From an optimization exercise on the open Yosys and OpenROAD flow, aimed at small area; shortcuts taken in it are not production practice.
RTL that was checked went through simulation tests only; none was proved equivalent to the original.
Some runs may be left out. An edit can pass the tests and still lose a function that they never use.
The RTL of runs 8 to 11 was laid out without a check of its function.
With no activity given, the tool overestimates toggling in this design, so its power and IR-drop figures are unreliable.

`flow/config.mk`:
```
export PLATFORM = sky130hd
export DESIGN_NAME = uart_top
export DESIGN_NICKNAME = uart_top
export VERILOG_FILES = /design/flow/design.v
export SDC_FILE = /design/flow/constraint.sdc
export NUM_CORES = 4
export LEC_CHECK = 0
export CAP_MARGIN = 20
export CORE_MARGIN = 2
export CORE_UTILIZATION = 40
export SLEW_MARGIN = 20
```
`flow/constraint.sdc`:
```
create_clock -name core_clock -period 8.0 [get_ports {iClk}]
set_input_delay 1.6000 -clock core_clock [delete_from_list [all_inputs] [get_ports {iClk}]]
set_output_delay 1.6000 -clock core_clock [all_outputs]
set_load 0.01 [all_outputs]
```
`flow/design.v`:
```
`timescale 1ns / 1ps
module uart_top (
    input  wire iClk,
    input  wire iRst,
    input  wire iRx,
    output wire oTx
  );
  localparam P_CMD  = 3'd0;
  localparam P_A    = 3'd1;
  localparam P_B    = 3'd2;
  localparam P_WAIT = 3'd3;
  localparam P_TXF  = 3'd4;    
  localparam P_TX   = 3'd5;
  localparam P_TXL  = 3'd6;    
  reg  [511:0] rRing;
  reg  [5:0]   rS;        
  reg  [5:0]   rK;        
  reg  [2:0]   rPh;
  reg          rBusy;     
  reg  [3:0]   rC;        
  reg  [3:0]   rB;        
  reg  [7:0]   rD;
  reg          rX7;
  reg          rReady;    
  reg          rSub;
  reg          rCout;
  reg          rPend;     
  reg          rTx;
  wire [7:0] wHead  = rRing[7:0];
  wire       wHit   = (rS == rK);
  wire       wRxPh  = (rPh == P_CMD) | (rPh == P_A) | (rPh == P_B);
  wire       wTxPh  = rPh[2];
  wire       wWr    = rReady & wHit & ((rPh == P_A) | (rPh == P_B));
  wire       wWrA   = wWr & (rPh == P_A);
  wire       wWrB   = wWr & (rPh == P_B);
  wire       wInv   = wWrB & rSub;
  wire [7:0] wOpR   = wWrA ? 8'd0 : wHead;
  wire [7:0] wOpX   = (wWr ? rD : 8'd0) ^ {8{wInv}};
  wire       wCin   = rPend | (wInv & (rK == 6'd0));
  wire [8:0] wSum   = {1'b0, wOpR} + {1'b0, wOpX} + {8'd0, wCin};
  wire       wTop   = (rS == 6'd63);
  wire       wSample = rBusy & wRxPh & (((rB == 4'd1) & (rC == 4'd15)) |
                                        ((rB >= 4'd2) & (rB <= 4'd8) & (rC == 4'd0)));
  wire       wRxEnd  = rBusy & wRxPh & (rB == 4'd8) & (rC == 4'd15);
  wire       wBitEnd = (rC == 4'd15);
  wire       wLdWin  = (rB >= 4'd7) | ((rB == 4'd6) & wBitEnd) | ((rB == 4'd0) & ~wBitEnd);
  wire       wLoad   = wTxPh & wLdWin & wHit;
  wire       wFrEnd  = (rB == 4'd9) & wBitEnd;
  wire       wKDec   = ((rPh == P_TX) | (rPh == P_TXL)) & (rB == 4'd0) & wBitEnd;
  wire       wTxGo   = (rPh == P_WAIT) & ~rPend & rB[3] & rB[2];
  always @(posedge iClk) begin
    rRing <= {wSum[7:0], rRing[511:8]};
  end
  always @(posedge iClk) begin
    if (wSample) rD <= {iRx, rD[7:1]};
    else if (wLoad) rD[6:0] <= wHead[6:0];
    if (wKDec) rD[7] <= rX7;
    if (wLoad) rX7 <= wHead[7];
  end
  always @(posedge iClk) begin
    if (iRst) begin
      rS     <= 6'd0;
      rK     <= 6'd63;
      rPh    <= P_CMD;
      rBusy  <= 1'b0;
      rC     <= 4'd0;
      rB     <= 4'd0;
      rReady <= 1'b0;
      rSub   <= 1'b0;
      rCout  <= 1'b0;
      rPend  <= 1'b0;
      rTx    <= 1'b1;
    end else begin
      rS    <= rS + 6'd1;
      rPend <= wSum[8] & ~wTop;
      if (wSum[8] & wTop) rCout <= 1'b1;
      if (rBusy) begin
        rC <= rC + 4'd1;
        if (wBitEnd) rB <= rB + 4'd1;
      end
      if (wRxPh) begin
        if (!rBusy) begin
          if (!iRx) begin
            rBusy <= 1'b1;
            rC    <= 4'd1;
            rB    <= 4'd0;
          end
        end else if (wRxEnd) begin
          rBusy <= 1'b0;
        end
        if (wSample && rB == 4'd8) rReady <= 1'b1;
        if (rPh == P_CMD) begin
          if (rReady) begin
            rReady <= 1'b0;
            rSub   <= rD[0];
            rCout  <= 1'b0;
            rPh    <= P_A;
          end
        end else if (wWr) begin
          rReady <= 1'b0;
          rK     <= rK - 6'd1;
          if (rK == 6'd0) begin
            rPh <= (rPh == P_A) ? P_B : P_WAIT;
            if (rPh == P_B) rBusy <= 1'b1;
          end
        end
      end
      if (wTxGo) begin
        rPh   <= P_TXF;
        rBusy <= 1'b1;
        rC    <= 4'd0;
        rB    <= 4'd0;
      end
      if (wKDec) rK <= rK - 6'd1;
      if ((rPh == P_TXL) && (rB == 4'd9) && (rC == 4'd14)) begin
        rPh   <= P_CMD;
        rBusy <= 1'b0;
      end
      if (wTxPh && wFrEnd) begin
        rB <= 4'd0;
        if (rPh == P_TXF) begin
          rPh <= P_TX;
        end else if (rK == 6'd0) begin
          rPh <= P_TXL;
        end
      end
      if (wTxGo)
        rTx <= 1'b0;
      else if (wTxPh && wBitEnd) begin
        case (rB)
          4'd0:    rTx <= (rPh == P_TXF) ? (rCout & ~rSub) : rD[0];
          4'd1:    rTx <= (rPh == P_TXF) ? 1'b0 : rD[1];
          4'd2:    rTx <= (rPh == P_TXF) ? 1'b0 : rD[2];
          4'd3:    rTx <= (rPh == P_TXF) ? 1'b0 : rD[3];
          4'd4:    rTx <= (rPh == P_TXF) ? 1'b0 : rD[4];
          4'd5:    rTx <= (rPh == P_TXF) ? 1'b0 : rD[5];
          4'd6:    rTx <= (rPh == P_TXF) ? 1'b0 : rD[6];
          4'd7:    rTx <= (rPh == P_TXF) ? 1'b0 : rD[7];
          4'd8:    rTx <= 1'b1;
          default: rTx <= (rPh == P_TXL) ? 1'b1 : 1'b0;
        endcase
      end
    end
  end
  assign oTx = rTx;
endmodule
```
`flow/run.sh`:
```
#!/bin/bash
# synth_recipe.tcl (not shown) runs the flow's synth.tcl, then flattens the netlist and writes it again
# the make line also repeats each setting of config.mk as NAME=value (left out here)
make -C /OpenROAD-flow-scripts/flow DESIGN_CONFIG=/design/flow/config.mk WORK_HOME=/design/flow/orfs CLKGATE_MAP_FILE= SYNTH_SCRIPT=/design/flow/synth_recipe.tcl finish
```
Figure 1. Power grid (run 1).
Pins as bars on the die edge.
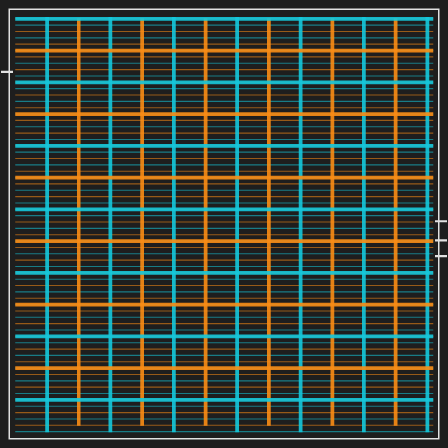
[VDD] orange
[VSS] cyan
rows: 65
met4 straps: 13
signal pins: 4

Figure 2. Cells coloured by class (run 1).
Scale bar: 50 um. Fill, decap, tap and diode cells in grey.
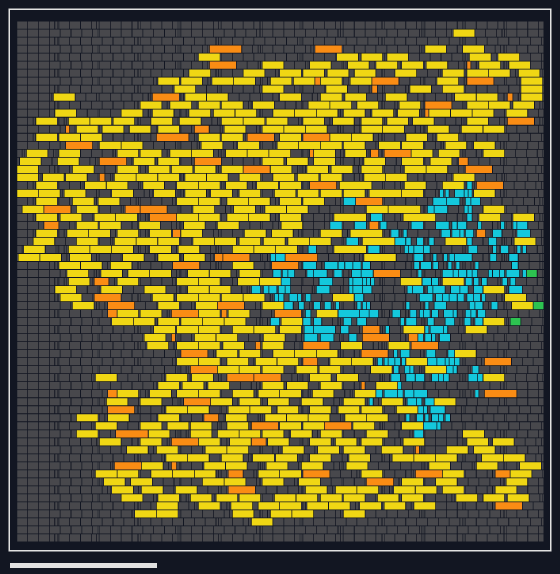
[clock drivers and dummy loads] orange | cells: 88
[all other logic] cyan | cells: 244
[flip-flops] yellow | cells: 550
[other buffers and delay cells] green | cells: 3

Figure 3. Clock distribution (run 1).
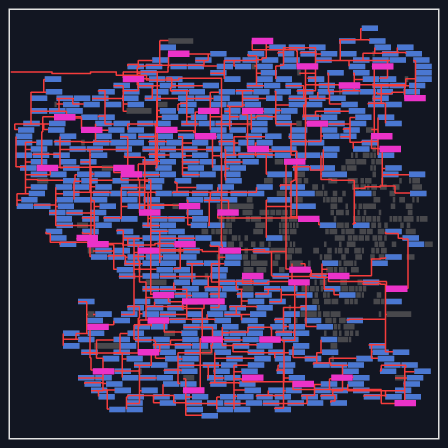
[flip-flops] blue | count: 550
[clock wires] red | length: 5,230 um
[cells driving clock nets] magenta | count: 49
flops lie: all over the die
routed clock nets: 50
Layout Skew: 0.0245 ns
clock latency on the worst-skew pair: 0.55 ns

Figure 4. Signal wires by layer (run 1).
Only two layers are drawn.
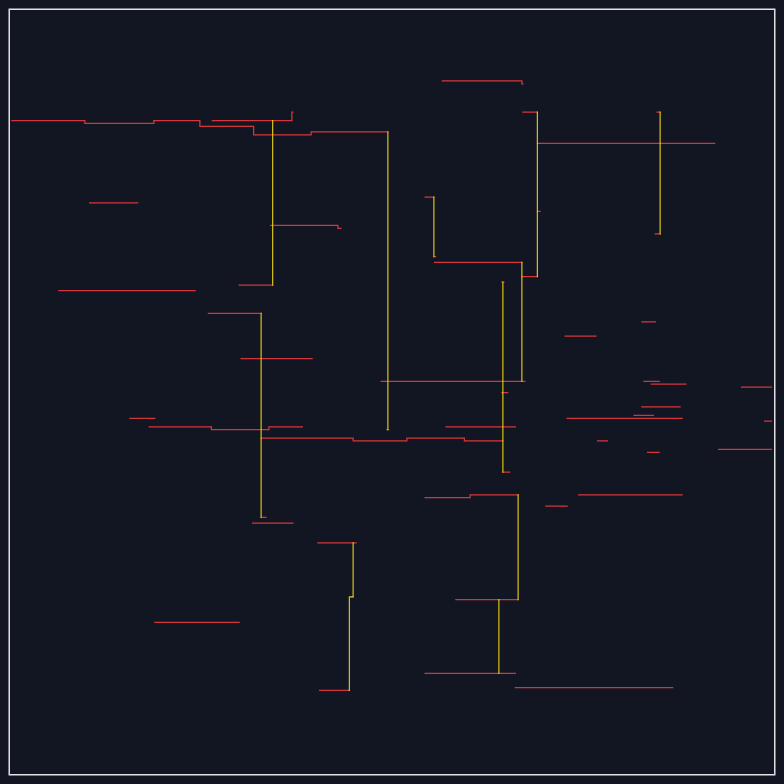
[met3] red | wire length: 735 um
[met4] yellow | wire length: 396 um

==> flow_metrics.py, run 1 <==
metrics = {
    "worst_hold_path": {
        "min-delay-start": "rRing[475]$_DFF_P_",
        "hold_depth": 0,
        "hold_class": "reg -> reg",
        "min_to": "rRing[467]$_DFF_P_",
    },
    "sta": {
        "relSlewSlack_pct": 53.0,
        "setup-violations-final": 0,
        "worst_slew_pin_slew_ns": 0.701,
        "rsz0062_at_grt": "false",
        "drv_slew": 0,
        "tns_ns": 0,
        "post-route-min-period_ns": 3.44,
        "min_period_over_period_pct": 43.0,
        "clock.fmax_mhz": 291,
        "hold_viol_final": 0,
    },
    "setup_path": {
        "start_kind": "register",
        "endpoint": "rRing[510]$_DFF_P_",
        "worst-path-stages": 12,
        "r2r_setup_slack_ns": 4.56,
        "reg2reg_to": "rRing[510]$_DFF_P_",
        "cpLargestDelayFamily": "adder cells",
        "worstPathArrival_ns": 3.91,
        "critPathKind": "reg -> reg",
        "r2r_start": "rPh[1]$_SDFF_PP0_",
        "cp_slowest_stage_delay_ns": 0.62,
        "cp_cell_sequence": "xor2_1 > nand4_1 > nor2_2 > nand2_1 > xor2_1 > fa_1 > fa_1 > a21o_1 > a21oi_1 > o21bai_1 > a21oi_1 > xnor2_1",
        "critPathBufInv": 0,
        "crit_slowest_cell": "dfxtp_1",
        "reg2reg_depth": 12,
        "required_ns": 8.48,
        "crit_start": "rPh[1]$_SDFF_PP0_",
        "end_kind": "register",
        "crit_path_max_fanout": 14,
    },
    "global_routing": {
        "antenna_found_initial": 0,
        "grt.total_usage_pct": 9.48,
        "grt_pass1_vias": 5215,
        "grt_overflow_total": 0,
        "grt_first_pass_wirelength_mm": 25.9,
        "grt_max_degree": 17,
    },
    "finish": {
        "nets": 869,
        "largest_register_ff_count": 512,
        "layout_common_cells": "541 x dfxtp_1, 50 x clkbuf_16, 24 x nor2_1",
        "n_antenna_cell": 0,
        "area_delta_synth_final_pct": 16.7,
        "top_register": "rRing",
        "drive_gt1_share_pct": 11.0,
        "mostFrequentLayoutCell": "dfxtp_1",
        "reg.largest.list": "rRing: 512 flops, rD: 8 flops",
    },
    "logic_synthesis": {
        "ys.flop_type": "dfxtp_1",
        "yosys.area_share.adder_pct": 1.87,
        "synth_warnings": 1,
        "synth.most_common_cell": "dfxtp_1",
        "syn_inst": 803,
        "ys_seq_elements": 550,
        "yosysSeqAreaShare_pct": 86.3,
        "syn_area_per_cell_sq_um": 16.0,
        "synth_area_sq_um": 12900,
        "ys_types": 63,
        "synthTopCellsByCount": "541 x dfxtp_1, 24 x nor2_1, 21 x nand2_1, 16 x a21oi_1, 16 x ha_1",
        "yosysTopAreaCell": "dfxtp_1",
        "synth_fp_nets": 824,
        "synth_top_family_by_area": "simple AND/OR/NAND/NOR gates",
        "synth_top_area_share_pct": 84.2,
        "async_flop_share_pct": 0,
        "synth_mux_area_share_pct": 0.856,
        "synth_compound_area_share_pct": 2.99,
        "synth_edf_count": 9,
        "synth-xor-area-share_pct": 2.04,
    },
    "floorplanning": {
        "fp.dieH_um": 183,
        "core_sq_um": 31600,
        "die_area_sq_um": 33600,
        "rows": 65,
        "die_w_um": 183,
        "start_util_pct": 40.6,
    },
    "cts": {
        "numCtsBuffers": 49,
        "cts_tree": "done",
        "cts_hold_buffers": 0,
        "cts_sinks": 550,
        "root_buffer": "clkbuf_16",
        "clock_path_buffers": 3,
        "postCtsResizedCells": 0,
        "htreeDepth": 2,
        "post_cts_buffers": 0,
        "clk_pin_slew_ns": 0.06,
    },
    "outcome": {
        "outcome": "complete, no violations",
    },
    "route": {
        "drtIter0Drc": 267,
        "dr.pass1.iters": 5,
        "wl_per_cell_um": 11.8,
        "vias_per_cell": 4.13,
        "route.vias.total": 5317,
        "drc": 0,
        "final_antenna_net_count": 0,
        "wl_mm": 15.1,
    },
    "place": {
        "gp_congestion": 0.809,
        "place_hpwl_mm": 8.06,
        "port_buffers": 3,
    },
    "job": {
        "max_cap_violations": 0,
    },
}
-- run 1: routing by layer --
| layer | vias up | share of wire (%) | GRT usage, % |
|---|---|---|---|
| met5 | - | 0 | 0 |
| met4 | 0 | 2.6 | 4.54 |
| met3 | 30 | 4.9 | 2.90 |
| met2 | 85 | 38 | 12.4 |
| met1 | 2476 | 55 | 14.0 |
| li1 | 2726 | - | - |
-- run 1: through the flow --
stage          worst slack, ns  hold slack (ns)  std cells  instance area (sq um)
4_1_cts                   4.57            0.313       1287                  15000
3_3_place_gp              4.64            0.311       1199                  13300
3_5_place_dp              4.56            0.312       1199                  13300
5_1_grt                   4.16            0.321       1287                  15000
6_report                  4.56            0.315       1287                  15000
2_1_floorplan             4.92            0.310        803                  12900
-- run 1: area by class of cell --
type                            instances  area, sq um
Sequential cell                       550        11100
Clock buffer                           64         1390
Tap cell                              402          503
Timing Repair Buffer                    3         30.0
Fill cell                            2689        16600
Multi-Input combinational cell        232         1650
Clock inverter                         24          284
Inverter                               12         45.0
==> inputs of run 2 (changes only) <==
--- a/flow/config.mk
+++ b/flow/config.mk
@@ -7,2 +7,3 @@
 export LEC_CHECK = 0
+export ABC_AREA = 1
 export CAP_MARGIN = 20
@@ -10,2 +11,3 @@
 export CORE_UTILIZATION = 40
+export CTS_BUF_LIST = sky130_fd_sc_hd__clkbuf_4
 export SLEW_MARGIN = 20
==> run 2 against run 1 <==
  * Critical path type is now reg -> out
  * Largest cell class unchanged
  * Sequential share of layout area down 1.5 points
  * Flip-flop and latch count unchanged
  * Fmax up 5.0%
  * Routed wire length up 7.2%
  * Global-route usage up 0.94 points
  * Core utilization about the same
==> flow_metrics.py, run 2 <==
metrics = {
    "outcome": {
        "outcome": "complete, no violations",
    },
    "setup_path": {
        "crit_path_max_fanout": 2,
        "reg2reg_depth": 17,
        "crit_slowest_cell": "clkdlybuf4s50_1",
        "worstPathArrival_ns": 1.67,
        "r2r_setup_slack_ns": 4.82,
        "r2r_start": "rS[0]$_SDFF_PP0_",
        "cp_cell_sequence": "clkdlybuf4s50_1",
        "cpLargestDelayFamily": "buffers and inverters",
        "required_ns": 6.40,
        "reg2reg_to": "rRing[510]$_DFF_P_",
        "endpoint": "oTx",
        "start_kind": "register",
        "critPathKind": "reg -> out",
        "worst-path-stages": 1,
        "critPathBufInv": 1,
        "end_kind": "output port",
        "cp_slowest_stage_delay_ns": 0.57,
    },
    "logic_synthesis": {
        "synth.most_common_cell": "dfxtp_1",
        "ys_types": 37,
        "syn_area_per_cell_sq_um": 14.3,
        "yosysTopAreaCell": "dfxtp_1",
        "ys.flop_type": "dfxtp_1",
        "ys_seq_elements": 550,
        "synthTopCellsByCount": "541 x dfxtp_1, 81 x nand2_1, 62 x inv_1, 60 x nor2_1, 21 x a21oi_1",
        "synth_warnings": 1,
        "synth_edf_count": 9,
        "yosysSeqAreaShare_pct": 85.1,
        "syn_inst": 915,
        "async_flop_share_pct": 0,
        "synth_fp_nets": 936,
        "synth_top_area_share_pct": 83.0,
    },
    "route": {
        "drtIter0Drc": 220,
        "route.vias.total": 6179,
        "drc": 0,
        "highest_layer": "met4",
        "vias_per_cell": 3.90,
        "wl_met3_um": 837,
        "wl_met2_mm": 6.42,
        "wl_met1_mm": 8.58,
        "wl_mm": 16.2,
        "final_antenna_net_count": 0,
    },
    "sta": {
        "worst_slew_pin_slew_ns": 1.05,
        "tns_ns": 0,
        "setup-violations-final": 0,
        "rsz0062_at_grt": "false",
        "post-route-min-period_ns": 3.27,
        "clock.fmax_mhz": 305,
        "min_period_over_period_pct": 40.9,
        "clock_skew_ns": 0.0359,
    },
    "worst_hold_path": {
        "hold_class": "reg -> reg",
        "min-delay-start": "rRing[39]$_DFF_P_",
        "hold_depth": 0,
    },
    "global_routing": {
        "grt_max_degree": 18,
        "antenna_found_initial": 1,
        "use_met2_pct": 13.7,
        "grt_first_pass_wirelength_mm": 28.5,
        "grt_busiest_layer": "met1",
        "grt_pass1_vias": 6334,
        "grt_overflow_total": 0,
        "grt_use_met1_pct": 13.8,
    },
    "cts": {
        "cts_sinks": 550,
        "cts_tree": "done",
        "clock_path_buffers": 3,
        "post_cts_buffers": 0,
        "numCtsBuffers": 130,
        "insertion_delay_ns": 0.74,
        "htreeDepth": 4,
        "postCtsResizedCells": 0,
        "root_buffer": "clkbuf_4",
        "cts_hold_buffers": 0,
        "clk_pin_slew_ns": 0.06,
    },
    "place": {
        "port_buffers": 3,
        "gp_congestion": 0.791,
        "place_hpwl_mm": 8.66,
    },
    "job": {
        "max_cap_violations": 0,
    },
    "finish": {
        "drive_gt1_share_pct": 20.9,
        "reg.largest.list": "rRing: 512 flops, rD: 8 flops",
        "area_delta_synth_final_pct": 17.5,
        "mostFrequentLayoutCell": "dfxtp_1",
        "fill_cells": 2854,
        "largest_register_ff_count": 512,
        "top_register": "rRing",
        "layout_common_cells": "541 x dfxtp_1, 199 x clkbuf_4, 81 x nand2_1",
    },
    "floorplanning": {
        "core_sq_um": 32300,
        "start_util_pct": 40.4,
        "die_w_um": 185,
        "die_area_sq_um": 34100,
        "fp.dieH_um": 185,
    },
}
## run 2: cell count changes after synthesis, moves of 6 or more
cell     before  now
o21ai_0      11   19
inv_1        12   62
nor4_1        6    0
mux2_2        7    0
and2b_1       7    0
inv_2         0    6
nand2_1      21   81
nor2_1       24   60
## run 2: cell type report
type	count	area, sq um	share of cell area, %
clock inverters	29	226	1.48
flip-flops and latches	550	11100	72.4
well taps	442	553	3.61
diodes	1	2.50	0.0163
clock buffers	199	1490	9.75
inverters	68	255	1.67
repair buffers	3	30.0	0.196
multi-input cells	292	1660	10.8
## run 2: cell families after synthesis
family                     after synthesis  synth area share (%)
and+or+nand+nor                        193                  6.86
DFF                                    550                  85.1
adders and majority gates               18                  1.84
xor gates and xnor gates                23                  1.54
buffers and inverters                   73                  2.18
AOI/OAI and AO/OA                       58                  2.49
## run 2: stage by stage
stage	util [%]	std cells	setup WS (ns)	cell area, sq um
3_5_place_dp	42.1	1355	4.85	13600
5_1_grt	47.5	1584	4.51	15300
3_3_place_gp	42.1	1355	4.94	13600
6_report	47.5	1584	4.73	15300
2_1_floorplan	-	915	5.21	13000
4_1_cts	47.5	1583	4.62	15300
Figure 5. Track usage over the die (run 2).
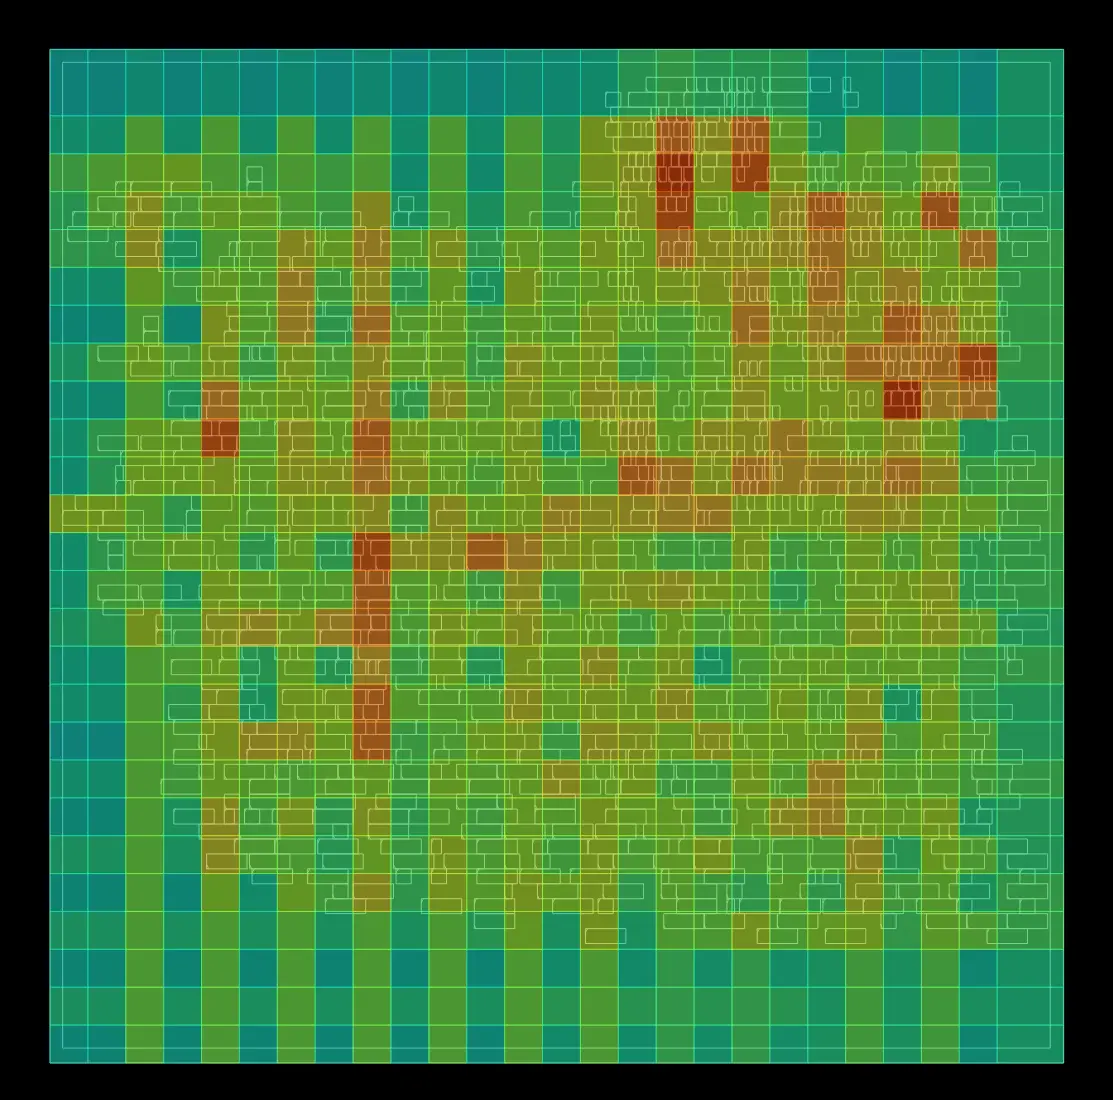
WL per Instance: 10.2 um
gr usage total: 10.4%

Figure 6. Cells coloured by class (run 2).
Scale bar: 50 um. Fill, decap, tap and diode cells in grey.
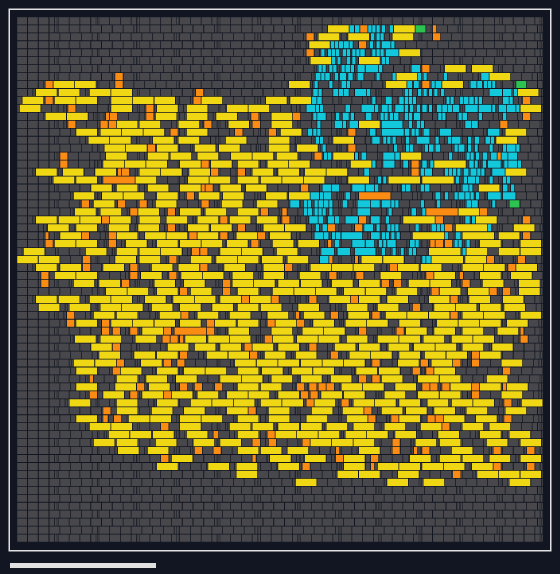
post-route cell area: 15,300 sq um
final core utilization: 47.5%
row cnt: 66

Figure 7. Signal wires by layer (run 2).
Only two layers are drawn.
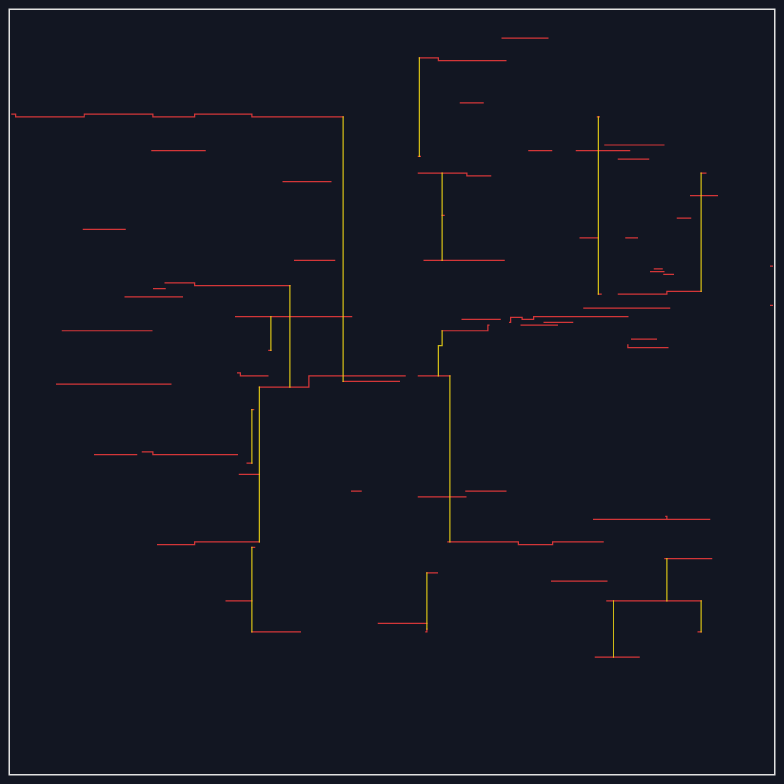
[met3] red | wire length: 837 um
[met4] yellow | wire length: 380 um

==> inputs of run 3 (changes only) <==
--- a/flow/design.v
+++ b/flow/design.v
@@ -35,7 +35,5 @@
   wire       wWrB   = wWr & (rPh == P_B);
-  wire       wInv   = wWrB & rSub;
   wire [7:0] wOpR   = wWrA ? 8'd0 : wHead;
-  wire [7:0] wOpX   = (wWr ? rD : 8'd0) ^ {8{wInv}};
-  wire       wCin   = rPend | (wInv & (rK == 6'd0));
-  wire [8:0] wSum   = {1'b0, wOpR} + {1'b0, wOpX} + {8'd0, wCin};
+  wire [7:0] wOpX   = wWr ? rD : 8'd0;
+  wire [8:0] wSum   = {1'b0, wOpR} + {1'b0, wOpX} + {8'd0, rPend};
   wire       wTop   = (rS == 6'd63);
@@ -54,3 +52,3 @@
   always @(posedge iClk) begin
-    if (wSample) rD <= {iRx, rD[7:1]};
+    if (wSample) rD <= {iRx ^ (rSub & (rPh == P_A)), rD[7:1]};
     else if (wLoad) rD[6:0] <= wHead[6:0];
@@ -65,7 +63,3 @@
       rBusy  <= 1'b0;
-      rC     <= 4'd0;
-      rB     <= 4'd0;
       rReady <= 1'b0;
-      rSub   <= 1'b0;
-      rCout  <= 1'b0;
       rPend  <= 1'b0;
@@ -75,3 +69,3 @@
       rPend <= wSum[8] & ~wTop;
-      if (wSum[8] & wTop) rCout <= 1'b1;
+      if (wSum[8] & wTop & ~rSub) rCout <= 1'b1;
       if (rBusy) begin
@@ -130,10 +124,10 @@
         case (rB)
-          4'd0:    rTx <= (rPh == P_TXF) ? (rCout & ~rSub) : rD[0];
-          4'd1:    rTx <= (rPh == P_TXF) ? 1'b0 : rD[1];
-          4'd2:    rTx <= (rPh == P_TXF) ? 1'b0 : rD[2];
-          4'd3:    rTx <= (rPh == P_TXF) ? 1'b0 : rD[3];
-          4'd4:    rTx <= (rPh == P_TXF) ? 1'b0 : rD[4];
-          4'd5:    rTx <= (rPh == P_TXF) ? 1'b0 : rD[5];
-          4'd6:    rTx <= (rPh == P_TXF) ? 1'b0 : rD[6];
-          4'd7:    rTx <= (rPh == P_TXF) ? 1'b0 : rD[7];
+          4'd0:    rTx <= (rPh == P_TXF) ? rCout : rD[0] ^ rSub;
+          4'd1:    rTx <= (rPh == P_TXF) ? 1'b0 : rD[1] ^ rSub;
+          4'd2:    rTx <= (rPh == P_TXF) ? 1'b0 : rD[2] ^ rSub;
+          4'd3:    rTx <= (rPh == P_TXF) ? 1'b0 : rD[3] ^ rSub;
+          4'd4:    rTx <= (rPh == P_TXF) ? 1'b0 : rD[4] ^ rSub;
+          4'd5:    rTx <= (rPh == P_TXF) ? 1'b0 : rD[5] ^ rSub;
+          4'd6:    rTx <= (rPh == P_TXF) ? 1'b0 : rD[6] ^ rSub;
+          4'd7:    rTx <= (rPh == P_TXF) ? 1'b0 : rD[7] ^ rSub;
           4'd8:    rTx <= 1'b1;
--- a/flow/config.mk
+++ b/flow/config.mk
@@ -7,7 +7,8 @@
 export LEC_CHECK = 0
-export ABC_AREA = 1
 export CAP_MARGIN = 20
 export CORE_MARGIN = 2
-export CORE_UTILIZATION = 40
-export CTS_BUF_LIST = sky130_fd_sc_hd__clkbuf_4
+export CORE_UTILIZATION = 65
+export CTS_BUF_LIST = sky130_fd_sc_hd__clkbuf_8
+export CTS_CLUSTER_DIAMETER = 50
+export CTS_CLUSTER_SIZE = 16
 export SLEW_MARGIN = 20
==> run 3 against run 2 <==
  * Core utilization grew 24 points
  * Routed wire length shrank 3.4%
  * Die area down 38%
  * Setup slack worse by 0.34 ns
  * Final cell count shrank 28%
  * Clock skew is 0.011 ns lower
  * Via count decreased by 12%
  * Hold slack gained 0.014 ns
  * Area after synthesis fell by 0.24%
  * Flip-flop and latch count is the same
  * Critical path type is now reg -> reg
  * Still clean
==> flow_metrics.py, run 3 <==
metrics = {
    "outcome": {
        "outcome": "complete, no violations",
    },
    "cts": {
        "post_cts_buffers": 0,
        "clk_pin_slew_ns": 0.10,
        "root_buffer": "clkbuf_8",
        "postCtsResizedCells": 0,
        "htreeDepth": 2,
    },
    "floorplanning": {
        "start_util_pct": 66.7,
        "die_area_sq_um": 21200,
        "taps": 265,
    },
    "setup_path": {
        "cp_cell_sequence": "xor2_1 > nand3b_1 > nor3_2 > nand2_1 > fa_1 > fa_1 > nor2b_1 > o21ai_0 > a21oi_1 > o41ai_1 > a311oi_1",
        "cp_slowest_stage_delay_ns": 0.73,
        "end_kind": "register",
    },
    "logic_synthesis": {
        "synthTopCellsByCount": "531 x dfxtp_1, 46 x nor2_1, 21 x nand2_1, 19 x edfxtp_1, 18 x xnor2_1",
        "synth_edf_count": 19,
        "yosysTopAreaCell": "dfxtp_1",
        "synth_top_area_share_pct": 81.7,
        "ys_seq_elements": 550,
        "synth_warnings": 1,
        "async_flop_share_pct": 0,
    },
    "place": {
        "place_hpwl_mm": 9.15,
    },
    "global_routing": {
        "grt_use_met1_pct": 22.7,
        "grt_max_degree": 25,
        "grt_overflow_total": 0,
        "grt.total_usage_pct": 15.5,
    },
    "finish": {
        "comb.multi_input.count": 252,
        "largest_register_ff_count": 512,
        "multi_input_area_share_pct": 12.1,
        "buffer_area_share_pct": 0.215,
        "fill_cells": 1262,
        "nNonClkBuffers": 3,
        "mostFrequentLayoutCell": "dfxtp_1",
        "top_register": "rRing",
    },
    "route": {
        "final_antenna_net_count": 0,
        "vias_per_cell": 4.76,
        "drtIter0Drc": 275,
        "wl_mm": 15.7,
        "route.vias.total": 5421,
    },
    "sta": {
        "rsz0062_at_grt": "false",
        "tns_ns": 0,
        "worst_slew_pin_slew_ns": 0.908,
    },
}
run 3: path summary, 6_finish.rpt:
check / end / slack [ns] / depth (start not counted) / startpoint
worst max-delay path: rPend$_SDFF_PP0_ / 4.38 / 11 / rPh[1]$_SDFF_PP0_
worst min-delay path: rRing[499]$_DFF_P_ / 0.31 / 0 / rRing[507]$_DFF_P_
worst max register to register: rPend$_SDFF_PP0_ / 4.38 / 11 / rPh[1]$_SDFF_PP0_
worst min register to register: rRing[499]$_DFF_P_ / 0.31 / 0 / rRing[507]$_DFF_P_
run 3: cell families after synthesis:
kind of cell             share of synthesized area [%]
multiplexers                                      1.14
AND/OR/NAND/NOR                                   5.94
adder cells (fa/ha/maj)                           1.85
buffers and inverters                            0.952
XOR/XNOR                                          1.68
AO/OA/AOI/OAI                                     2.37
flip-flops                                        86.1
run 3: through the flow:
step	util (%)	setup WS [ns]	area [sq um]	cells
2_1_floorplan	-	5.19	13000	831
5_1_grt	71.7	4.09	14000	1139
4_1_cts	71.7	4.36	14000	1139
3_3_place_gp	68.2	4.06	13300	1088
6_report	71.7	4.38	14000	1139
3_5_place_dp	68.2	3.88	13300	1088
Figure 8. Cells coloured by class (run 3).
Scale bar: 50 um. Fill, decap, tap and diode cells in grey.
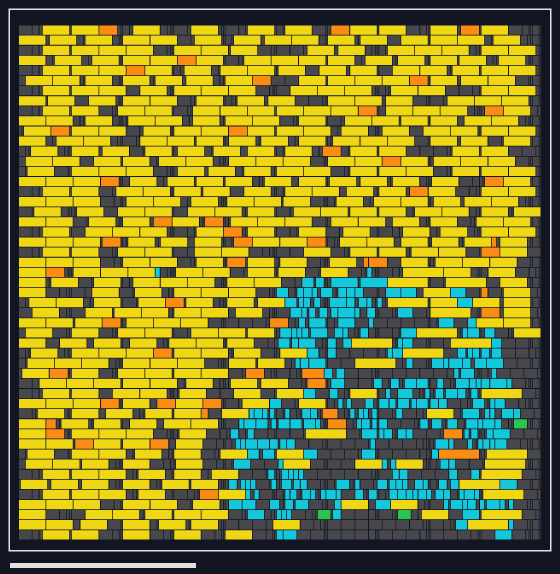
[flip-flops] yellow | cells: 550
[all other logic] cyan | cells: 270
[clock drivers and dummy loads] orange | cells: 51
[other buffers and delay cells] green | cells: 3
row cnt: 51
core area: 19,500 sq um
final core utilization: 71.7%
Seq area share: 80.0%
post-route cell area: 14,000 sq um

Figure 9. Power grid (run 3).
Pins as bars on the die edge.
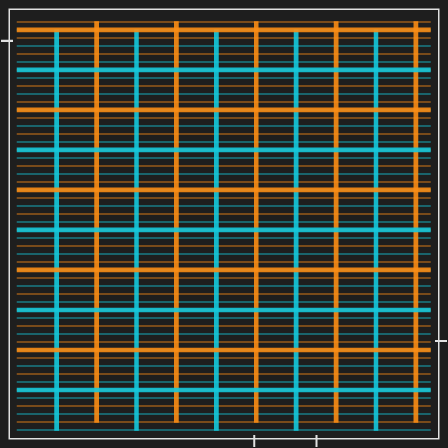
[VSS] cyan
[VDD] orange
met5 straps: 10
met4 straps: 10
signal pins: 4
die outline height: 146 um
Die W: 146 um

Figure 10. Track usage over the die (run 3).
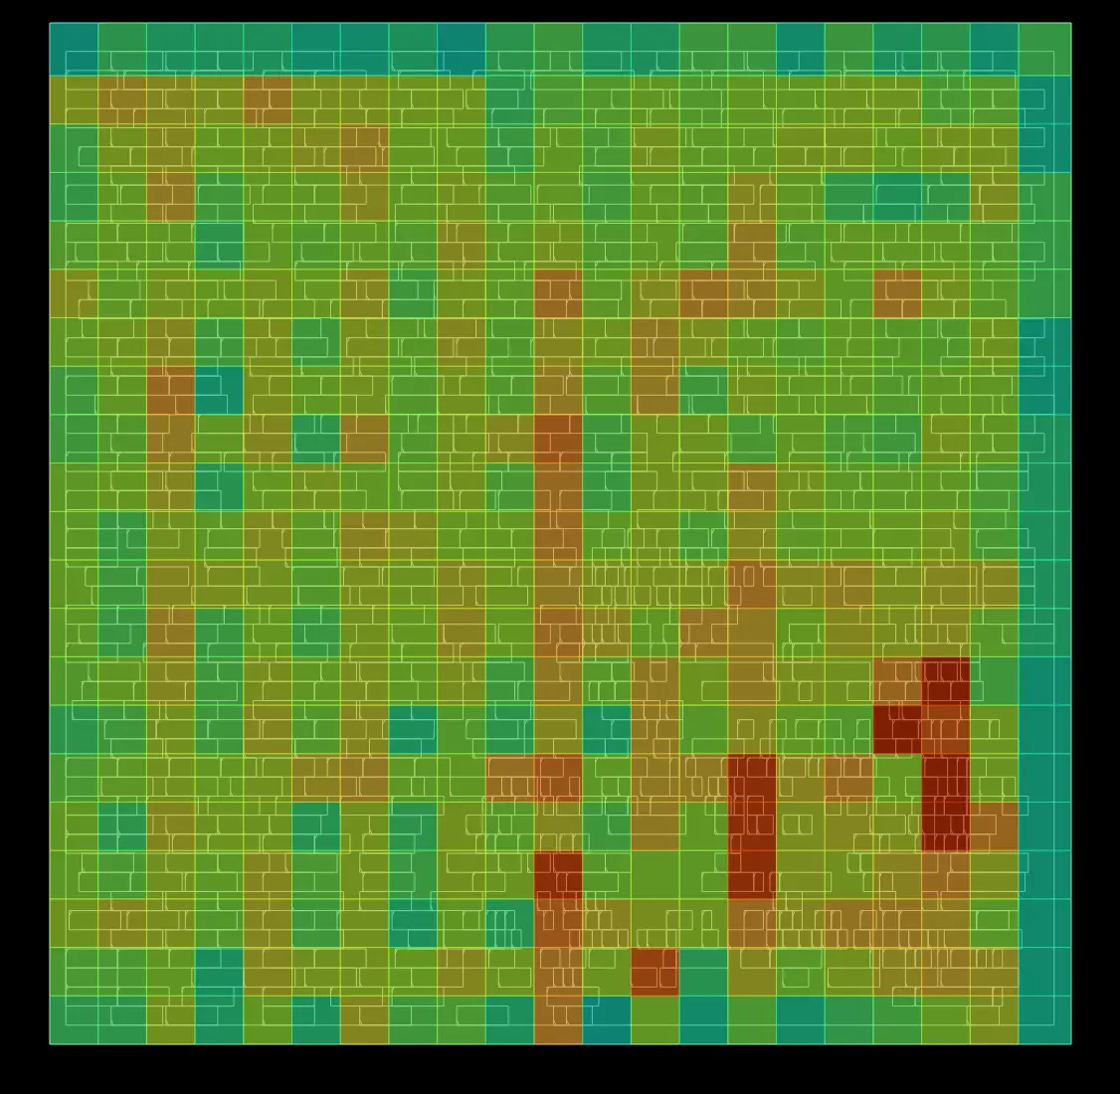
WL per Instance: 13.8 um
GR Util met2: 22.4%

==> inputs of run 4 (changes only) <==
--- a/flow/config.mk
+++ b/flow/config.mk
@@ -10,5 +10,5 @@
 export CORE_UTILIZATION = 65
-export CTS_BUF_LIST = sky130_fd_sc_hd__clkbuf_8
-export CTS_CLUSTER_DIAMETER = 50
-export CTS_CLUSTER_SIZE = 16
+export CTS_BUF_LIST = sky130_fd_sc_hd__clkbuf_4 sky130_fd_sc_hd__clkbuf_8
+export CTS_CLUSTER_DIAMETER = 30
+export CTS_CLUSTER_SIZE = 10
 export SLEW_MARGIN = 20
==> run 4 against run 3 <==
  * Largest cell class unchanged
  * First-iteration DRC count increased by 15%
  * Via count increased by 3.8%
  * Final cell count increased by 4.7%
  * Highest routed layer unchanged
  * Core utilization increased by 3.5 points
  * Critical endpoint unchanged
  * Clock-buffer cell count increased by 43
  * Register-to-register slack improved by 0.02 ns
==> flow_metrics.py, run 4 <==
metrics = {
    "floorplanning": {
        "die_w_um": 146,
        "fp.dieH_um": 146,
        "die_area_sq_um": 21200,
        "core_sq_um": 19500,
        "start_util_pct": 66.7,
        "rows": 51,
    },
    "setup_path": {
        "worst-path-stages": 11,
        "end_kind": "register",
        "reg2reg_depth": 11,
        "critPathKind": "reg -> reg",
        "cp_slowest_stage_delay_ns": 0.73,
        "cp_cell_sequence": "xor2_1 > nand3b_1 > nor3_2 > nand2_1 > fa_1 > fa_1 > nor2b_1 > o21ai_0 > a21oi_1 > o41ai_1 > a311oi_1",
    },
    "place": {
        "place_ws_ns": 3.88,
        "place_area_sq_um": 13300,
        "post-place-cells": 1088,
        "place_hpwl_mm": 9.15,
    },
    "route": {
        "vias_per_cell": 4.72,
        "drtIter0Drc": 316,
        "final_antenna_net_count": 0,
    },
    "cts": {
        "postCtsResizedCells": 0,
        "clk_pin_slew_ns": 0.07,
        "post_cts_buffers": 0,
        "root_buffer": "clkbuf_8",
        "htreeDepth": 3,
    },
    "finish": {
        "fill_cells": 1138,
        "finish.instance_area_sq_um": 14700,
        "mostFrequentLayoutCell": "dfxtp_1",
        "top_register": "rRing",
        "finalNonFillerCells": 1192,
        "largest_register_ff_count": 512,
    },
    "global_routing": {
        "use_met2_pct": 26.3,
        "grt_overflow_total": 0,
        "grt_max_degree": 25,
        "grt_first_pass_wirelength_mm": 29.7,
    },
    "logic_synthesis": {
        "synth_edf_count": 19,
        "synth_warnings": 1,
        "ys_seq_elements": 550,
        "yosysTopAreaCell": "dfxtp_1",
        "async_flop_share_pct": 0,
        "yosys-top-cells-area": "dfxtp_1 82%, edfxtp_1 4.4%, ha_1 1.5%",
        "synthTopCellsByCount": "531 x dfxtp_1, 46 x nor2_1, 21 x nand2_1, 19 x edfxtp_1, 18 x xnor2_1",
        "synth_top_area_share_pct": 81.7,
        "syn_area_per_cell_sq_um": 15.7,
    },
    "sta": {
        "worst_slack_ns": 4.40,
        "rsz0062_at_grt": "false",
        "tns_ns": 0,
        "worst_slew_pin_slew_ns": 0.914,
    },
    "outcome": {
        "outcome": "complete, no violations",
    },
    "worst_hold_path": {
        "hold_depth": 0,
    },
}
==> run 4: final timing paths <==
path	from	to	slack, ns
hold reg to reg	rRing[22]$_DFF_P_	rRing[14]$_DFF_P_	0.31
hold / removal	rRing[22]$_DFF_P_	rRing[14]$_DFF_P_	0.31
setup reg to reg	rPh[0]$_SDFF_PP0_	rPend$_SDFF_PP0_	4.40
setup / recovery	rPh[0]$_SDFF_PP0_	rPend$_SDFF_PP0_	4.40
==> run 4: cell families (layout without fill, tap and decap cells) <==
family	Yosys count	count (layout)	synth area share (%)
simple gates	150	150	5.94
fa+ha+maj	18	18	1.85
mux	14	14	1.14
xor+xnor	25	25	1.68
flops	550	550	86.1
compound gates	45	45	2.37
buf+inv	29	125	0.952
==> run 4: area by class of cell <==
type | count | area, sq um | area share [%]
clock buffer | 86 | 1140 | 7.77
sequential | 550 | 11200 | 76.3
clock inverter | 18 | 218 | 1.48
timing repair buffer | 3 | 30.0 | 0.205
multi-input combinational | 252 | 1690 | 11.5
tap | 265 | 332 | 2.26
inverter | 18 | 67.6 | 0.460
Figure 11. Track usage over the die (run 4).
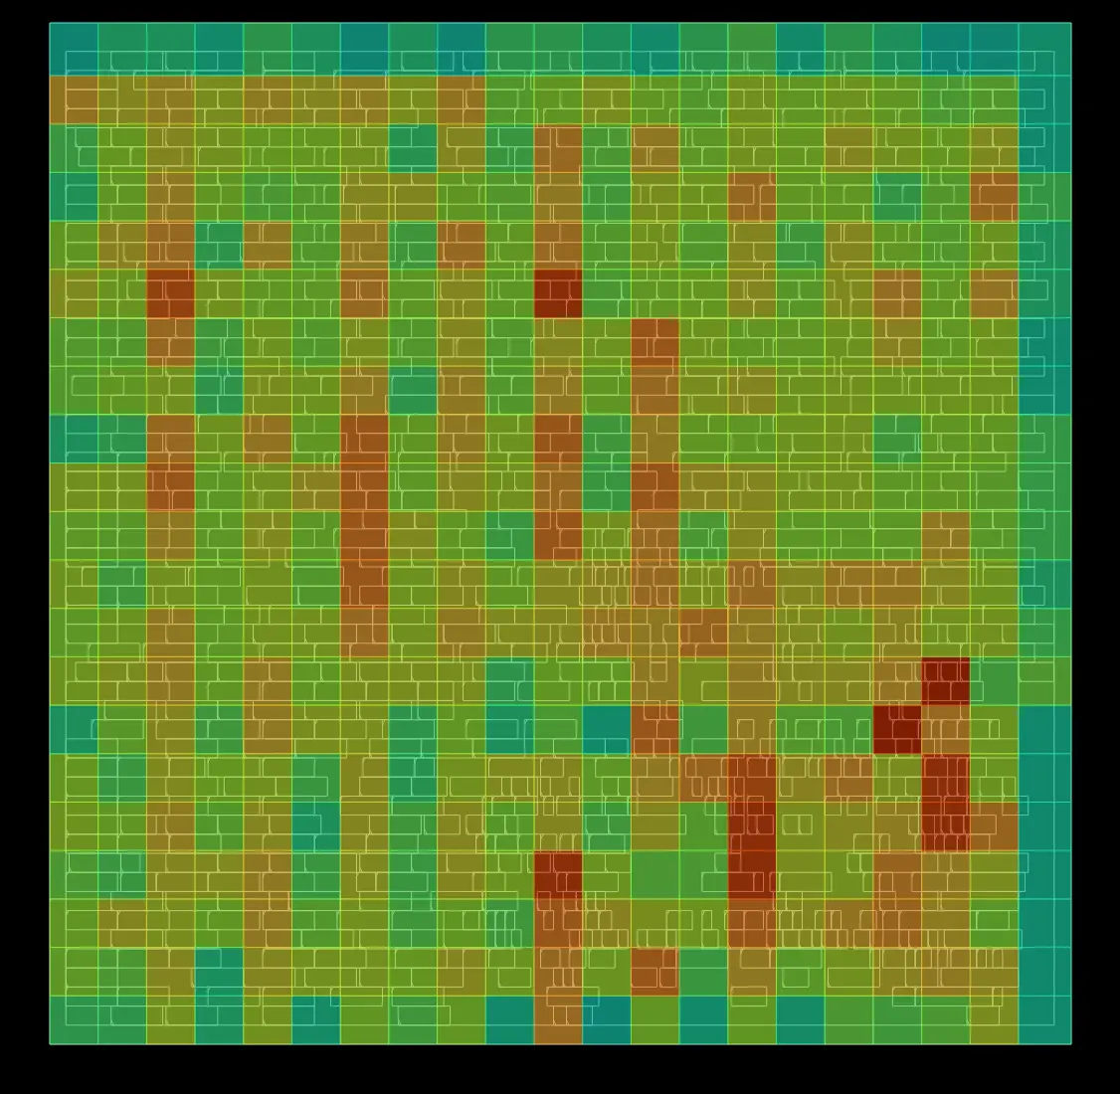
met1 global-route usage: 24.0%
GR peak layer: met2
met3 usage: 4.45%
final core utilization: 75.2%
WL per Instance: 14.4 um

Figure 12. Signal wires by layer (run 4).
Only two layers are drawn.
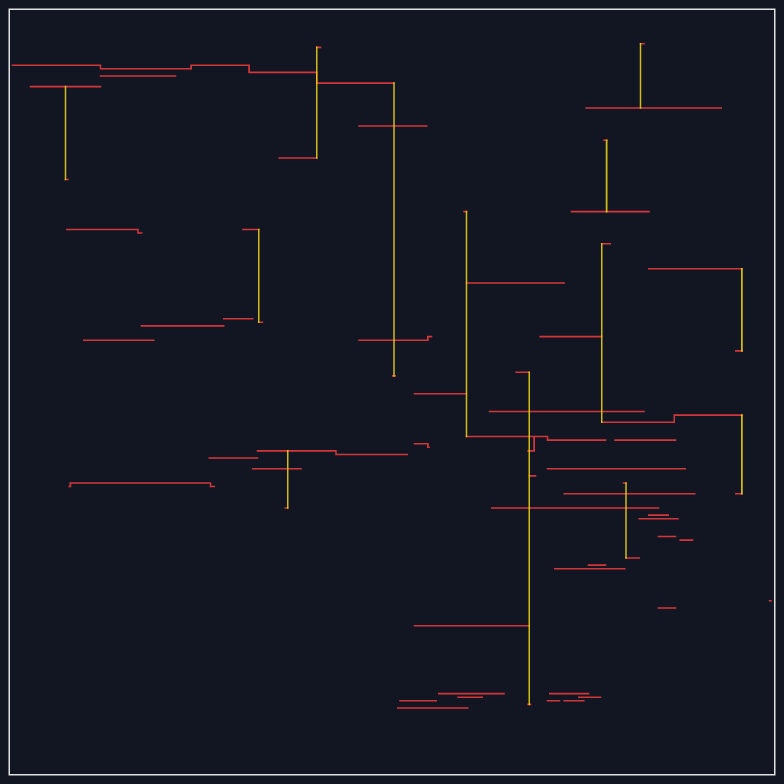
[met4] yellow | wire length: 334 um
[met3] red | wire length: 680 um
gr usage total: 17.4%
Vias: 5,628
final WL: 17.1 mm

Figure 13. IR drop map (run 4).
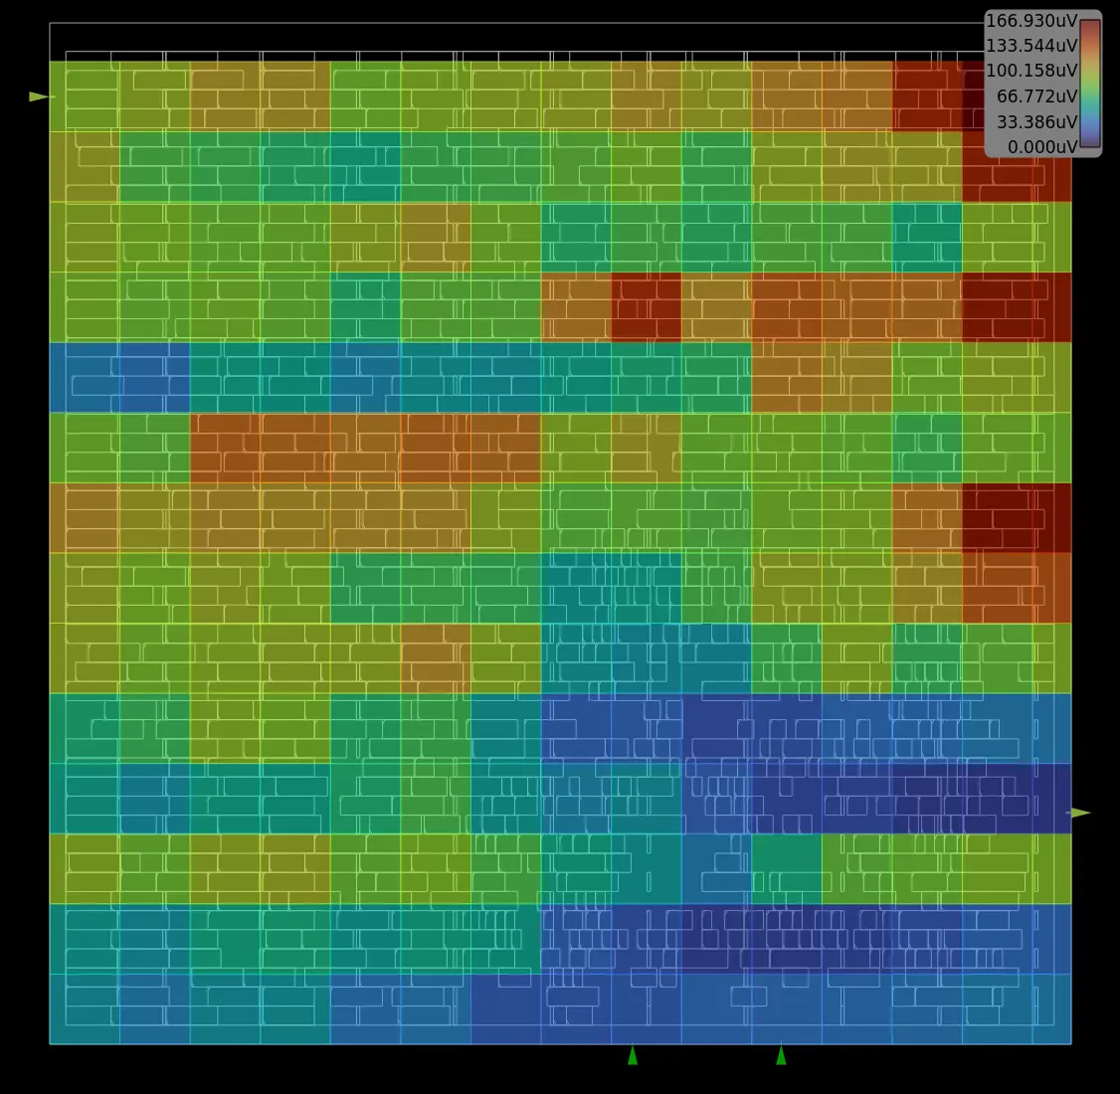

==> inputs of run 5 (changes only) <==
==> flow/flow/run.sh (new file) <==
#!/bin/bash
# Standard layout, with clock tree synthesis told to use clkbuf_8 sink
# buffers in larger clusters and to add no dummy loads.
set -euo pipefail
export CTS_ARGS="-sink_clustering_enable -repair_clock_nets -dont_use_dummy_load -buf_list sky130_fd_sc_hd__clkbuf_8 -sink_clustering_size 20 -sink_clustering_max_diameter 60"
bash standard.sh > standard.log 2>&1
==> flow/standard.sh (new file) <==
#!/bin/bash
# synth_recipe.tcl (not shown) runs the flow's synth.tcl, then flattens the netlist and writes it again
# the make line also repeats each setting of config.mk as NAME=value (left out here)
make -C /OpenROAD-flow-scripts/flow DESIGN_CONFIG=/design/flow/config.mk WORK_HOME=/design/flow/orfs CLKGATE_MAP_FILE= SYNTH_SCRIPT=/design/flow/synth_recipe.tcl "${@:-finish}"
--- a/flow/config.mk
+++ b/flow/config.mk
@@ -10,5 +10,2 @@
 export CORE_UTILIZATION = 65
-export CTS_BUF_LIST = sky130_fd_sc_hd__clkbuf_4 sky130_fd_sc_hd__clkbuf_8
-export CTS_CLUSTER_DIAMETER = 30
-export CTS_CLUSTER_SIZE = 10
 export SLEW_MARGIN = 20
removed: flow/run.sh
==> run 5 against run 4 <==
  * Final area is 6.1% lower
  * Flip-flop and latch count unchanged
  * Critical endpoint is now rK[5]$_SDFFE_PP1P_
  * Area after synthesis did not move
==> flow_metrics.py, run 5 <==
metrics = {
    "worst_hold_path": {
        "hold_depth": 0,
        "min-delay-start": "rRing[55]$_DFF_P_",
        "min_to": "rRing[47]$_DFF_P_",
    },
    "logic_synthesis": {
        "yosys.area_share.simple_pct": 5.94,
        "synth-xor-area-share_pct": 1.68,
        "async_flop_share_pct": 0,
        "yosys-top-cells-area": "dfxtp_1 82%, edfxtp_1 4.4%, ha_1 1.5%",
        "synth_compound_area_share_pct": 2.37,
        "syn_area_per_cell_sq_um": 15.7,
        "synth_mux_area_share_pct": 1.14,
        "synth_top_area_share_pct": 81.7,
        "yosysTopAreaCell": "dfxtp_1",
        "synth_warnings": 1,
        "yosys.area_share.adder_pct": 1.85,
        "synth_top_family_by_area": "simple AND/OR/NAND/NOR gates",
        "synth_edf_count": 19,
        "synthTopCellsByCount": "531 x dfxtp_1, 46 x nor2_1, 21 x nand2_1, 19 x edfxtp_1, 18 x xnor2_1",
    },
    "outcome": {
        "outcome": "complete, no violations",
    },
    "place": {
        "place_hpwl_mm": 9.15,
        "place_area_sq_um": 13300,
        "post-place-cells": 1088,
    },
    "sta": {
        "rsz0062_at_grt": "false",
        "tns_ns": 0,
        "worst_slew_pin_slew_ns": 0.909,
    },
    "global_routing": {
        "grt_pass1_vias": 5399,
        "grt_use_met1_pct": 22.8,
        "grt_overflow_total": 0,
        "grt_max_degree": 25,
        "grt_busiest_layer": "met1",
        "grt.total_usage_pct": 15.4,
        "grt_first_pass_wirelength_mm": 26.6,
    },
    "setup_path": {
        "critPathKind": "in -> reg",
        "r2r_setup_slack_ns": 4.47,
        "end_kind": "register",
        "crit_start": "iRst",
        "endpoint": "rK[5]$_SDFFE_PP1P_",
        "reg2reg_depth": 11,
        "reg2reg_to": "rPend$_SDFF_PP0_",
        "r2r_start": "rS[4]$_SDFF_PP0_",
    },
    "floorplanning": {
        "core_sq_um": 19500,
        "rows": 51,
        "start_util_pct": 66.7,
        "die_area_sq_um": 21200,
        "fp.dieH_um": 146,
    },
    "route": {
        "wl_mm": 15.6,
        "drtIter0Drc": 247,
        "final_antenna_net_count": 0,
        "route.vias.total": 5379,
        "vias_per_cell": 4.79,
    },
    "finish": {
        "mostFrequentLayoutCell": "dfxtp_1",
        "finish.instance_area_sq_um": 13800,
        "area_delta_synth_final_pct": 5.94,
        "largest_register_ff_count": 512,
    },
    "cts": {
        "post_cts_buffers": 0,
        "root_buffer": "clkbuf_8",
        "clk_pin_slew_ns": 0.11,
        "postCtsResizedCells": 0,
        "htreeDepth": 2,
    },
}
==> run 5: changes by cell type in the layout (fill, tap and decap cells not counted), moves of 2 or more <==
cell	before	now
clkbuf_4	7	0
bufinv_16	3	0
clkinv_4	2	0
inv_6	5	0
clkinvlp_4	6	0
clkbuf_8	79	34
==> run 5: kinds of logic (layout without fill, tap and decap cells) <==
kind of cell / count (synthesis) / in the layout
flops: 550 / 550
simple gates: 150 / 150
compound gates: 45 / 45
buf+inv: 29 / 55
xor+xnor: 25 / 25
fa+ha+maj: 18 / 18
mux: 14 / 14
==> run 5: layout make-up <==
class / count / area (sq um)
repair buffers: 3 / 30.0
inverters: 18 / 67.6
clock buffers: 34 / 468
multi-input cells: 252 / 1690
well taps: 265 / 332
fillers: 1266 / 5740
flip-flops and latches: 550 / 11200
==> run 5: per-stage QoR <==
stage	hold slack, ns	setup slack [ns]
5_1_grt	0.303	4.16
4_1_cts	0.307	4.39
3_3_place_gp	0.311	4.06
6_report	0.304	4.40
3_5_place_dp	0.312	3.88
2_1_floorplan	0.310	5.19
==> run 5: critical path: stages <==
cell and delay [ns]:
clkdlybuf4s50_1 1.03, clkinv_1 0.72, nand4_1 0.33, mux2i_1 0.11
nor3_1 0.21
Figure 14. Cells coloured by class (run 5).
Scale bar: 50 um. Fill, decap, tap and diode cells in grey.
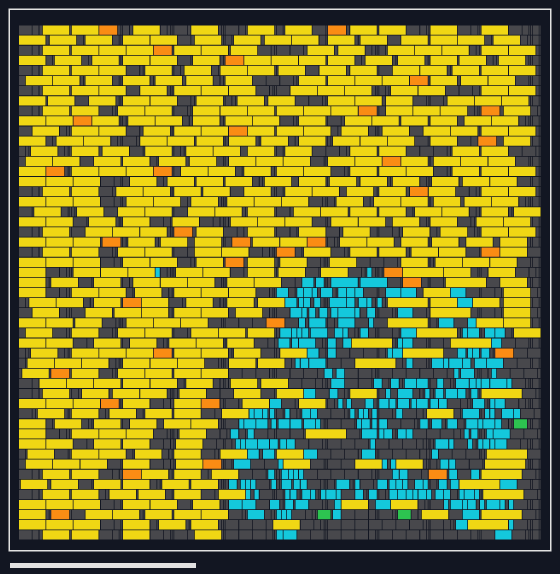
[cells driving clock nets] orange | cells: 34
[all other logic] cyan | cells: 270
[other buffers and delay cells] green | cells: 3
[flip-flops] yellow | cells: 550

Figure 15. Clock distribution (run 5).
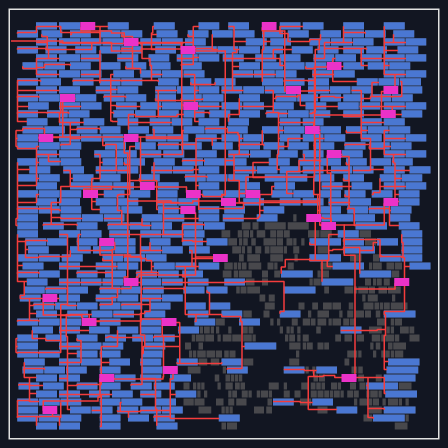
[flip-flops] blue | count: 550
[clock wires] red | length: 4,460 um
[cells driving clock nets] magenta | count: 34
routed clock nets: 35
flops lie: all over the die
clock latency on the worst-skew pair: 0.56 ns
Layout Skew: 0.0789 ns

Figure 16. Track usage over the die (run 5).
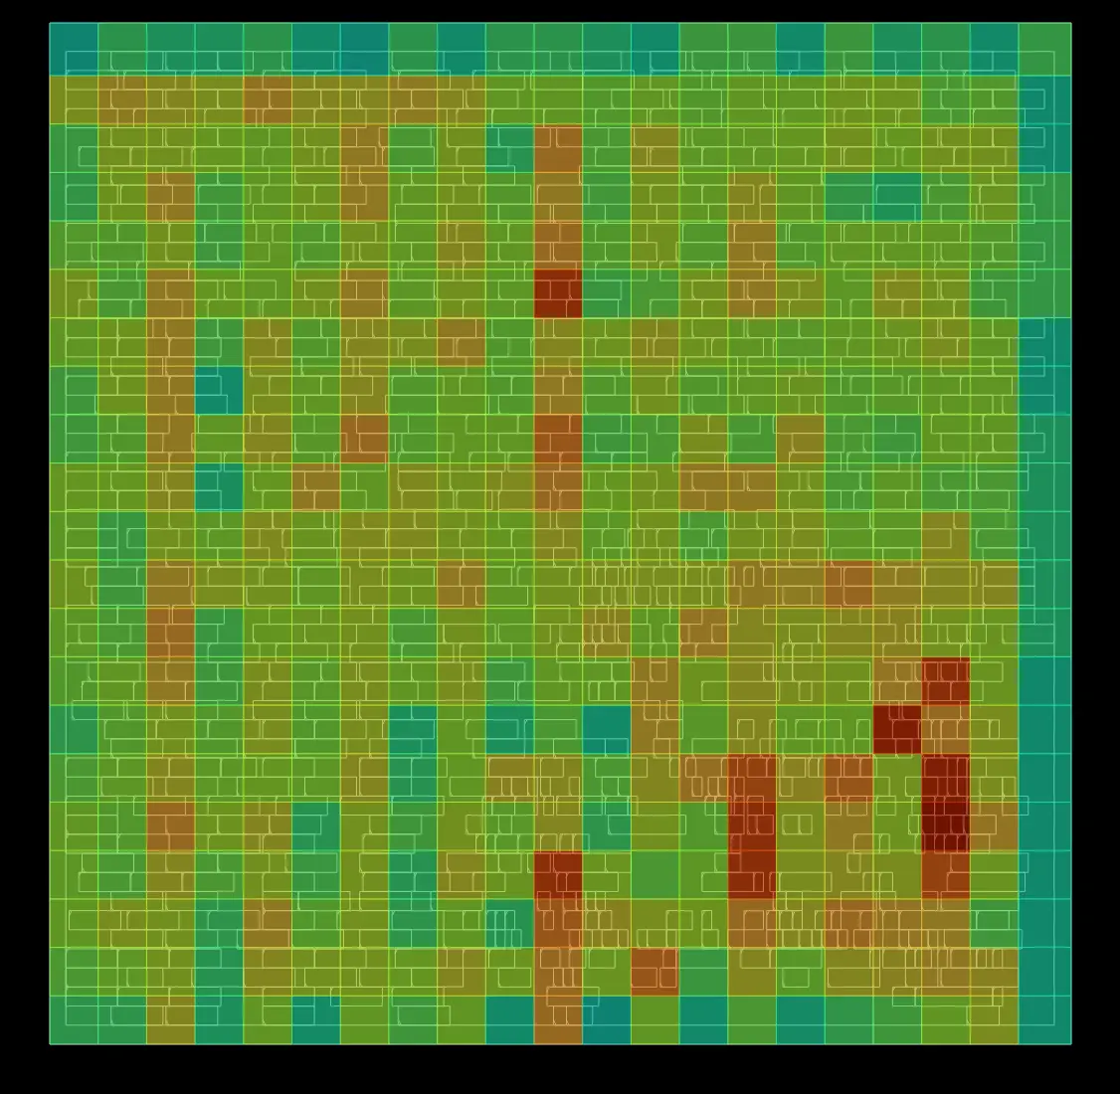
WL per Instance: 13.9 um
final core utilization: 70.6%
GR Util met2: 22.5%

==> inputs of run 6 (changes only) <==
==> flow/flow/run.sh (replaced) <==
#!/bin/bash
# Layout flow: the standard flow (standard.sh) with two changes.
#  1. After the standard synthesis, the combinational logic is mapped again
#     for area (flow/remap.tcl with flow/area.abc). Flip-flop instances keep
#     their names and cell types.
#  2. Clock tree synthesis builds the tree from clkbuf_8 cells in clusters of
#     at most 20 sinks and adds no dummy loads.
# Each tool's output goes to a log file in the work folder.
set -euo pipefail
WORK=$(pwd)
RES=$WORK/orfs/results/$FLOW_PLATFORM/uart_top/base

bash standard.sh synth > standard_synth.log 2>&1

cp $RES/1_2_yosys.v $WORK/1_2_yosys_standard.v
export REMAP_IN=$WORK/1_2_yosys_standard.v
export REMAP_OUT=$WORK/1_2_yosys_remap.v
export REMAP_ABC=$WORK/flow/area.abc
export LIB_FILE=$FLOW_HOME/platforms/$FLOW_PLATFORM/lib/sky130_fd_sc_hd__tt_025C_1v80.lib
export DONT_USE_CELLS="$(sed -n '/^export DONT_USE_CELLS/,/^$/p' $FLOW_HOME/platforms/$FLOW_PLATFORM/config.mk | grep -o 'sky130_fd_sc_hd__[a-z0-9_]*' | tr '\n' ' ')"
yosys -c $WORK/flow/remap.tcl > remap.log 2>&1
cp $REMAP_OUT $RES/1_2_yosys.v
touch $RES/1_2_yosys.v

export CTS_ARGS="-sink_clustering_enable -repair_clock_nets -dont_use_dummy_load -buf_list sky130_fd_sc_hd__clkbuf_4 -sink_clustering_size 10 -sink_clustering_max_diameter 40"
bash standard.sh > standard.log 2>&1
==> flow/flow/area.abc (new file) <==
strash
dc2
dch -f
amap
topo
==> flow/flow/remap.tcl (new file) <==
# Re-map the combinational logic of a synthesized netlist for area; flip-flop
# instances (names and cell types) are kept as they are.
# env: REMAP_IN REMAP_OUT LIB_FILE REMAP_ABC DONT_USE_CELLS
set lib $::env(LIB_FILE)
set du {}
foreach c $::env(DONT_USE_CELLS) { lappend du -dont_use $c }
yosys read_verilog -defer $::env(REMAP_IN)
yosys read_liberty -ignore_miss_func -overwrite $lib
yosys hierarchy -top uart_top
# keep every sequential cell as an opaque instance
yosys blackbox {*}[regexp -all -inline {sky130_fd_sc_hd__\w*df\w*} [exec grep -o {sky130_fd_sc_hd__[a-z0-9_]*df[a-z0-9_]*} $::env(REMAP_IN)]]
yosys flatten
yosys opt -purge
yosys abc -script $::env(REMAP_ABC) -liberty $lib {*}$du
yosys opt_clean -purge
yosys hilomap -singleton -hicell sky130_fd_sc_hd__conb_1 HI -locell sky130_fd_sc_hd__conb_1 LO
yosys splitnets
yosys opt_clean -purge
yosys insbuf -buf sky130_fd_sc_hd__buf_4 A X
yosys tee -o $::env(REMAP_OUT).stat stat -liberty $lib
yosys write_verilog -noattr -nohex -nodec $::env(REMAP_OUT)
==> run 6 against run 5 <==
  * Still clean
  * Area after synthesis down 4.2%
  * Critical path depth up 13
  * Via count up 1.2%
==> flow_metrics.py, run 6 <==
metrics = {
    "outcome": {
        "outcome": "complete, no violations",
    },
    "sta": {
        "post-route-min-period_ns": 4.92,
        "drv_slew": 0,
        "worst_slack_ns": 3.08,
        "setup-violations-final": 0,
        "relSlewSlack_pct": 47.1,
        "hold_viol_final": 0,
        "worst_slew_pin_slew_ns": 0.789,
        "tns_ns": 0,
        "clock.fmax_mhz": 203,
        "timing.hold.ws_ns": 0.290,
        "rsz0062_at_grt": "false",
        "min_period_over_period_pct": 61.5,
    },
    "finish": {
        "largest_register_ff_count": 512,
        "area_delta_synth_final_pct": 6.74,
        "nets": 884,
        "fin_util_pct": 70.9,
        "mostFrequentLayoutCell": "dfxtp_1",
        "fill_cells": 1162,
        "finish.instance_area_sq_um": 13300,
        "layout_common_cells": "531 x dfxtp_1, 67 x clkbuf_4, 66 x nor2_1",
        "finalNonFillerCells": 1114,
        "drive_gt1_share_pct": 7.85,
        "reg.largest.list": "rRing: 512 flops, rD: 8 flops",
        "top_register": "rRing",
    },
    "route": {
        "drtIter0Drc": 302,
        "wl_met3_um": 762,
        "highest_layer": "met4",
        "drc": 0,
        "wl_met2_mm": 7.61,
        "dr.pass1.iters": 5,
        "vias_per_cell": 4.89,
        "wl_met1_mm": 8.45,
        "final_antenna_net_count": 0,
    },
    "global_routing": {
        "grt_pass1_vias": 5765,
        "grt_first_pass_wirelength_mm": 29.0,
        "grt_overflow_total": 0,
        "grt_use_met1_pct": 25.8,
        "grtUsageMet3_pct": 5.15,
        "grt_busiest_layer": "met2",
        "antenna_found_initial": 1,
        "use_met2_pct": 27.4,
        "grt_max_degree": 17,
    },
    "logic_synthesis": {
        "synth_warnings": 1,
        "syn_inst": 808,
        "synth_area_sq_um": 12500,
        "synth_fp_nets": 811,
        "syn_area_per_cell_sq_um": 15.4,
    },
    "setup_path": {
        "critPathKind": "reg -> reg",
        "start_kind": "register",
        "cp_cell_sequence": "clkinv_1 > a222oi_1 > o21ai_0 > nor3_1 > o211ai_1 > nor3_1 > clkinv_1 > nor4_1 > nor2_1 > a21o_1 > o22ai_1 > o21ai_0 > and2_0 > o311a_1 > nor2_1 > clkinv_1 > a31oi_1 > nor2_1",
        "required_ns": 8.40,
        "critPathBufInv": 3,
        "crit_path_max_fanout": 11,
        "worstPathArrival_ns": 5.32,
        "cp_slowest_stage_delay_ns": 0.56,
        "cpLargestDelayFamily": "compound AO/OA/AOI/OAI gates",
        "crit_slowest_cell": "nor3_1",
        "crit_start": "rS[0]$_SDFF_PP0_",
        "r2r_start": "rS[0]$_SDFF_PP0_",
        "end_kind": "register",
    },
    "cts": {
        "postCtsResizedCells": 0,
        "clk_pin_slew_ns": 0.10,
        "cts_sinks": 550,
        "htreeDepth": 3,
        "clock_path_buffers": 3,
        "cts_tree": "done",
        "post_cts_buffers": 0,
        "root_buffer": "clkbuf_4",
        "cts_hold_buffers": 0,
        "numCtsBuffers": 67,
    },
    "place": {
        "place_ws_ns": 3.24,
        "post-place-cells": 1046,
        "port_buffers": 3,
        "place_hpwl_mm": 10.3,
        "place_area_sq_um": 12800,
        "gp_congestion": 0.780,
    },
    "worst_hold_path": {
        "min-delay-start": "rRing[8]$_DFF_P_",
        "hold_class": "reg -> reg",
    },
    "floorplanning": {
        "start_util_pct": 66.4,
        "ios": 4,
        "die_area_sq_um": 20300,
        "rows": 50,
    },
    "job": {
        "max_cap_violations": 0,
    },
}
## run 6: cell types whose count changed in the layout (fill, tap and decap cells not counted), sizes merged, moves of 7 or more
cell / previous run / this run
clkinv: 1 / 47
nand4: 10 / 0
ha: 16 / 0
o22ai: 1 / 15
clkbuf: 34 / 67
mux2: 7 / 0
inv: 17 / 0
a21oi: 8 / 18
nor2: 46 / 66
xnor2: 18 / 0
nor3: 11 / 19
nor2b: 12 / 2
and2: 12 / 1
mux2i: 7 / 0
## run 6: path summary, 6_finish.rpt
kind,endpoint,slack [ns],cells after the start
setup / recovery,rCout$_DFFE_PN_,3.08,18
hold / removal,rRing[0]$_DFF_P_,0.29,0
setup reg to reg,rCout$_DFFE_PN_,3.08,18
hold reg to reg,rRing[0]$_DFF_P_,0.29,0
## run 6: final cells by class
cell class                      instances  area [sq um]  area share (%)
Inverter                               47           176            1.33
Timing Repair Buffer                    4          37.5           0.282
Antenna cell                            1          2.50          0.0188
Tap cell                              234           293            2.20
Multi-Input combinational cell        211          1100            8.24
Sequential cell                       550         11200            84.2
Clock buffer                           67           503            3.78
Figure 17. Power grid (run 6).
Pins as bars on the die edge.
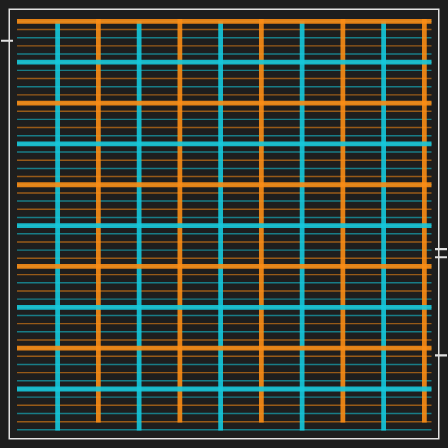
[VSS] cyan
[VDD] orange
signal pins: 4
met4 straps: 10
rows: 50
met5 straps: 10
Die W: 143 um
core area: 18,800 sq um
die outline height: 143 um

Figure 18. Signal wires by layer (run 6).
Only two layers are drawn.
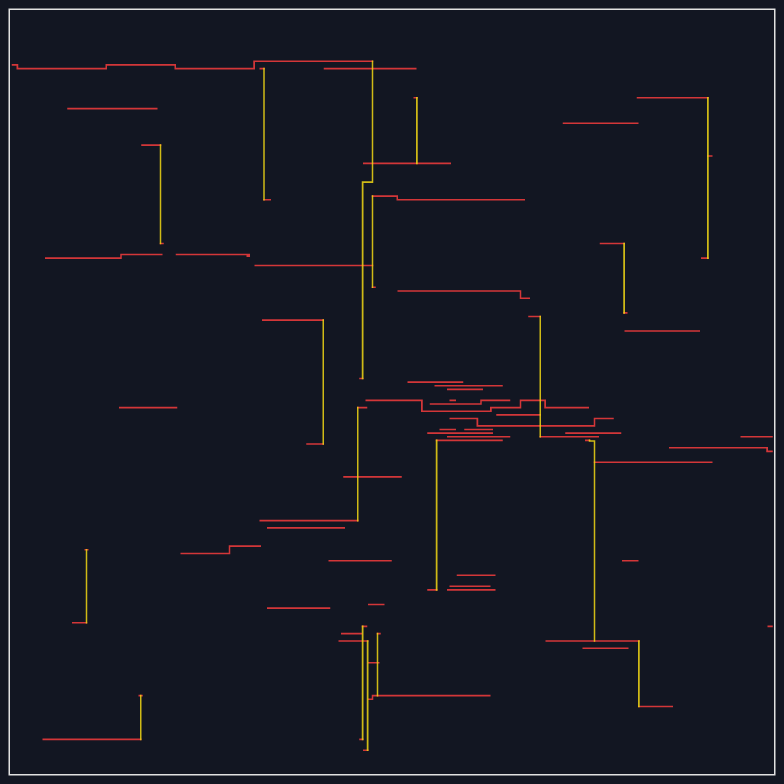
WL per Instance: 15.5 um
final WL: 17.2 mm
Vias: 5,446
gr usage total: 18.5%

Figure 19. Clock distribution (run 6).
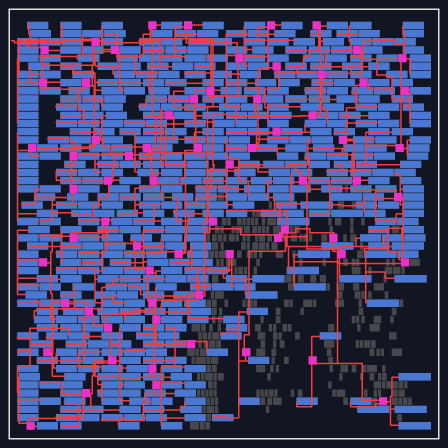
clock latency on the worst-skew pair: 0.66 ns
Layout Skew: 0.0487 ns

==> inputs of run 7 (changes only) <==
--- a/flow/flow/run.sh
+++ b/flow/flow/run.sh
@@ -24,3 +24,3 @@
 
-export CTS_ARGS="-sink_clustering_enable -repair_clock_nets -dont_use_dummy_load -buf_list sky130_fd_sc_hd__clkbuf_4 -sink_clustering_size 10 -sink_clustering_max_diameter 40"
+export CTS_ARGS="-sink_clustering_enable -repair_clock_nets -dont_use_dummy_load -buf_list sky130_fd_sc_hd__clkbuf_8 -sink_clustering_size 20 -sink_clustering_max_diameter 60"
 bash standard.sh > standard.log 2>&1
==> run 7 against run 6 <==
  * Via count is 3.0% lower
  * Global-route usage is 0.96 points lower
  * Clock skew is 0.0012 ns lower
  * Die area stayed put
  * Area after synthesis stayed put
  * Hold slack better by 0.018 ns
  * Largest cell class unchanged
  * Final area is 0.28% lower
  * Flip-flop and latch count stayed put
  * Register-to-register slack better by 0.02 ns
==> flow_metrics.py, run 7 <==
metrics = {
    "logic_synthesis": {
        "syn_area_per_cell_sq_um": 15.4,
    },
    "cts": {
        "insertion_delay_ns": 0.54,
        "clock_path_buffers": 3,
        "postCtsResizedCells": 0,
        "cts_hold_buffers": 0,
    },
    "global_routing": {
        "grtUsageMet3_pct": 3.87,
        "grt_overflow_total": 0,
        "grt_max_degree": 21,
        "grt_first_pass_wirelength_mm": 27.7,
        "grt_pass1_vias": 5404,
    },
    "job": {
        "max_cap_violations": 0,
    },
    "route": {
        "vias_per_cell": 4.89,
        "route.vias.total": 5285,
        "final_antenna_net_count": 0,
        "wl_met3_um": 670,
    },
    "setup_path": {
        "crit_slowest_cell": "nor3_1",
        "reg2reg_to": "rCout$_DFFE_PN_",
        "critPathBufInv": 3,
        "start_kind": "register",
        "cpLargestDelayFamily": "compound AO/OA/AOI/OAI gates",
        "cp_slowest_stage_delay_ns": 0.55,
        "reg2reg_depth": 18,
        "required_ns": 8.26,
        "critPathKind": "reg -> reg",
    },
    "sta": {
        "relSlewSlack_pct": 47.5,
        "drv_slew": 0,
        "setup-violations-final": 0,
        "hold_viol_final": 0,
        "timing.hold.ws_ns": 0.308,
    },
    "place": {
        "post-place-cells": 1046,
        "gp_congestion": 0.780,
    },
    "worst_hold_path": {
        "min_to": "rRing[503]$_DFF_P_",
    },
    "floorplanning": {
        "fp.dieH_um": 143,
        "die_w_um": 143,
        "ios": 4,
    },
    "outcome": {
        "outcome": "complete, no violations",
    },
    "finish": {
        "largest_register_ff_count": 512,
        "reg.largest.list": "rRing: 512 flops, rD: 8 flops",
        "mostFrequentLayoutCell": "dfxtp_1",
        "ff_latch_area_sq_um": 11200,
    },
}
run 7: final cells by class:
class	count	area share, %
Tap cell	234	2.21
Sequential cell	550	84.4
Multi-Input combinational cell	211	8.27
Inverter	47	1.33
Clock buffer	34	3.53
Timing Repair Buffer	4	0.283
run 7: through the flow:
stage               cell area (sq um)  utilization (%)
floorplan                       12500                -
global placement                12800             68.2
detailed placement              12800             68.2
CTS                             13300             70.7
global route                    13300             70.7
finish                          13300             70.7
run 7: worst max-delay path by stage:
stage | start | endpoint | depth (start not counted)
floorplan | rS[0]$_SDFF_PP0_ | rCout$_DFFE_PN_ | 22
global placement | rS[0]$_SDFF_PP0_ | rCout$_DFFE_PN_ | 22
detailed placement | rS[0]$_SDFF_PP0_ | rCout$_DFFE_PN_ | 18
CTS | rS[0]$_SDFF_PP0_ | rCout$_DFFE_PN_ | 18
global route | rS[0]$_SDFF_PP0_ | rCout$_DFFE_PN_ | 18
finish | rS[0]$_SDFF_PP0_ | rCout$_DFFE_PN_ | 18
Figure 20. Signal wires by layer (run 7).
Only two layers are drawn.
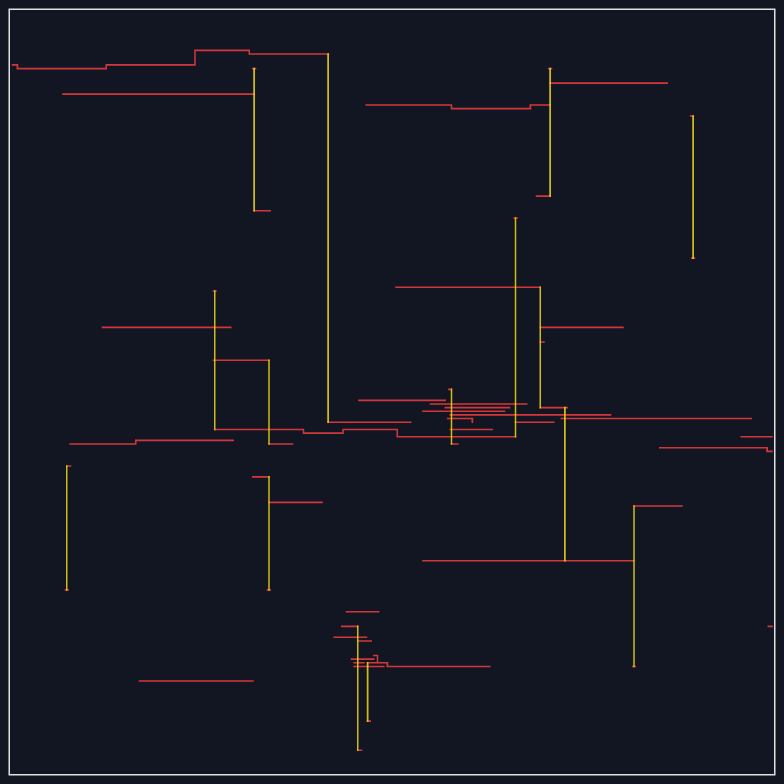
[met3] red | wire length: 671 um
[met4] yellow | wire length: 397 um

Figure 21. Track usage over the die (run 7).
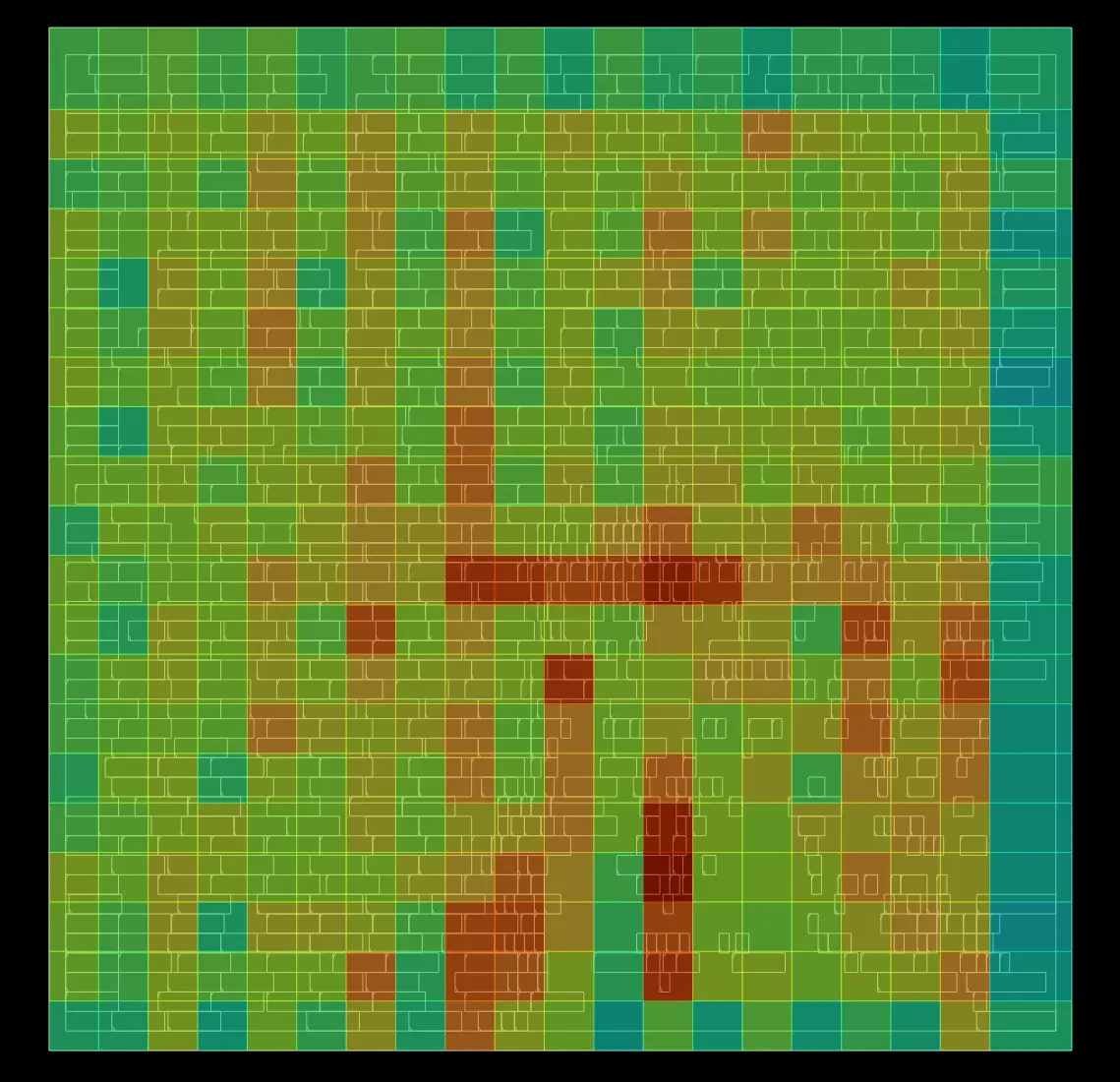
met1 global-route usage: 25.3%
gr usage total: 17.5%

Figure 22. Clock distribution (run 7).
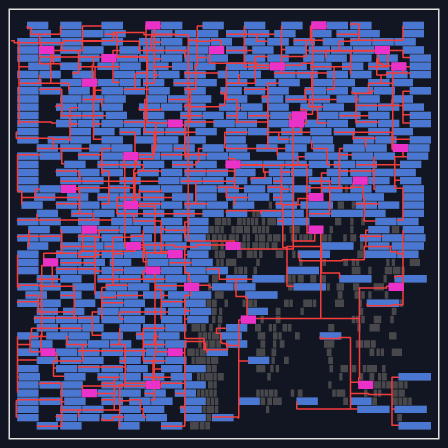
[clock wires] red | length: 4,380 um
[cells driving clock nets] magenta | count: 34
[flip-flops] blue | count: 550
routed clock nets: 35
flops lie: all over the die

==> inputs of run 8 (changes only) <==
==> flow/design.v (replaced) <==
`timescale 1ns / 1ps
module uart_top (
    input  wire iClk,
    input  wire iRst,
    input  wire iRx,
    output wire oTx
  );
  localparam S_BOT  = 6'b000000;    
  localparam S_TOP  = 6'b100000;    
  localparam C_0    = 4'd0;         
  localparam C_1    = 4'd1;
  localparam C_15   = 4'd8;         
  localparam P_CMD  = 3'd0;
  localparam P_A    = 3'd1;
  localparam P_B    = 3'd2;
  localparam P_WAIT = 3'd3;
  localparam P_TXF  = 3'd4;    
  localparam P_TX   = 3'd5;
  localparam P_TXL  = 3'd6;    
  reg  [511:0] rRing;
  reg  [5:0]   rS;        
  reg  [5:0]   rK;        
  reg  [2:0]   rPh;
  reg          rBusy;     
  reg  [3:0]   rC;        
  reg  [3:0]   rB;        
  reg  [7:0]   rD;
  reg          rX7;
  reg          rReady;    
  reg          rSub;
  reg          rCout;
  reg          rPend;     
  reg          rTx;
  wire [7:0] wHead  = rRing[7:0];
  wire       wHit   = (rS == rK);
  wire       wTop   = (rS == S_TOP);
  wire       wBot   = (rS == S_BOT);
  wire [5:0] wSNext = {rS[4:0], rS[5] ^ rS[4] ^ ~|rS[4:0]};    
  wire [5:0] wKPrev = {rK[0] ^ rK[5] ^ ~|rK[5:1], rK[5:1]};    
  wire [3:0] wCNext = {rC[2:0], rC[3] ^ rC[2] ^ ~|rC[2:0]};
  wire       wBitEnd = (rC == C_15);
  wire       wBitBeg = (rC == C_0);
  wire       wPhA   = (rPh == P_A);
  wire       wRxPh  = ~rPh[2] & ~(rPh[1] & rPh[0]);
  wire       wTxPh  = rPh[2];
  wire       wWr    = rReady & wHit & (wPhA | (rPh == P_B));
  wire       wWrA   = wWr & wPhA;
  wire [7:0] wOpR   = wWrA ? 8'd0 : wHead;
  wire [7:0] wOpX   = wWr ? rD : 8'd0;
  wire [8:0] wSum   = {1'b0, wOpR} + {1'b0, wOpX} + {8'd0, rPend};
  wire       wStart  = wRxPh & ~rBusy & ~iRx;
  wire       wSample = rBusy & wRxPh & (((rB == 4'd0) & wBitEnd) |
                                        ((rB >= 4'd1) & (rB <= 4'd7) & wBitBeg));
  wire       wLdWin  = rB[3] | (rB[2] & rB[1]);
  wire       wLoad   = wTxPh & wLdWin & wHit;
  wire       wKDec   = ((rPh == P_TX) | (rPh == P_TXL)) & (rB == 4'd0) & wBitBeg;
  wire       wTxGo   = (rPh == P_WAIT) & ~rPend & rB[3] & rB[2];
  wire       wFrEnd  = (rB == 4'd8) & wBitEnd;
  wire       wTxBit  = (rPh == P_TXF) ? (rCout & (rB[2:0] == 3'd0)) : (rD[rB[2:0]] ^ rSub);
  always @(posedge iClk) begin
    rRing <= {wSum[7:0], rRing[511:8]};
  end
  always @(posedge iClk) begin
    if (wSample) rD <= {iRx ^ (rSub & wPhA), rD[7:1]};
    else if (wLoad) rD[6:0] <= wHead[6:0];
    if (wKDec) rD[7] <= rX7;
    if (wLoad) rX7 <= wHead[7];
  end
  always @(posedge iClk) begin
    if (wStart | wTxGo) begin
      rC <= C_1;
      rB <= 4'd15;
    end else begin
      rC <= wCNext;
      if (wBitEnd) rB <= (wTxPh & (rB == 4'd8)) ? 4'd15 : rB + 4'd1;
    end
  end
  always @(posedge iClk) begin
    if (iRst) begin
      rS     <= S_BOT;
      rK     <= S_TOP;
      rPh    <= P_CMD;
      rBusy  <= 1'b0;
      rReady <= 1'b0;
      rPend  <= 1'b0;
      rTx    <= 1'b1;
    end else begin
      rS    <= wSNext;
      rPend <= wSum[8] & ~wTop;
      if (wSum[8] & wTop & ~rSub) rCout <= 1'b1;
      if (wStart) rBusy <= 1'b1;
      else if ((rB == 4'd7) & wBitEnd) rBusy <= 1'b0;
      if (wSample && rB == 4'd7) rReady <= 1'b1;
      if (rPh == P_CMD) begin
        if (rReady) begin
          rReady <= 1'b0;
          rSub   <= rD[0];
          rCout  <= 1'b0;
          rPh    <= P_A;
        end
      end else if (wWr) begin
        rReady <= 1'b0;
        rK     <= wKPrev;
        if (wBot) rPh <= wPhA ? P_B : P_WAIT;
      end
      if (wTxGo) rPh <= P_TXF;
      if (wKDec) rK <= wKPrev;
      if (wTxPh && wFrEnd) begin
        if (rPh == P_TXL)
          rPh <= P_CMD;
        else if (rPh == P_TXF)
          rPh <= P_TX;
        else if (rK == S_BOT)
          rPh <= P_TXL;
      end
      if (wTxGo)
        rTx <= 1'b0;
      else if (wTxPh && wBitBeg)
        rTx <= rB[3] ? ~rB[0] : wTxBit;
    end
  end
  assign oTx = rTx;
endmodule
==> run 8 against run 7 <==
  * Register-to-register slack gained 0.09 ns
  * Hold slack lost 0.018 ns
  * Clock-buffer cell count shrank 3
  * Die area shrank 1.3%
  * Core utilization shrank 0.67 points
  * First-iteration DRC count shrank 36%
  * Global-route usage shrank 1.7 points
  * Flip-flop and latch count is the same
  * Largest cell class unchanged
  * Highest routed layer unchanged
==> flow_metrics.py, run 8 <==
metrics = {
    "global_routing": {
        "grt.total_usage_pct": 15.8,
        "grt_pass1_vias": 4981,
        "grt_overflow_total": 0,
        "grt_max_degree": 21,
        "grt_first_pass_wirelength_mm": 25.2,
    },
    "sta": {
        "relSlewSlack_pct": 36.5,
        "setup-violations-final": 0,
        "hold_viol_final": 0,
        "drv_slew": 0,
        "post-route-min-period_ns": 4.81,
        "worst_slack_ns": 3.19,
        "clock_skew_ns": 0.0799,
        "timing.hold.ws_ns": 0.290,
    },
    "route": {
        "vias_per_cell": 4.75,
        "route.vias.total": 5054,
        "final_antenna_net_count": 0,
    },
    "cts": {
        "cts_tree": "done",
        "root_buffer": "clkbuf_8",
        "insertion_delay_ns": 0.62,
        "postCtsResizedCells": 0,
        "numCtsBuffers": 31,
        "clock_path_buffers": 3,
        "cts_hold_buffers": 0,
    },
    "outcome": {
        "outcome": "complete, no violations",
    },
    "setup_path": {
        "start_kind": "register",
        "critPathBufInv": 2,
        "cpLargestDelayFamily": "simple AND/OR/NAND/NOR gates",
        "required_ns": 8.39,
        "crit_slowest_cell": "nor3_1",
        "critPathKind": "reg -> reg",
        "cp_slowest_stage_delay_ns": 0.74,
    },
    "floorplanning": {
        "die_w_um": 142,
        "fp.dieH_um": 142,
        "ios": 4,
    },
    "logic_synthesis": {
        "synth_warnings": 1,
        "syn_area_per_cell_sq_um": 15.5,
    },
    "finish": {
        "finish.instance_area_sq_um": 13100,
        "largest_register_ff_count": 512,
        "reg.largest.list": "rRing: 512 flops, rD: 8 flops",
        "mostFrequentLayoutCell": "dfxtp_1",
    },
    "place": {
        "gp_congestion": 0.757,
        "post-place-cells": 1033,
        "place_area_sq_um": 12600,
    },
    "job": {
        "max_cap_violations": 0,
    },
}
[run 8: path summary, 6_finish.rpt]
kind / start / endpoint / slack (ns) / depth (start not counted)
worst max register to register: rK[5]$_SDFFE_PP1P_ / rCout$_DFFE_PN_ / 3.19 / 18
worst min-delay path: rRing[187]$_DFF_P_ / rRing[179]$_DFF_P_ / 0.29 / 0
worst min register to register: rRing[187]$_DFF_P_ / rRing[179]$_DFF_P_ / 0.29 / 0
worst max-delay path: rK[5]$_SDFFE_PP1P_ / rCout$_DFFE_PN_ / 3.19 / 18
[run 8: final cells by class]
class	count	area, sq um	share of cell area (%)
clock buffers	31	427	3.27
well taps	234	293	2.24
multi-input cells	198	1010	7.72
flip-flops and latches	550	11100	85.2
inverters	48	180	1.38
repair buffers	3	30.0	0.230
[run 8: layer usage]
layer | share of wire [%] | vias up | track usage [%]
met1 | 53 | 2338 | 24.6
met3 | 3.3 | 39 | 3.00
met4 | 2.7 | 0 | 4.53
met5 | 0 | - | 0
met2 | 41 | 75 | 22.9
li1 | - | 2602 | -
Figure 23. IR drop map (run 8).
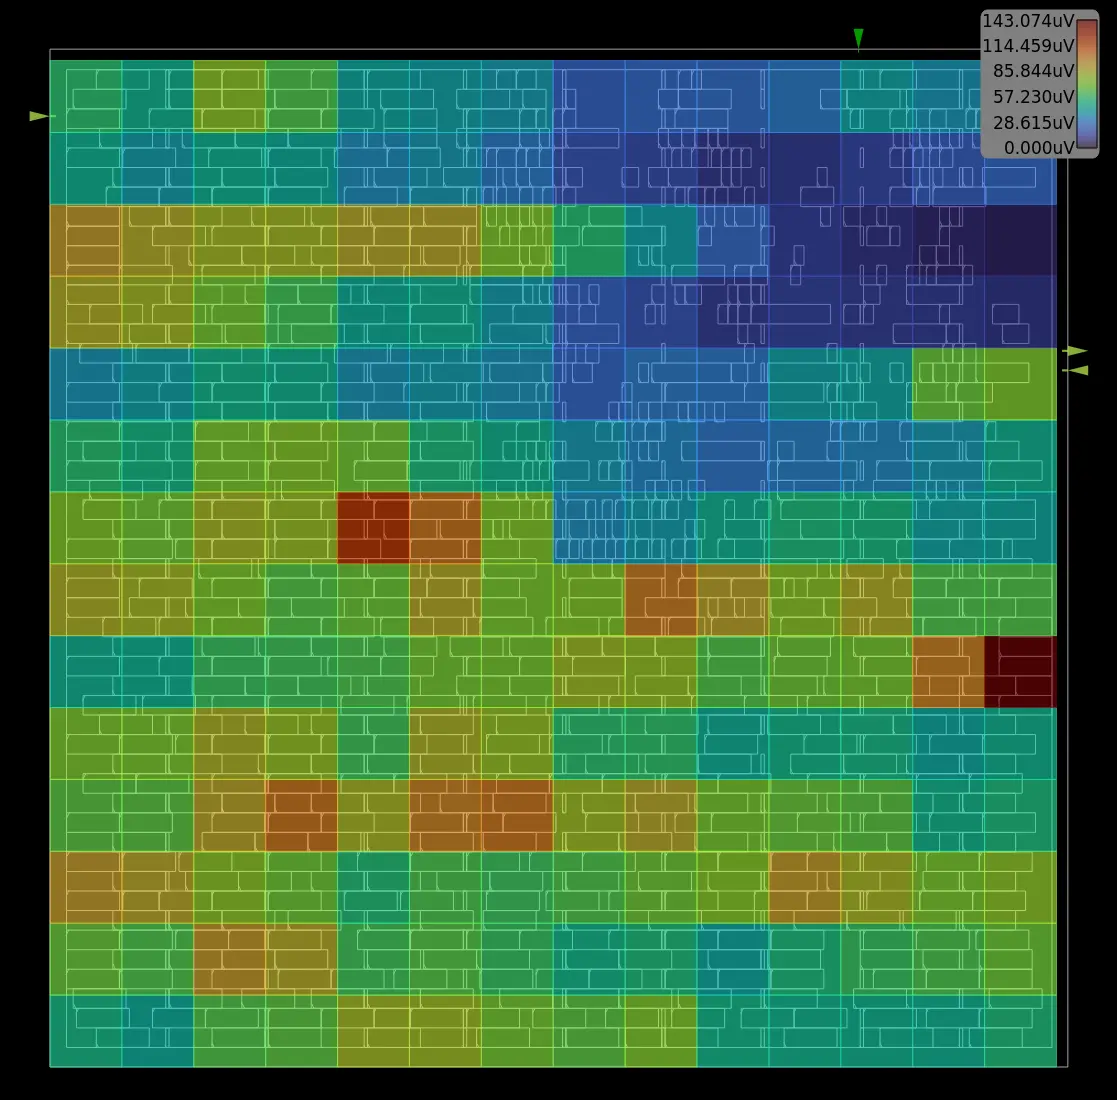

Figure 24. Clock distribution (run 8).
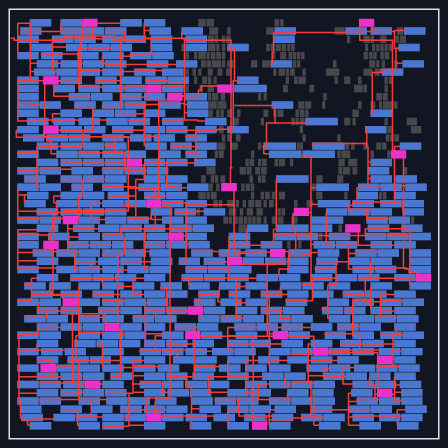
[cells driving clock nets] magenta | count: 31
[clock wires] red | length: 4,380 um
[flip-flops] blue | count: 550
flops lie: all over the die
routed clock nets: 32

Figure 25. Cells coloured by class (run 8).
Scale bar: 50 um. Fill, decap, tap and diode cells in grey.
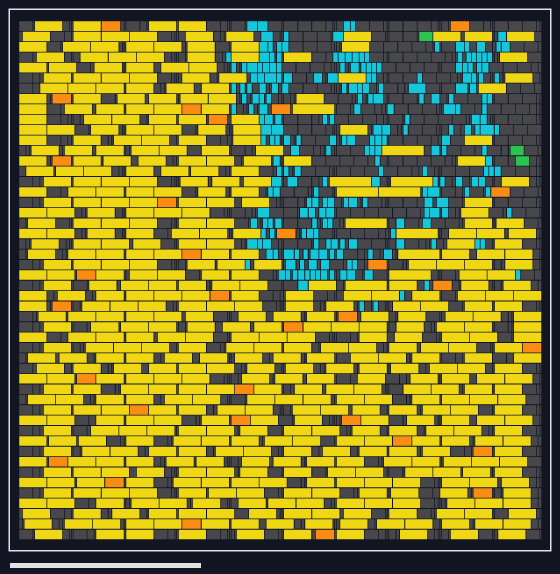
[cells driving clock nets] orange | cells: 31
[flip-flops] yellow | cells: 550
[other buffers and delay cells] green | cells: 3
[all other logic] cyan | cells: 246
final core utilization: 70.0%
Seq area share: 85.2%
row cnt: 50

==> inputs of run 9 (changes only) <==
--- a/flow/design.v
+++ b/flow/design.v
@@ -18,2 +18,3 @@
   localparam P_TX   = 3'd5;
+  localparam P_TX0  = 3'd7;    
   localparam P_TXL  = 3'd6;    
@@ -21,3 +22,3 @@
   reg  [5:0]   rS;        
-  reg  [5:0]   rK;        
+  reg  [5:0]   rDist;     
   reg  [2:0]   rPh;
@@ -34,3 +35,3 @@
   wire [7:0] wHead  = rRing[7:0];
-  wire       wHit   = (rS == rK);
+  wire       wHit   = (rDist == 6'd0);
   wire       wTop   = (rS == S_TOP);
@@ -38,3 +39,2 @@
   wire [5:0] wSNext = {rS[4:0], rS[5] ^ rS[4] ^ ~|rS[4:0]};    
-  wire [5:0] wKPrev = {rK[0] ^ rK[5] ^ ~|rK[5:1], rK[5:1]};    
   wire [3:0] wCNext = {rC[2:0], rC[3] ^ rC[2] ^ ~|rC[2:0]};
@@ -55,3 +55,3 @@
   wire       wLoad   = wTxPh & wLdWin & wHit;
-  wire       wKDec   = ((rPh == P_TX) | (rPh == P_TXL)) & (rB == 4'd0) & wBitBeg;
+  wire       wKDec   = wTxPh & (rPh != P_TXF) & (rB == 4'd0) & wBitBeg;
   wire       wTxGo   = (rPh == P_WAIT) & ~rPend & rB[3] & rB[2];
@@ -80,3 +80,3 @@
       rS     <= S_BOT;
-      rK     <= S_TOP;
+      rDist  <= 6'd63;
       rPh    <= P_CMD;
@@ -88,2 +88,3 @@
       rS    <= wSNext;
+      rDist <= rDist - 6'd1 - {5'd0, wWr | wKDec};
       rPend <= wSum[8] & ~wTop;
@@ -102,3 +103,2 @@
         rReady <= 1'b0;
-        rK     <= wKPrev;
         if (wBot) rPh <= wPhA ? P_B : P_WAIT;
@@ -106,3 +106,3 @@
       if (wTxGo) rPh <= P_TXF;
-      if (wKDec) rK <= wKPrev;
+      if (wLoad & wBot & (rPh == P_TX)) rPh <= (rB[3] & rB[0]) ? P_TXL : P_TX0;
       if (wTxPh && wFrEnd) begin
@@ -112,3 +112,3 @@
           rPh <= P_TX;
-        else if (rK == S_BOT)
+        else if (rPh == P_TX0)
           rPh <= P_TXL;
--- a/flow/config.mk
+++ b/flow/config.mk
@@ -9,3 +9,3 @@
 export CORE_MARGIN = 2
-export CORE_UTILIZATION = 65
+export CORE_UTILIZATION = 80
 export SLEW_MARGIN = 20
==> run 9 against run 8 <==
  * The run now fails in detailed placement (3_5_place_dp)
  * Area after synthesis is 0.51% lower
  * Synthesized cell count is 1.3% lower
==> flow_metrics.py, run 9 <==
metrics = {
    "outcome": {
        "outcome": "aborted with a tool error",
        "stop_stage": "detailed placement (3_5_place_dp)",
        "error": "[ERROR DPL-0033] detailed placement checks failed during check placement.",
    },
    "logic_synthesis": {
        "synth_warnings": 1,
        "synth_fp_nets": 789,
        "syn_area_per_cell_sq_um": 15.6,
        "syn_inst": 786,
        "synth_area_sq_um": 12200,
    },
    "floorplanning": {
        "die_w_um": 128,
        "rows": 45,
        "fp.dieH_um": 128,
        "start_util_pct": 81.1,
        "ios": 4,
    },
    "place": {
        "port_buffers": 3,
        "place_hpwl_mm": 14.3,
        "gp_congestion": 0.842,
    },
}
[run 9: stage by stage]
stage | cell area (sq um) | worst slack (ns) | instances
after floorplan | 12200 | 4.47 | 786
after global placement | 12500 | 4.60 | 979
[run 9: how the worst max path moves through the flow]
stage,startpoint,end,cells after the start
global placement,rPh[2]$_SDFF_PP0_,rCout$_DFFE_PN_,19
floorplan,rDist[2]$_SDFF_PP1_,rCout$_DFFE_PN_,17
==> inputs of run 10 (changes only) <==
--- a/flow/design.v
+++ b/flow/design.v
@@ -49,3 +49,13 @@
   wire [7:0] wOpX   = wWr ? rD : 8'd0;
-  wire [8:0] wSum   = {1'b0, wOpR} + {1'b0, wOpX} + {8'd0, rPend};
+  wire [8:0] wCy;
+  wire [8:0] wSum;
+  assign wCy[0] = rPend;
+  genvar gi;
+  generate
+    for (gi = 0; gi < 8; gi = gi + 1) begin : g_add
+      assign wSum[gi]  = wOpR[gi] ^ wOpX[gi] ^ wCy[gi];
+      assign wCy[gi+1] = (wOpR[gi] & wOpX[gi]) | (wOpR[gi] & wCy[gi]) | (wOpX[gi] & wCy[gi]);
+    end
+  endgenerate
+  assign wSum[8] = wCy[8];
   wire       wStart  = wRxPh & ~rBusy & ~iRx;
--- a/flow/flow/run.sh
+++ b/flow/flow/run.sh
@@ -3,4 +3,4 @@
 #  1. After the standard synthesis, the combinational logic is mapped again
-#     for area (flow/remap.tcl with flow/area.abc). Flip-flop instances keep
-#     their names and cell types.
+#     for area (flow/remap.tcl with flow/area.abc). Flip-flop and full-adder
+#     instances keep their names and cell types.
 #  2. Clock tree synthesis builds the tree from clkbuf_8 cells in clusters of
--- a/flow/flow/remap.tcl
+++ b/flow/flow/remap.tcl
@@ -9,4 +9,4 @@
 yosys hierarchy -top uart_top
-# keep every sequential cell as an opaque instance
-yosys blackbox {*}[regexp -all -inline {sky130_fd_sc_hd__\w*df\w*} [exec grep -o {sky130_fd_sc_hd__[a-z0-9_]*df[a-z0-9_]*} $::env(REMAP_IN)]]
+# keep every sequential cell, and the full-adder cells, as opaque instances
+yosys blackbox {*}[lsort -unique [regexp -all -inline {sky130_fd_sc_hd__(?:\w*df\w*|fa_\d)} [exec cat $::env(REMAP_IN)]]]
 yosys flatten
--- a/flow/config.mk
+++ b/flow/config.mk
@@ -9,3 +9,4 @@
 export CORE_MARGIN = 2
-export CORE_UTILIZATION = 80
+export CORE_UTILIZATION = 65
+export PLACE_DENSITY = 0.8
 export SLEW_MARGIN = 20
==> run 10 against run 9 <==
  * The run now finishes clean
  * Area after synthesis decreased by 0.36%
  * Synthesized cell count decreased by 3.9%
==> flow_metrics.py, run 10 <==
metrics = {
    "setup_path": {
        "cpLargestDelayFamily": "adder cells",
        "cp_slowest_stage_delay_ns": 0.40,
        "end_kind": "register",
        "crit_slowest_cell": "fa_1",
        "critPathKind": "reg -> reg",
        "r2r_setup_slack_ns": 3.50,
        "crit_path_max_fanout": 4,
        "start_kind": "register",
        "required_ns": 8.29,
        "worstPathArrival_ns": 4.79,
        "reg2reg_depth": 16,
        "critPathBufInv": 2,
        "crit_top_cell": "fa_1",
        "reg2reg_to": "rCout$_DFFE_PN_",
        "cp_cell_sequence": "nor3_1 > nand4_1 > o21ai_0 > fa_1 > fa_1 > clkinv_1 > fa_1 > fa_1 > fa_1 > fa_1 > fa_1 > fa_1 > clkinv_1 > nor2_1 > a21oi_1 > nor2_1",
        "r2r_start": "rDist[3]$_SDFF_PP1_",
    },
    "global_routing": {
        "grt.total_usage_pct": 16.3,
        "grt_pass1_vias": 4963,
        "antenna_found_initial": 0,
        "grt_first_pass_wirelength_mm": 25.6,
        "grt_max_degree": 21,
        "grtUsageMet3_pct": 3.80,
        "grt_use_met1_pct": 24.0,
        "use_met2_pct": 24.6,
        "grt_overflow_total": 0,
        "grt_busiest_layer": "met2",
    },
    "floorplanning": {
        "die_w_um": 141,
        "rows": 50,
        "ios": 4,
        "start_util_pct": 65.6,
        "die_area_sq_um": 19900,
        "fp.dieH_um": 141,
    },
    "sta": {
        "worst_slack_ns": 3.50,
        "clock.fmax_mhz": 222,
        "relSlewSlack_pct": 50.2,
        "min_period_over_period_pct": 56.2,
        "hold_viol_final": 0,
        "timing.hold.ws_ns": 0.306,
        "tns_ns": 0,
        "drv_slew": 0,
        "post-route-min-period_ns": 4.50,
        "rsz0062_at_grt": "false",
        "setup-violations-final": 0,
        "worst_slew_pin_slew_ns": 0.742,
    },
    "finish": {
        "drive_gt1_share_pct": 4.41,
        "layout_common_cells": "539 x dfxtp_1, 55 x nor2_1, 45 x clkinv_1",
        "mostFrequentLayoutCell": "dfxtp_1",
        "n_antenna_cell": 0,
        "reg.largest.list": "rRing: 512 flops, rD: 8 flops",
        "largest_register_ff_count": 512,
        "finalNonFillerCells": 1027,
        "area_delta_synth_final_pct": 6.55,
        "nets": 806,
        "top_register": "rRing",
    },
    "worst_hold_path": {
        "min_to": "rRing[429]$_DFF_P_",
        "hold_depth": 0,
        "hold_class": "reg -> reg",
        "min-delay-start": "rRing[437]$_DFF_P_",
    },
    "route": {
        "wl_met3_um": 634,
        "drtIter0Drc": 223,
        "dr.pass1.iters": 4,
        "drc": 0,
        "wl_met1_mm": 7.61,
        "route.vias.total": 4794,
        "final_antenna_net_count": 0,
        "vias_per_cell": 4.67,
        "wl_met2_mm": 6.53,
        "wl_mm": 15.2,
        "highest_layer": "met4",
        "wl_per_cell_um": 14.8,
    },
    "cts": {
        "clk_pin_slew_ns": 0.11,
        "cts_hold_buffers": 0,
        "numCtsBuffers": 34,
        "postCtsResizedCells": 0,
        "post_cts_buffers": 0,
        "clock_path_buffers": 3,
        "htreeDepth": 2,
        "cts_sinks": 550,
        "root_buffer": "clkbuf_8",
        "cts_tree": "done",
    },
    "place": {
        "port_buffers": 3,
        "place_hpwl_mm": 8.72,
        "post-place-cells": 993,
        "gp_congestion": 0.812,
        "place_ws_ns": 3.54,
        "place_area_sq_um": 12500,
    },
    "logic_synthesis": {
        "synth_area_sq_um": 12200,
        "synth_warnings": 1,
        "synth_fp_nets": 766,
        "syn_inst": 755,
        "syn_area_per_cell_sq_um": 16.2,
    },
    "outcome": {
        "outcome": "complete, no violations",
    },
    "job": {
        "max_cap_violations": 0,
    },
}
## run 10: worst max path at each step
stage / from / to / slack [ns] / cells after the start
final: rDist[3]$_SDFF_PP1_ / rCout$_DFFE_PN_ / 3.50 / 16
after global routing: rDist[1]$_SDFF_PP1_ / rCout$_DFFE_PN_ / 3.19 / 16
after CTS: rDist[1]$_SDFF_PP1_ / rCout$_DFFE_PN_ / 3.51 / 16
after detailed placement: rDist[3]$_SDFF_PP1_ / rCout$_DFFE_PN_ / 3.54 / 16
after global placement: rDist[3]$_SDFF_PP1_ / rCout$_DFFE_PN_ / 3.61 / 16
after floorplan: rDist[3]$_SDFF_PP1_ / rCout$_DFFE_PN_ / 3.84 / 16
## run 10: area by class of cell
cell class,instances,area [sq um]
fill,1169,5590
timing repair buffer,4,37.5
multi-input combinational,160,907
inverter,45,169
clock buffer,34,468
tap,234,293
sequential,550,11100
Figure 26. Cells coloured by class (run 10).
Scale bar: 50 um. Fill, decap, tap and diode cells in grey.
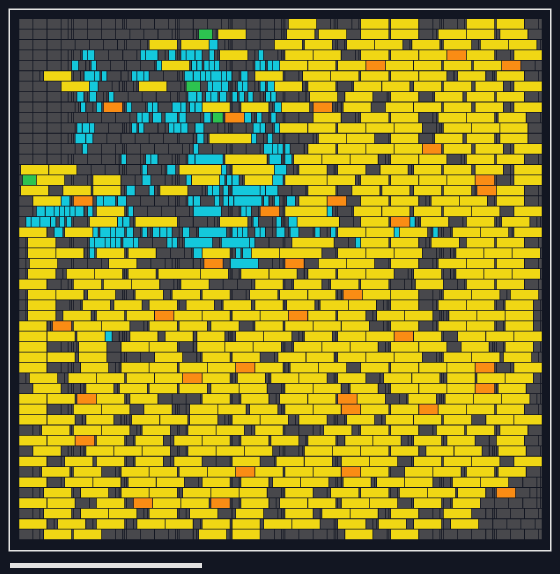
[flip-flops] yellow | cells: 550
[cells driving clock nets] orange | cells: 34
[all other logic] cyan | cells: 205
[other buffers and delay cells] green | cells: 4
post-route cell area: 13,000 sq um
Seq area share: 85.6%
core area: 18,600 sq um
final core utilization: 69.9%

Figure 27. Clock distribution (run 10).
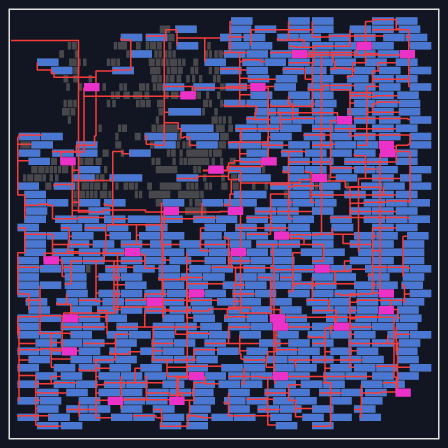
[cells driving clock nets] magenta | count: 34
[clock wires] red | length: 4,530 um
[flip-flops] blue | count: 550
flops lie: all over the die
routed clock nets: 35
clock latency on the worst-skew pair: 0.54 ns
Layout Skew: 0.0578 ns

Figure 28. Power grid (run 10).
Pins as bars on the die edge.
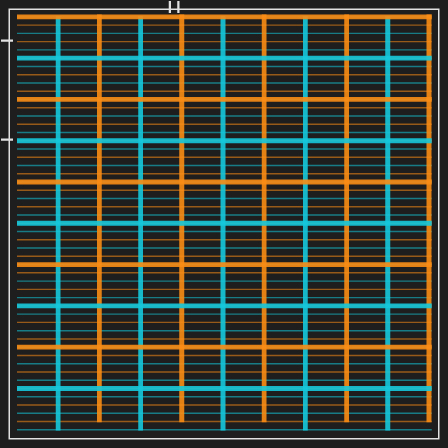
[VDD] orange
[VSS] cyan
met4 straps: 10
rows: 50

==> inputs of run 11 (changes only) <==
--- a/flow/flow/run.sh
+++ b/flow/flow/run.sh
@@ -24,3 +24,3 @@
 
-export CTS_ARGS="-sink_clustering_enable -repair_clock_nets -dont_use_dummy_load -buf_list sky130_fd_sc_hd__clkbuf_8 -sink_clustering_size 20 -sink_clustering_max_diameter 60"
+export CTS_ARGS="-sink_clustering_enable -repair_clock_nets -dont_use_dummy_load -buf_list sky130_fd_sc_hd__clkbuf_8 -sink_clustering_size 22 -sink_clustering_max_diameter 40"
 bash standard.sh > standard.log 2>&1
==> run 11 against run 10 <==
  * Clock skew up 0.044 ns
  * Register-to-register slack about the same
  * Critical path type unchanged
  * Fmax down 0.15%
  * Routed wire length down 0.72%
  * Still clean on timing, DRC and antenna
==> flow_metrics.py, run 11 <==
metrics = {
    "setup_path": {
        "cp_slowest_stage_delay_ns": 0.40,
        "r2r_start": "rDist[3]$_SDFF_PP1_",
        "crit_top_cell": "fa_1",
        "critPathKind": "reg -> reg",
    },
    "floorplanning": {
        "taps": 234,
        "core_sq_um": 18600,
        "rows": 50,
    },
    "cts": {
        "cts_sinks": 550,
    },
    "route": {
        "final_antenna_net_count": 0,
        "wl_mm": 15.0,
        "route.vias.total": 4806,
    },
    "logic_synthesis": {
        "syn_inst": 755,
        "syn_area_per_cell_sq_um": 16.2,
    },
    "sta": {
        "drv_slew": 0,
        "relSlewSlack_pct": 53.0,
    },
    "finish": {
        "area_delta_synth_final_pct": 7.11,
        "comb.multi_input.count": 160,
        "multi_input_area_share_pct": 6.94,
        "mostFrequentLayoutCell": "dfxtp_1",
        "clkbuf_count": 39,
        "finalNonFillerCells": 1032,
    },
    "global_routing": {
        "grt_pass1_vias": 5046,
        "antenna_found_initial": 0,
    },
    "place": {
        "place_ws_ns": 3.54,
    },
    "outcome": {
        "outcome": "complete, no violations",
    },
}
[run 11: worst max-delay path by stage]
stage                   startpoint               to  slack [ns]  cells after the start
2_1_floorplan  rDist[3]$_SDFF_PP1_  rCout$_DFFE_PN_        3.84                     16
3_3_place_gp   rDist[3]$_SDFF_PP1_  rCout$_DFFE_PN_        3.61                     16
3_5_place_dp   rDist[3]$_SDFF_PP1_  rCout$_DFFE_PN_        3.54                     16
4_1_cts        rDist[5]$_SDFF_PP1_  rCout$_DFFE_PN_        3.50                     16
5_1_grt        rDist[5]$_SDFF_PP1_  rCout$_DFFE_PN_        3.18                     16
6_report       rDist[3]$_SDFF_PP1_  rCout$_DFFE_PN_        3.49                     16
[run 11: metal layers]
layer	share of wire (%)	wire length [um]	track usage, %
met1	50	7590	23.8
met2	43	6520	24.5
met3	3.7	562	3.60
met4	2.4	365	6.26
met5	0	0	0
Figure 29. IR drop map (run 11).
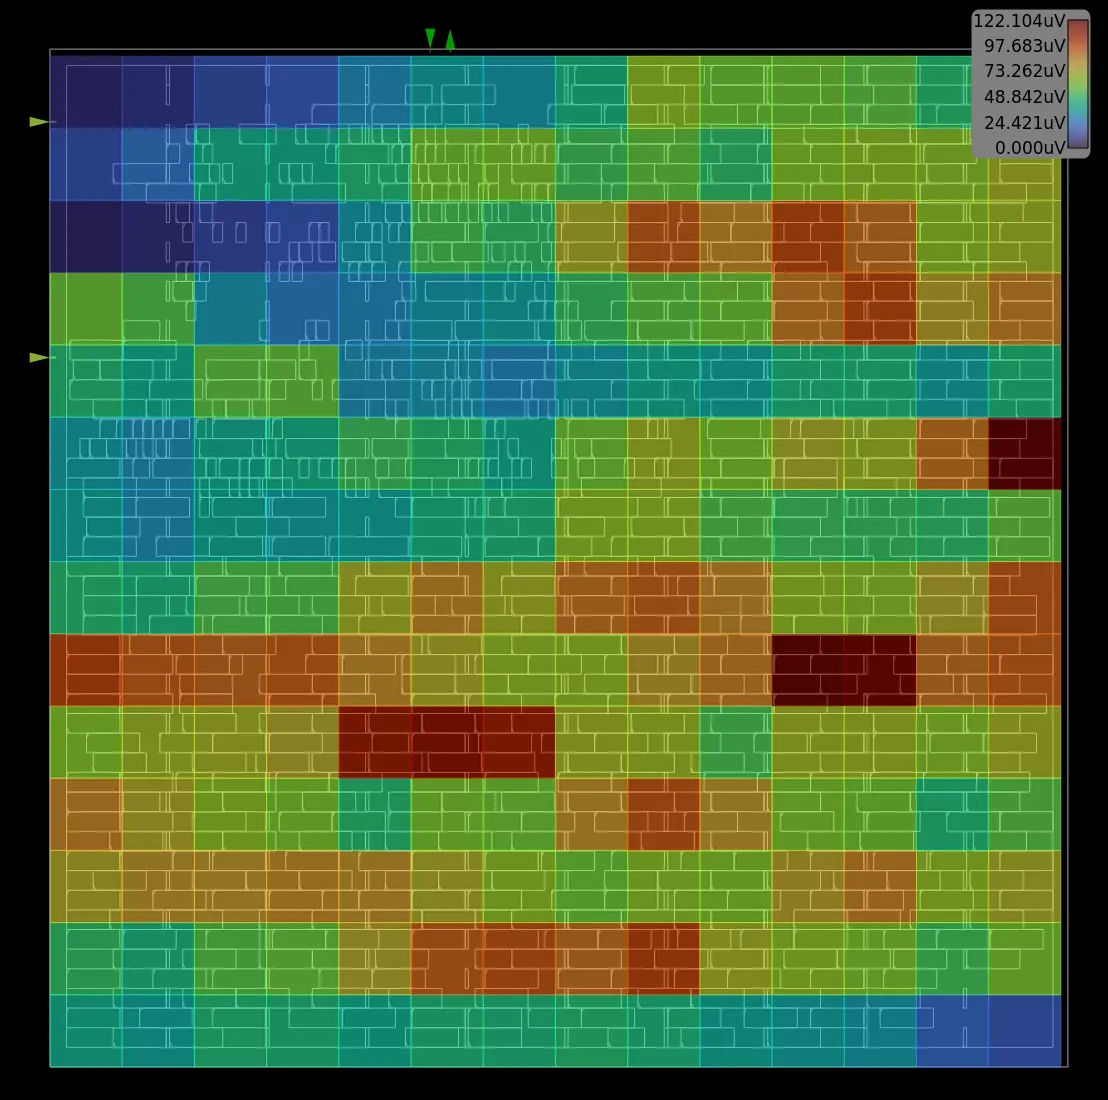

Figure 30. Track usage over the die (run 11).
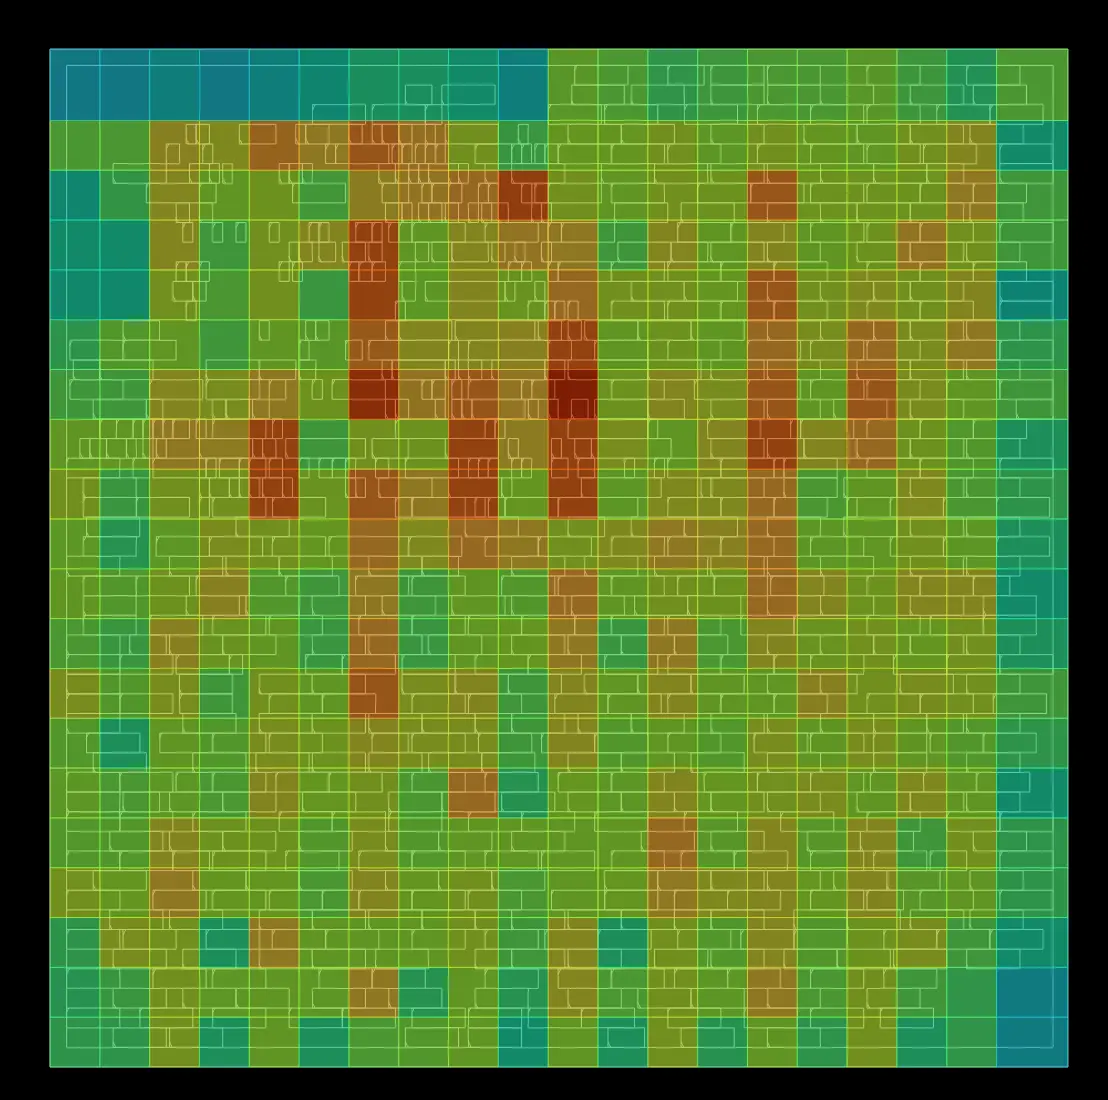
GR Util met2: 24.5%
met1 global-route usage: 23.8%
final core utilization: 70.3%
WL per Instance: 14.6 um
met3 usage: 3.60%

Figure 31. Clock distribution (run 11).
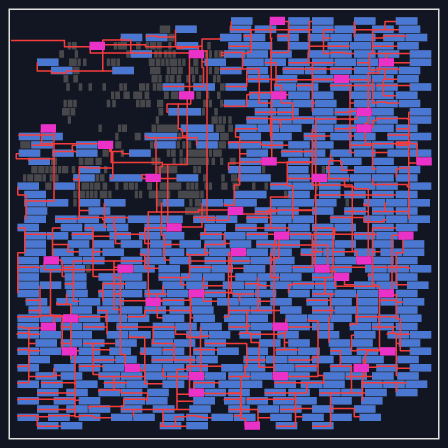
[clock wires] red | length: 4,530 um
[flip-flops] blue | count: 550
[cells driving clock nets] magenta | count: 39
routed clock nets: 40
flops lie: all over the die


==> screenshots <==
Track usage over the die.
(a)
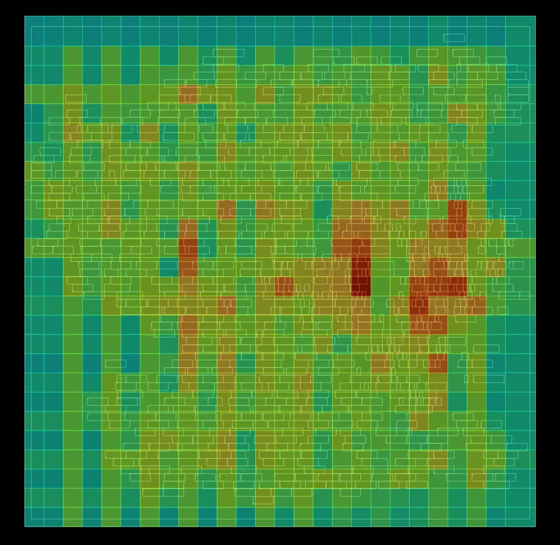
(b)
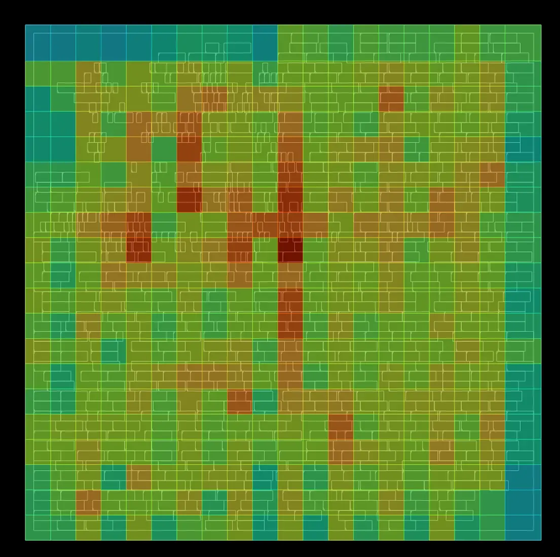
(c)
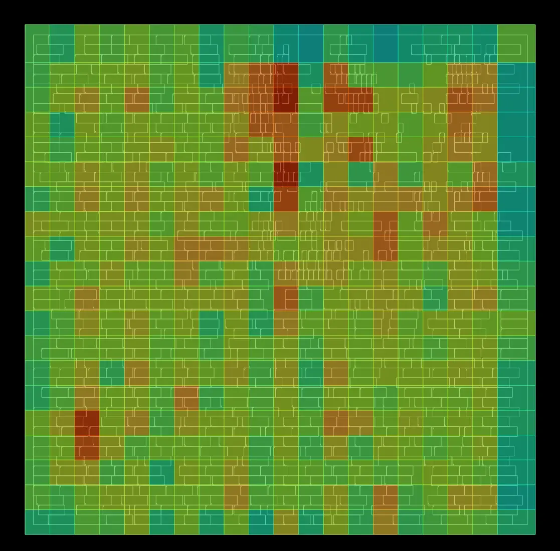
(d)
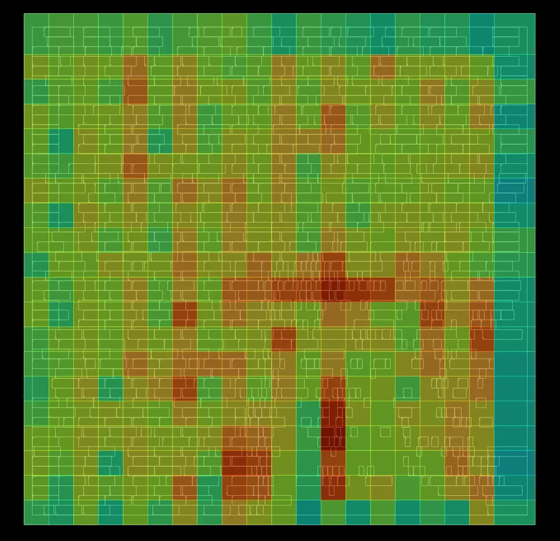
- lowest track usage: (a)
- lowest utilization: (a)
For run 6, see (d).
For run 10, see (b).
For run 8, see (c).
For run 1, see (a).


==> screenshots <==
Clock distribution.
picture 1
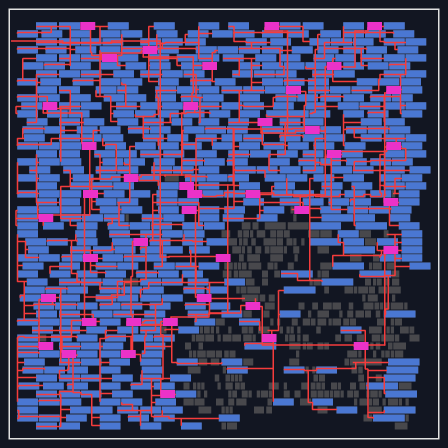
picture 2
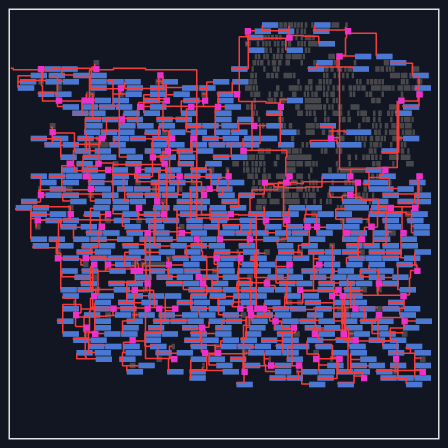
run 2 -> picture 2
run 3 -> picture 1

## what the ideal ports hide
No port has a modelled driver above. Below, the same layouts with a new extraction and two added sets of constraints.
Step 1 sets driving cells, clkbuf_16 on the clock port and buf_2 on the other inputs (assumed; they add their load-dependent delay and slew).
Step 2 also shifts input and output timing later by t, the mid clock arrival at the registers, as if the neighbouring blocks saw the same clock.
Slacks: ideal / step 1 / step 2; pairs: ideal / step 1.
run	t, ns	setup WS [ns]	worst setup path after step 2	clock arrival spread, ns	pins driven straight from the clock port
run 1	0.585	4.564 / 4.564 / 4.564	register to register	0.025 / 0.024	1
run 2	0.760	4.726 / 4.686 / 4.816	register to register	0.050 / 0.050	1
run 3	0.587	4.384 / 4.384 / 3.870	input to register	0.025 / 0.025	1
run 4	0.599	4.402 / 4.401 / 3.827	input to register	0.029 / 0.030	1
run 5	0.556	4.395 / 4.410 / 3.854	input to register	0.079 / 0.079	1
run 6	0.675	3.082 / 3.082 / 3.082	register to register	0.057 / 0.056	1
run 7	0.558	3.099 / 3.099 / 3.099	register to register	0.048 / 0.048	1
run 8	0.614	3.193 / 3.193 / 3.193	register to register	0.080 / 0.080	1
run 10	0.555	3.502 / 3.502 / 3.502	register to register	0.065 / 0.065	1
run 11	0.568	3.495 / 3.495 / 3.495	register to register	0.105 / 0.105	1
After both steps setup and hold are still met in every run listed. For run 4, which loses most, drivers alone change the setup slack by -0.001 ns; drivers and shift together by -0.575 ns.
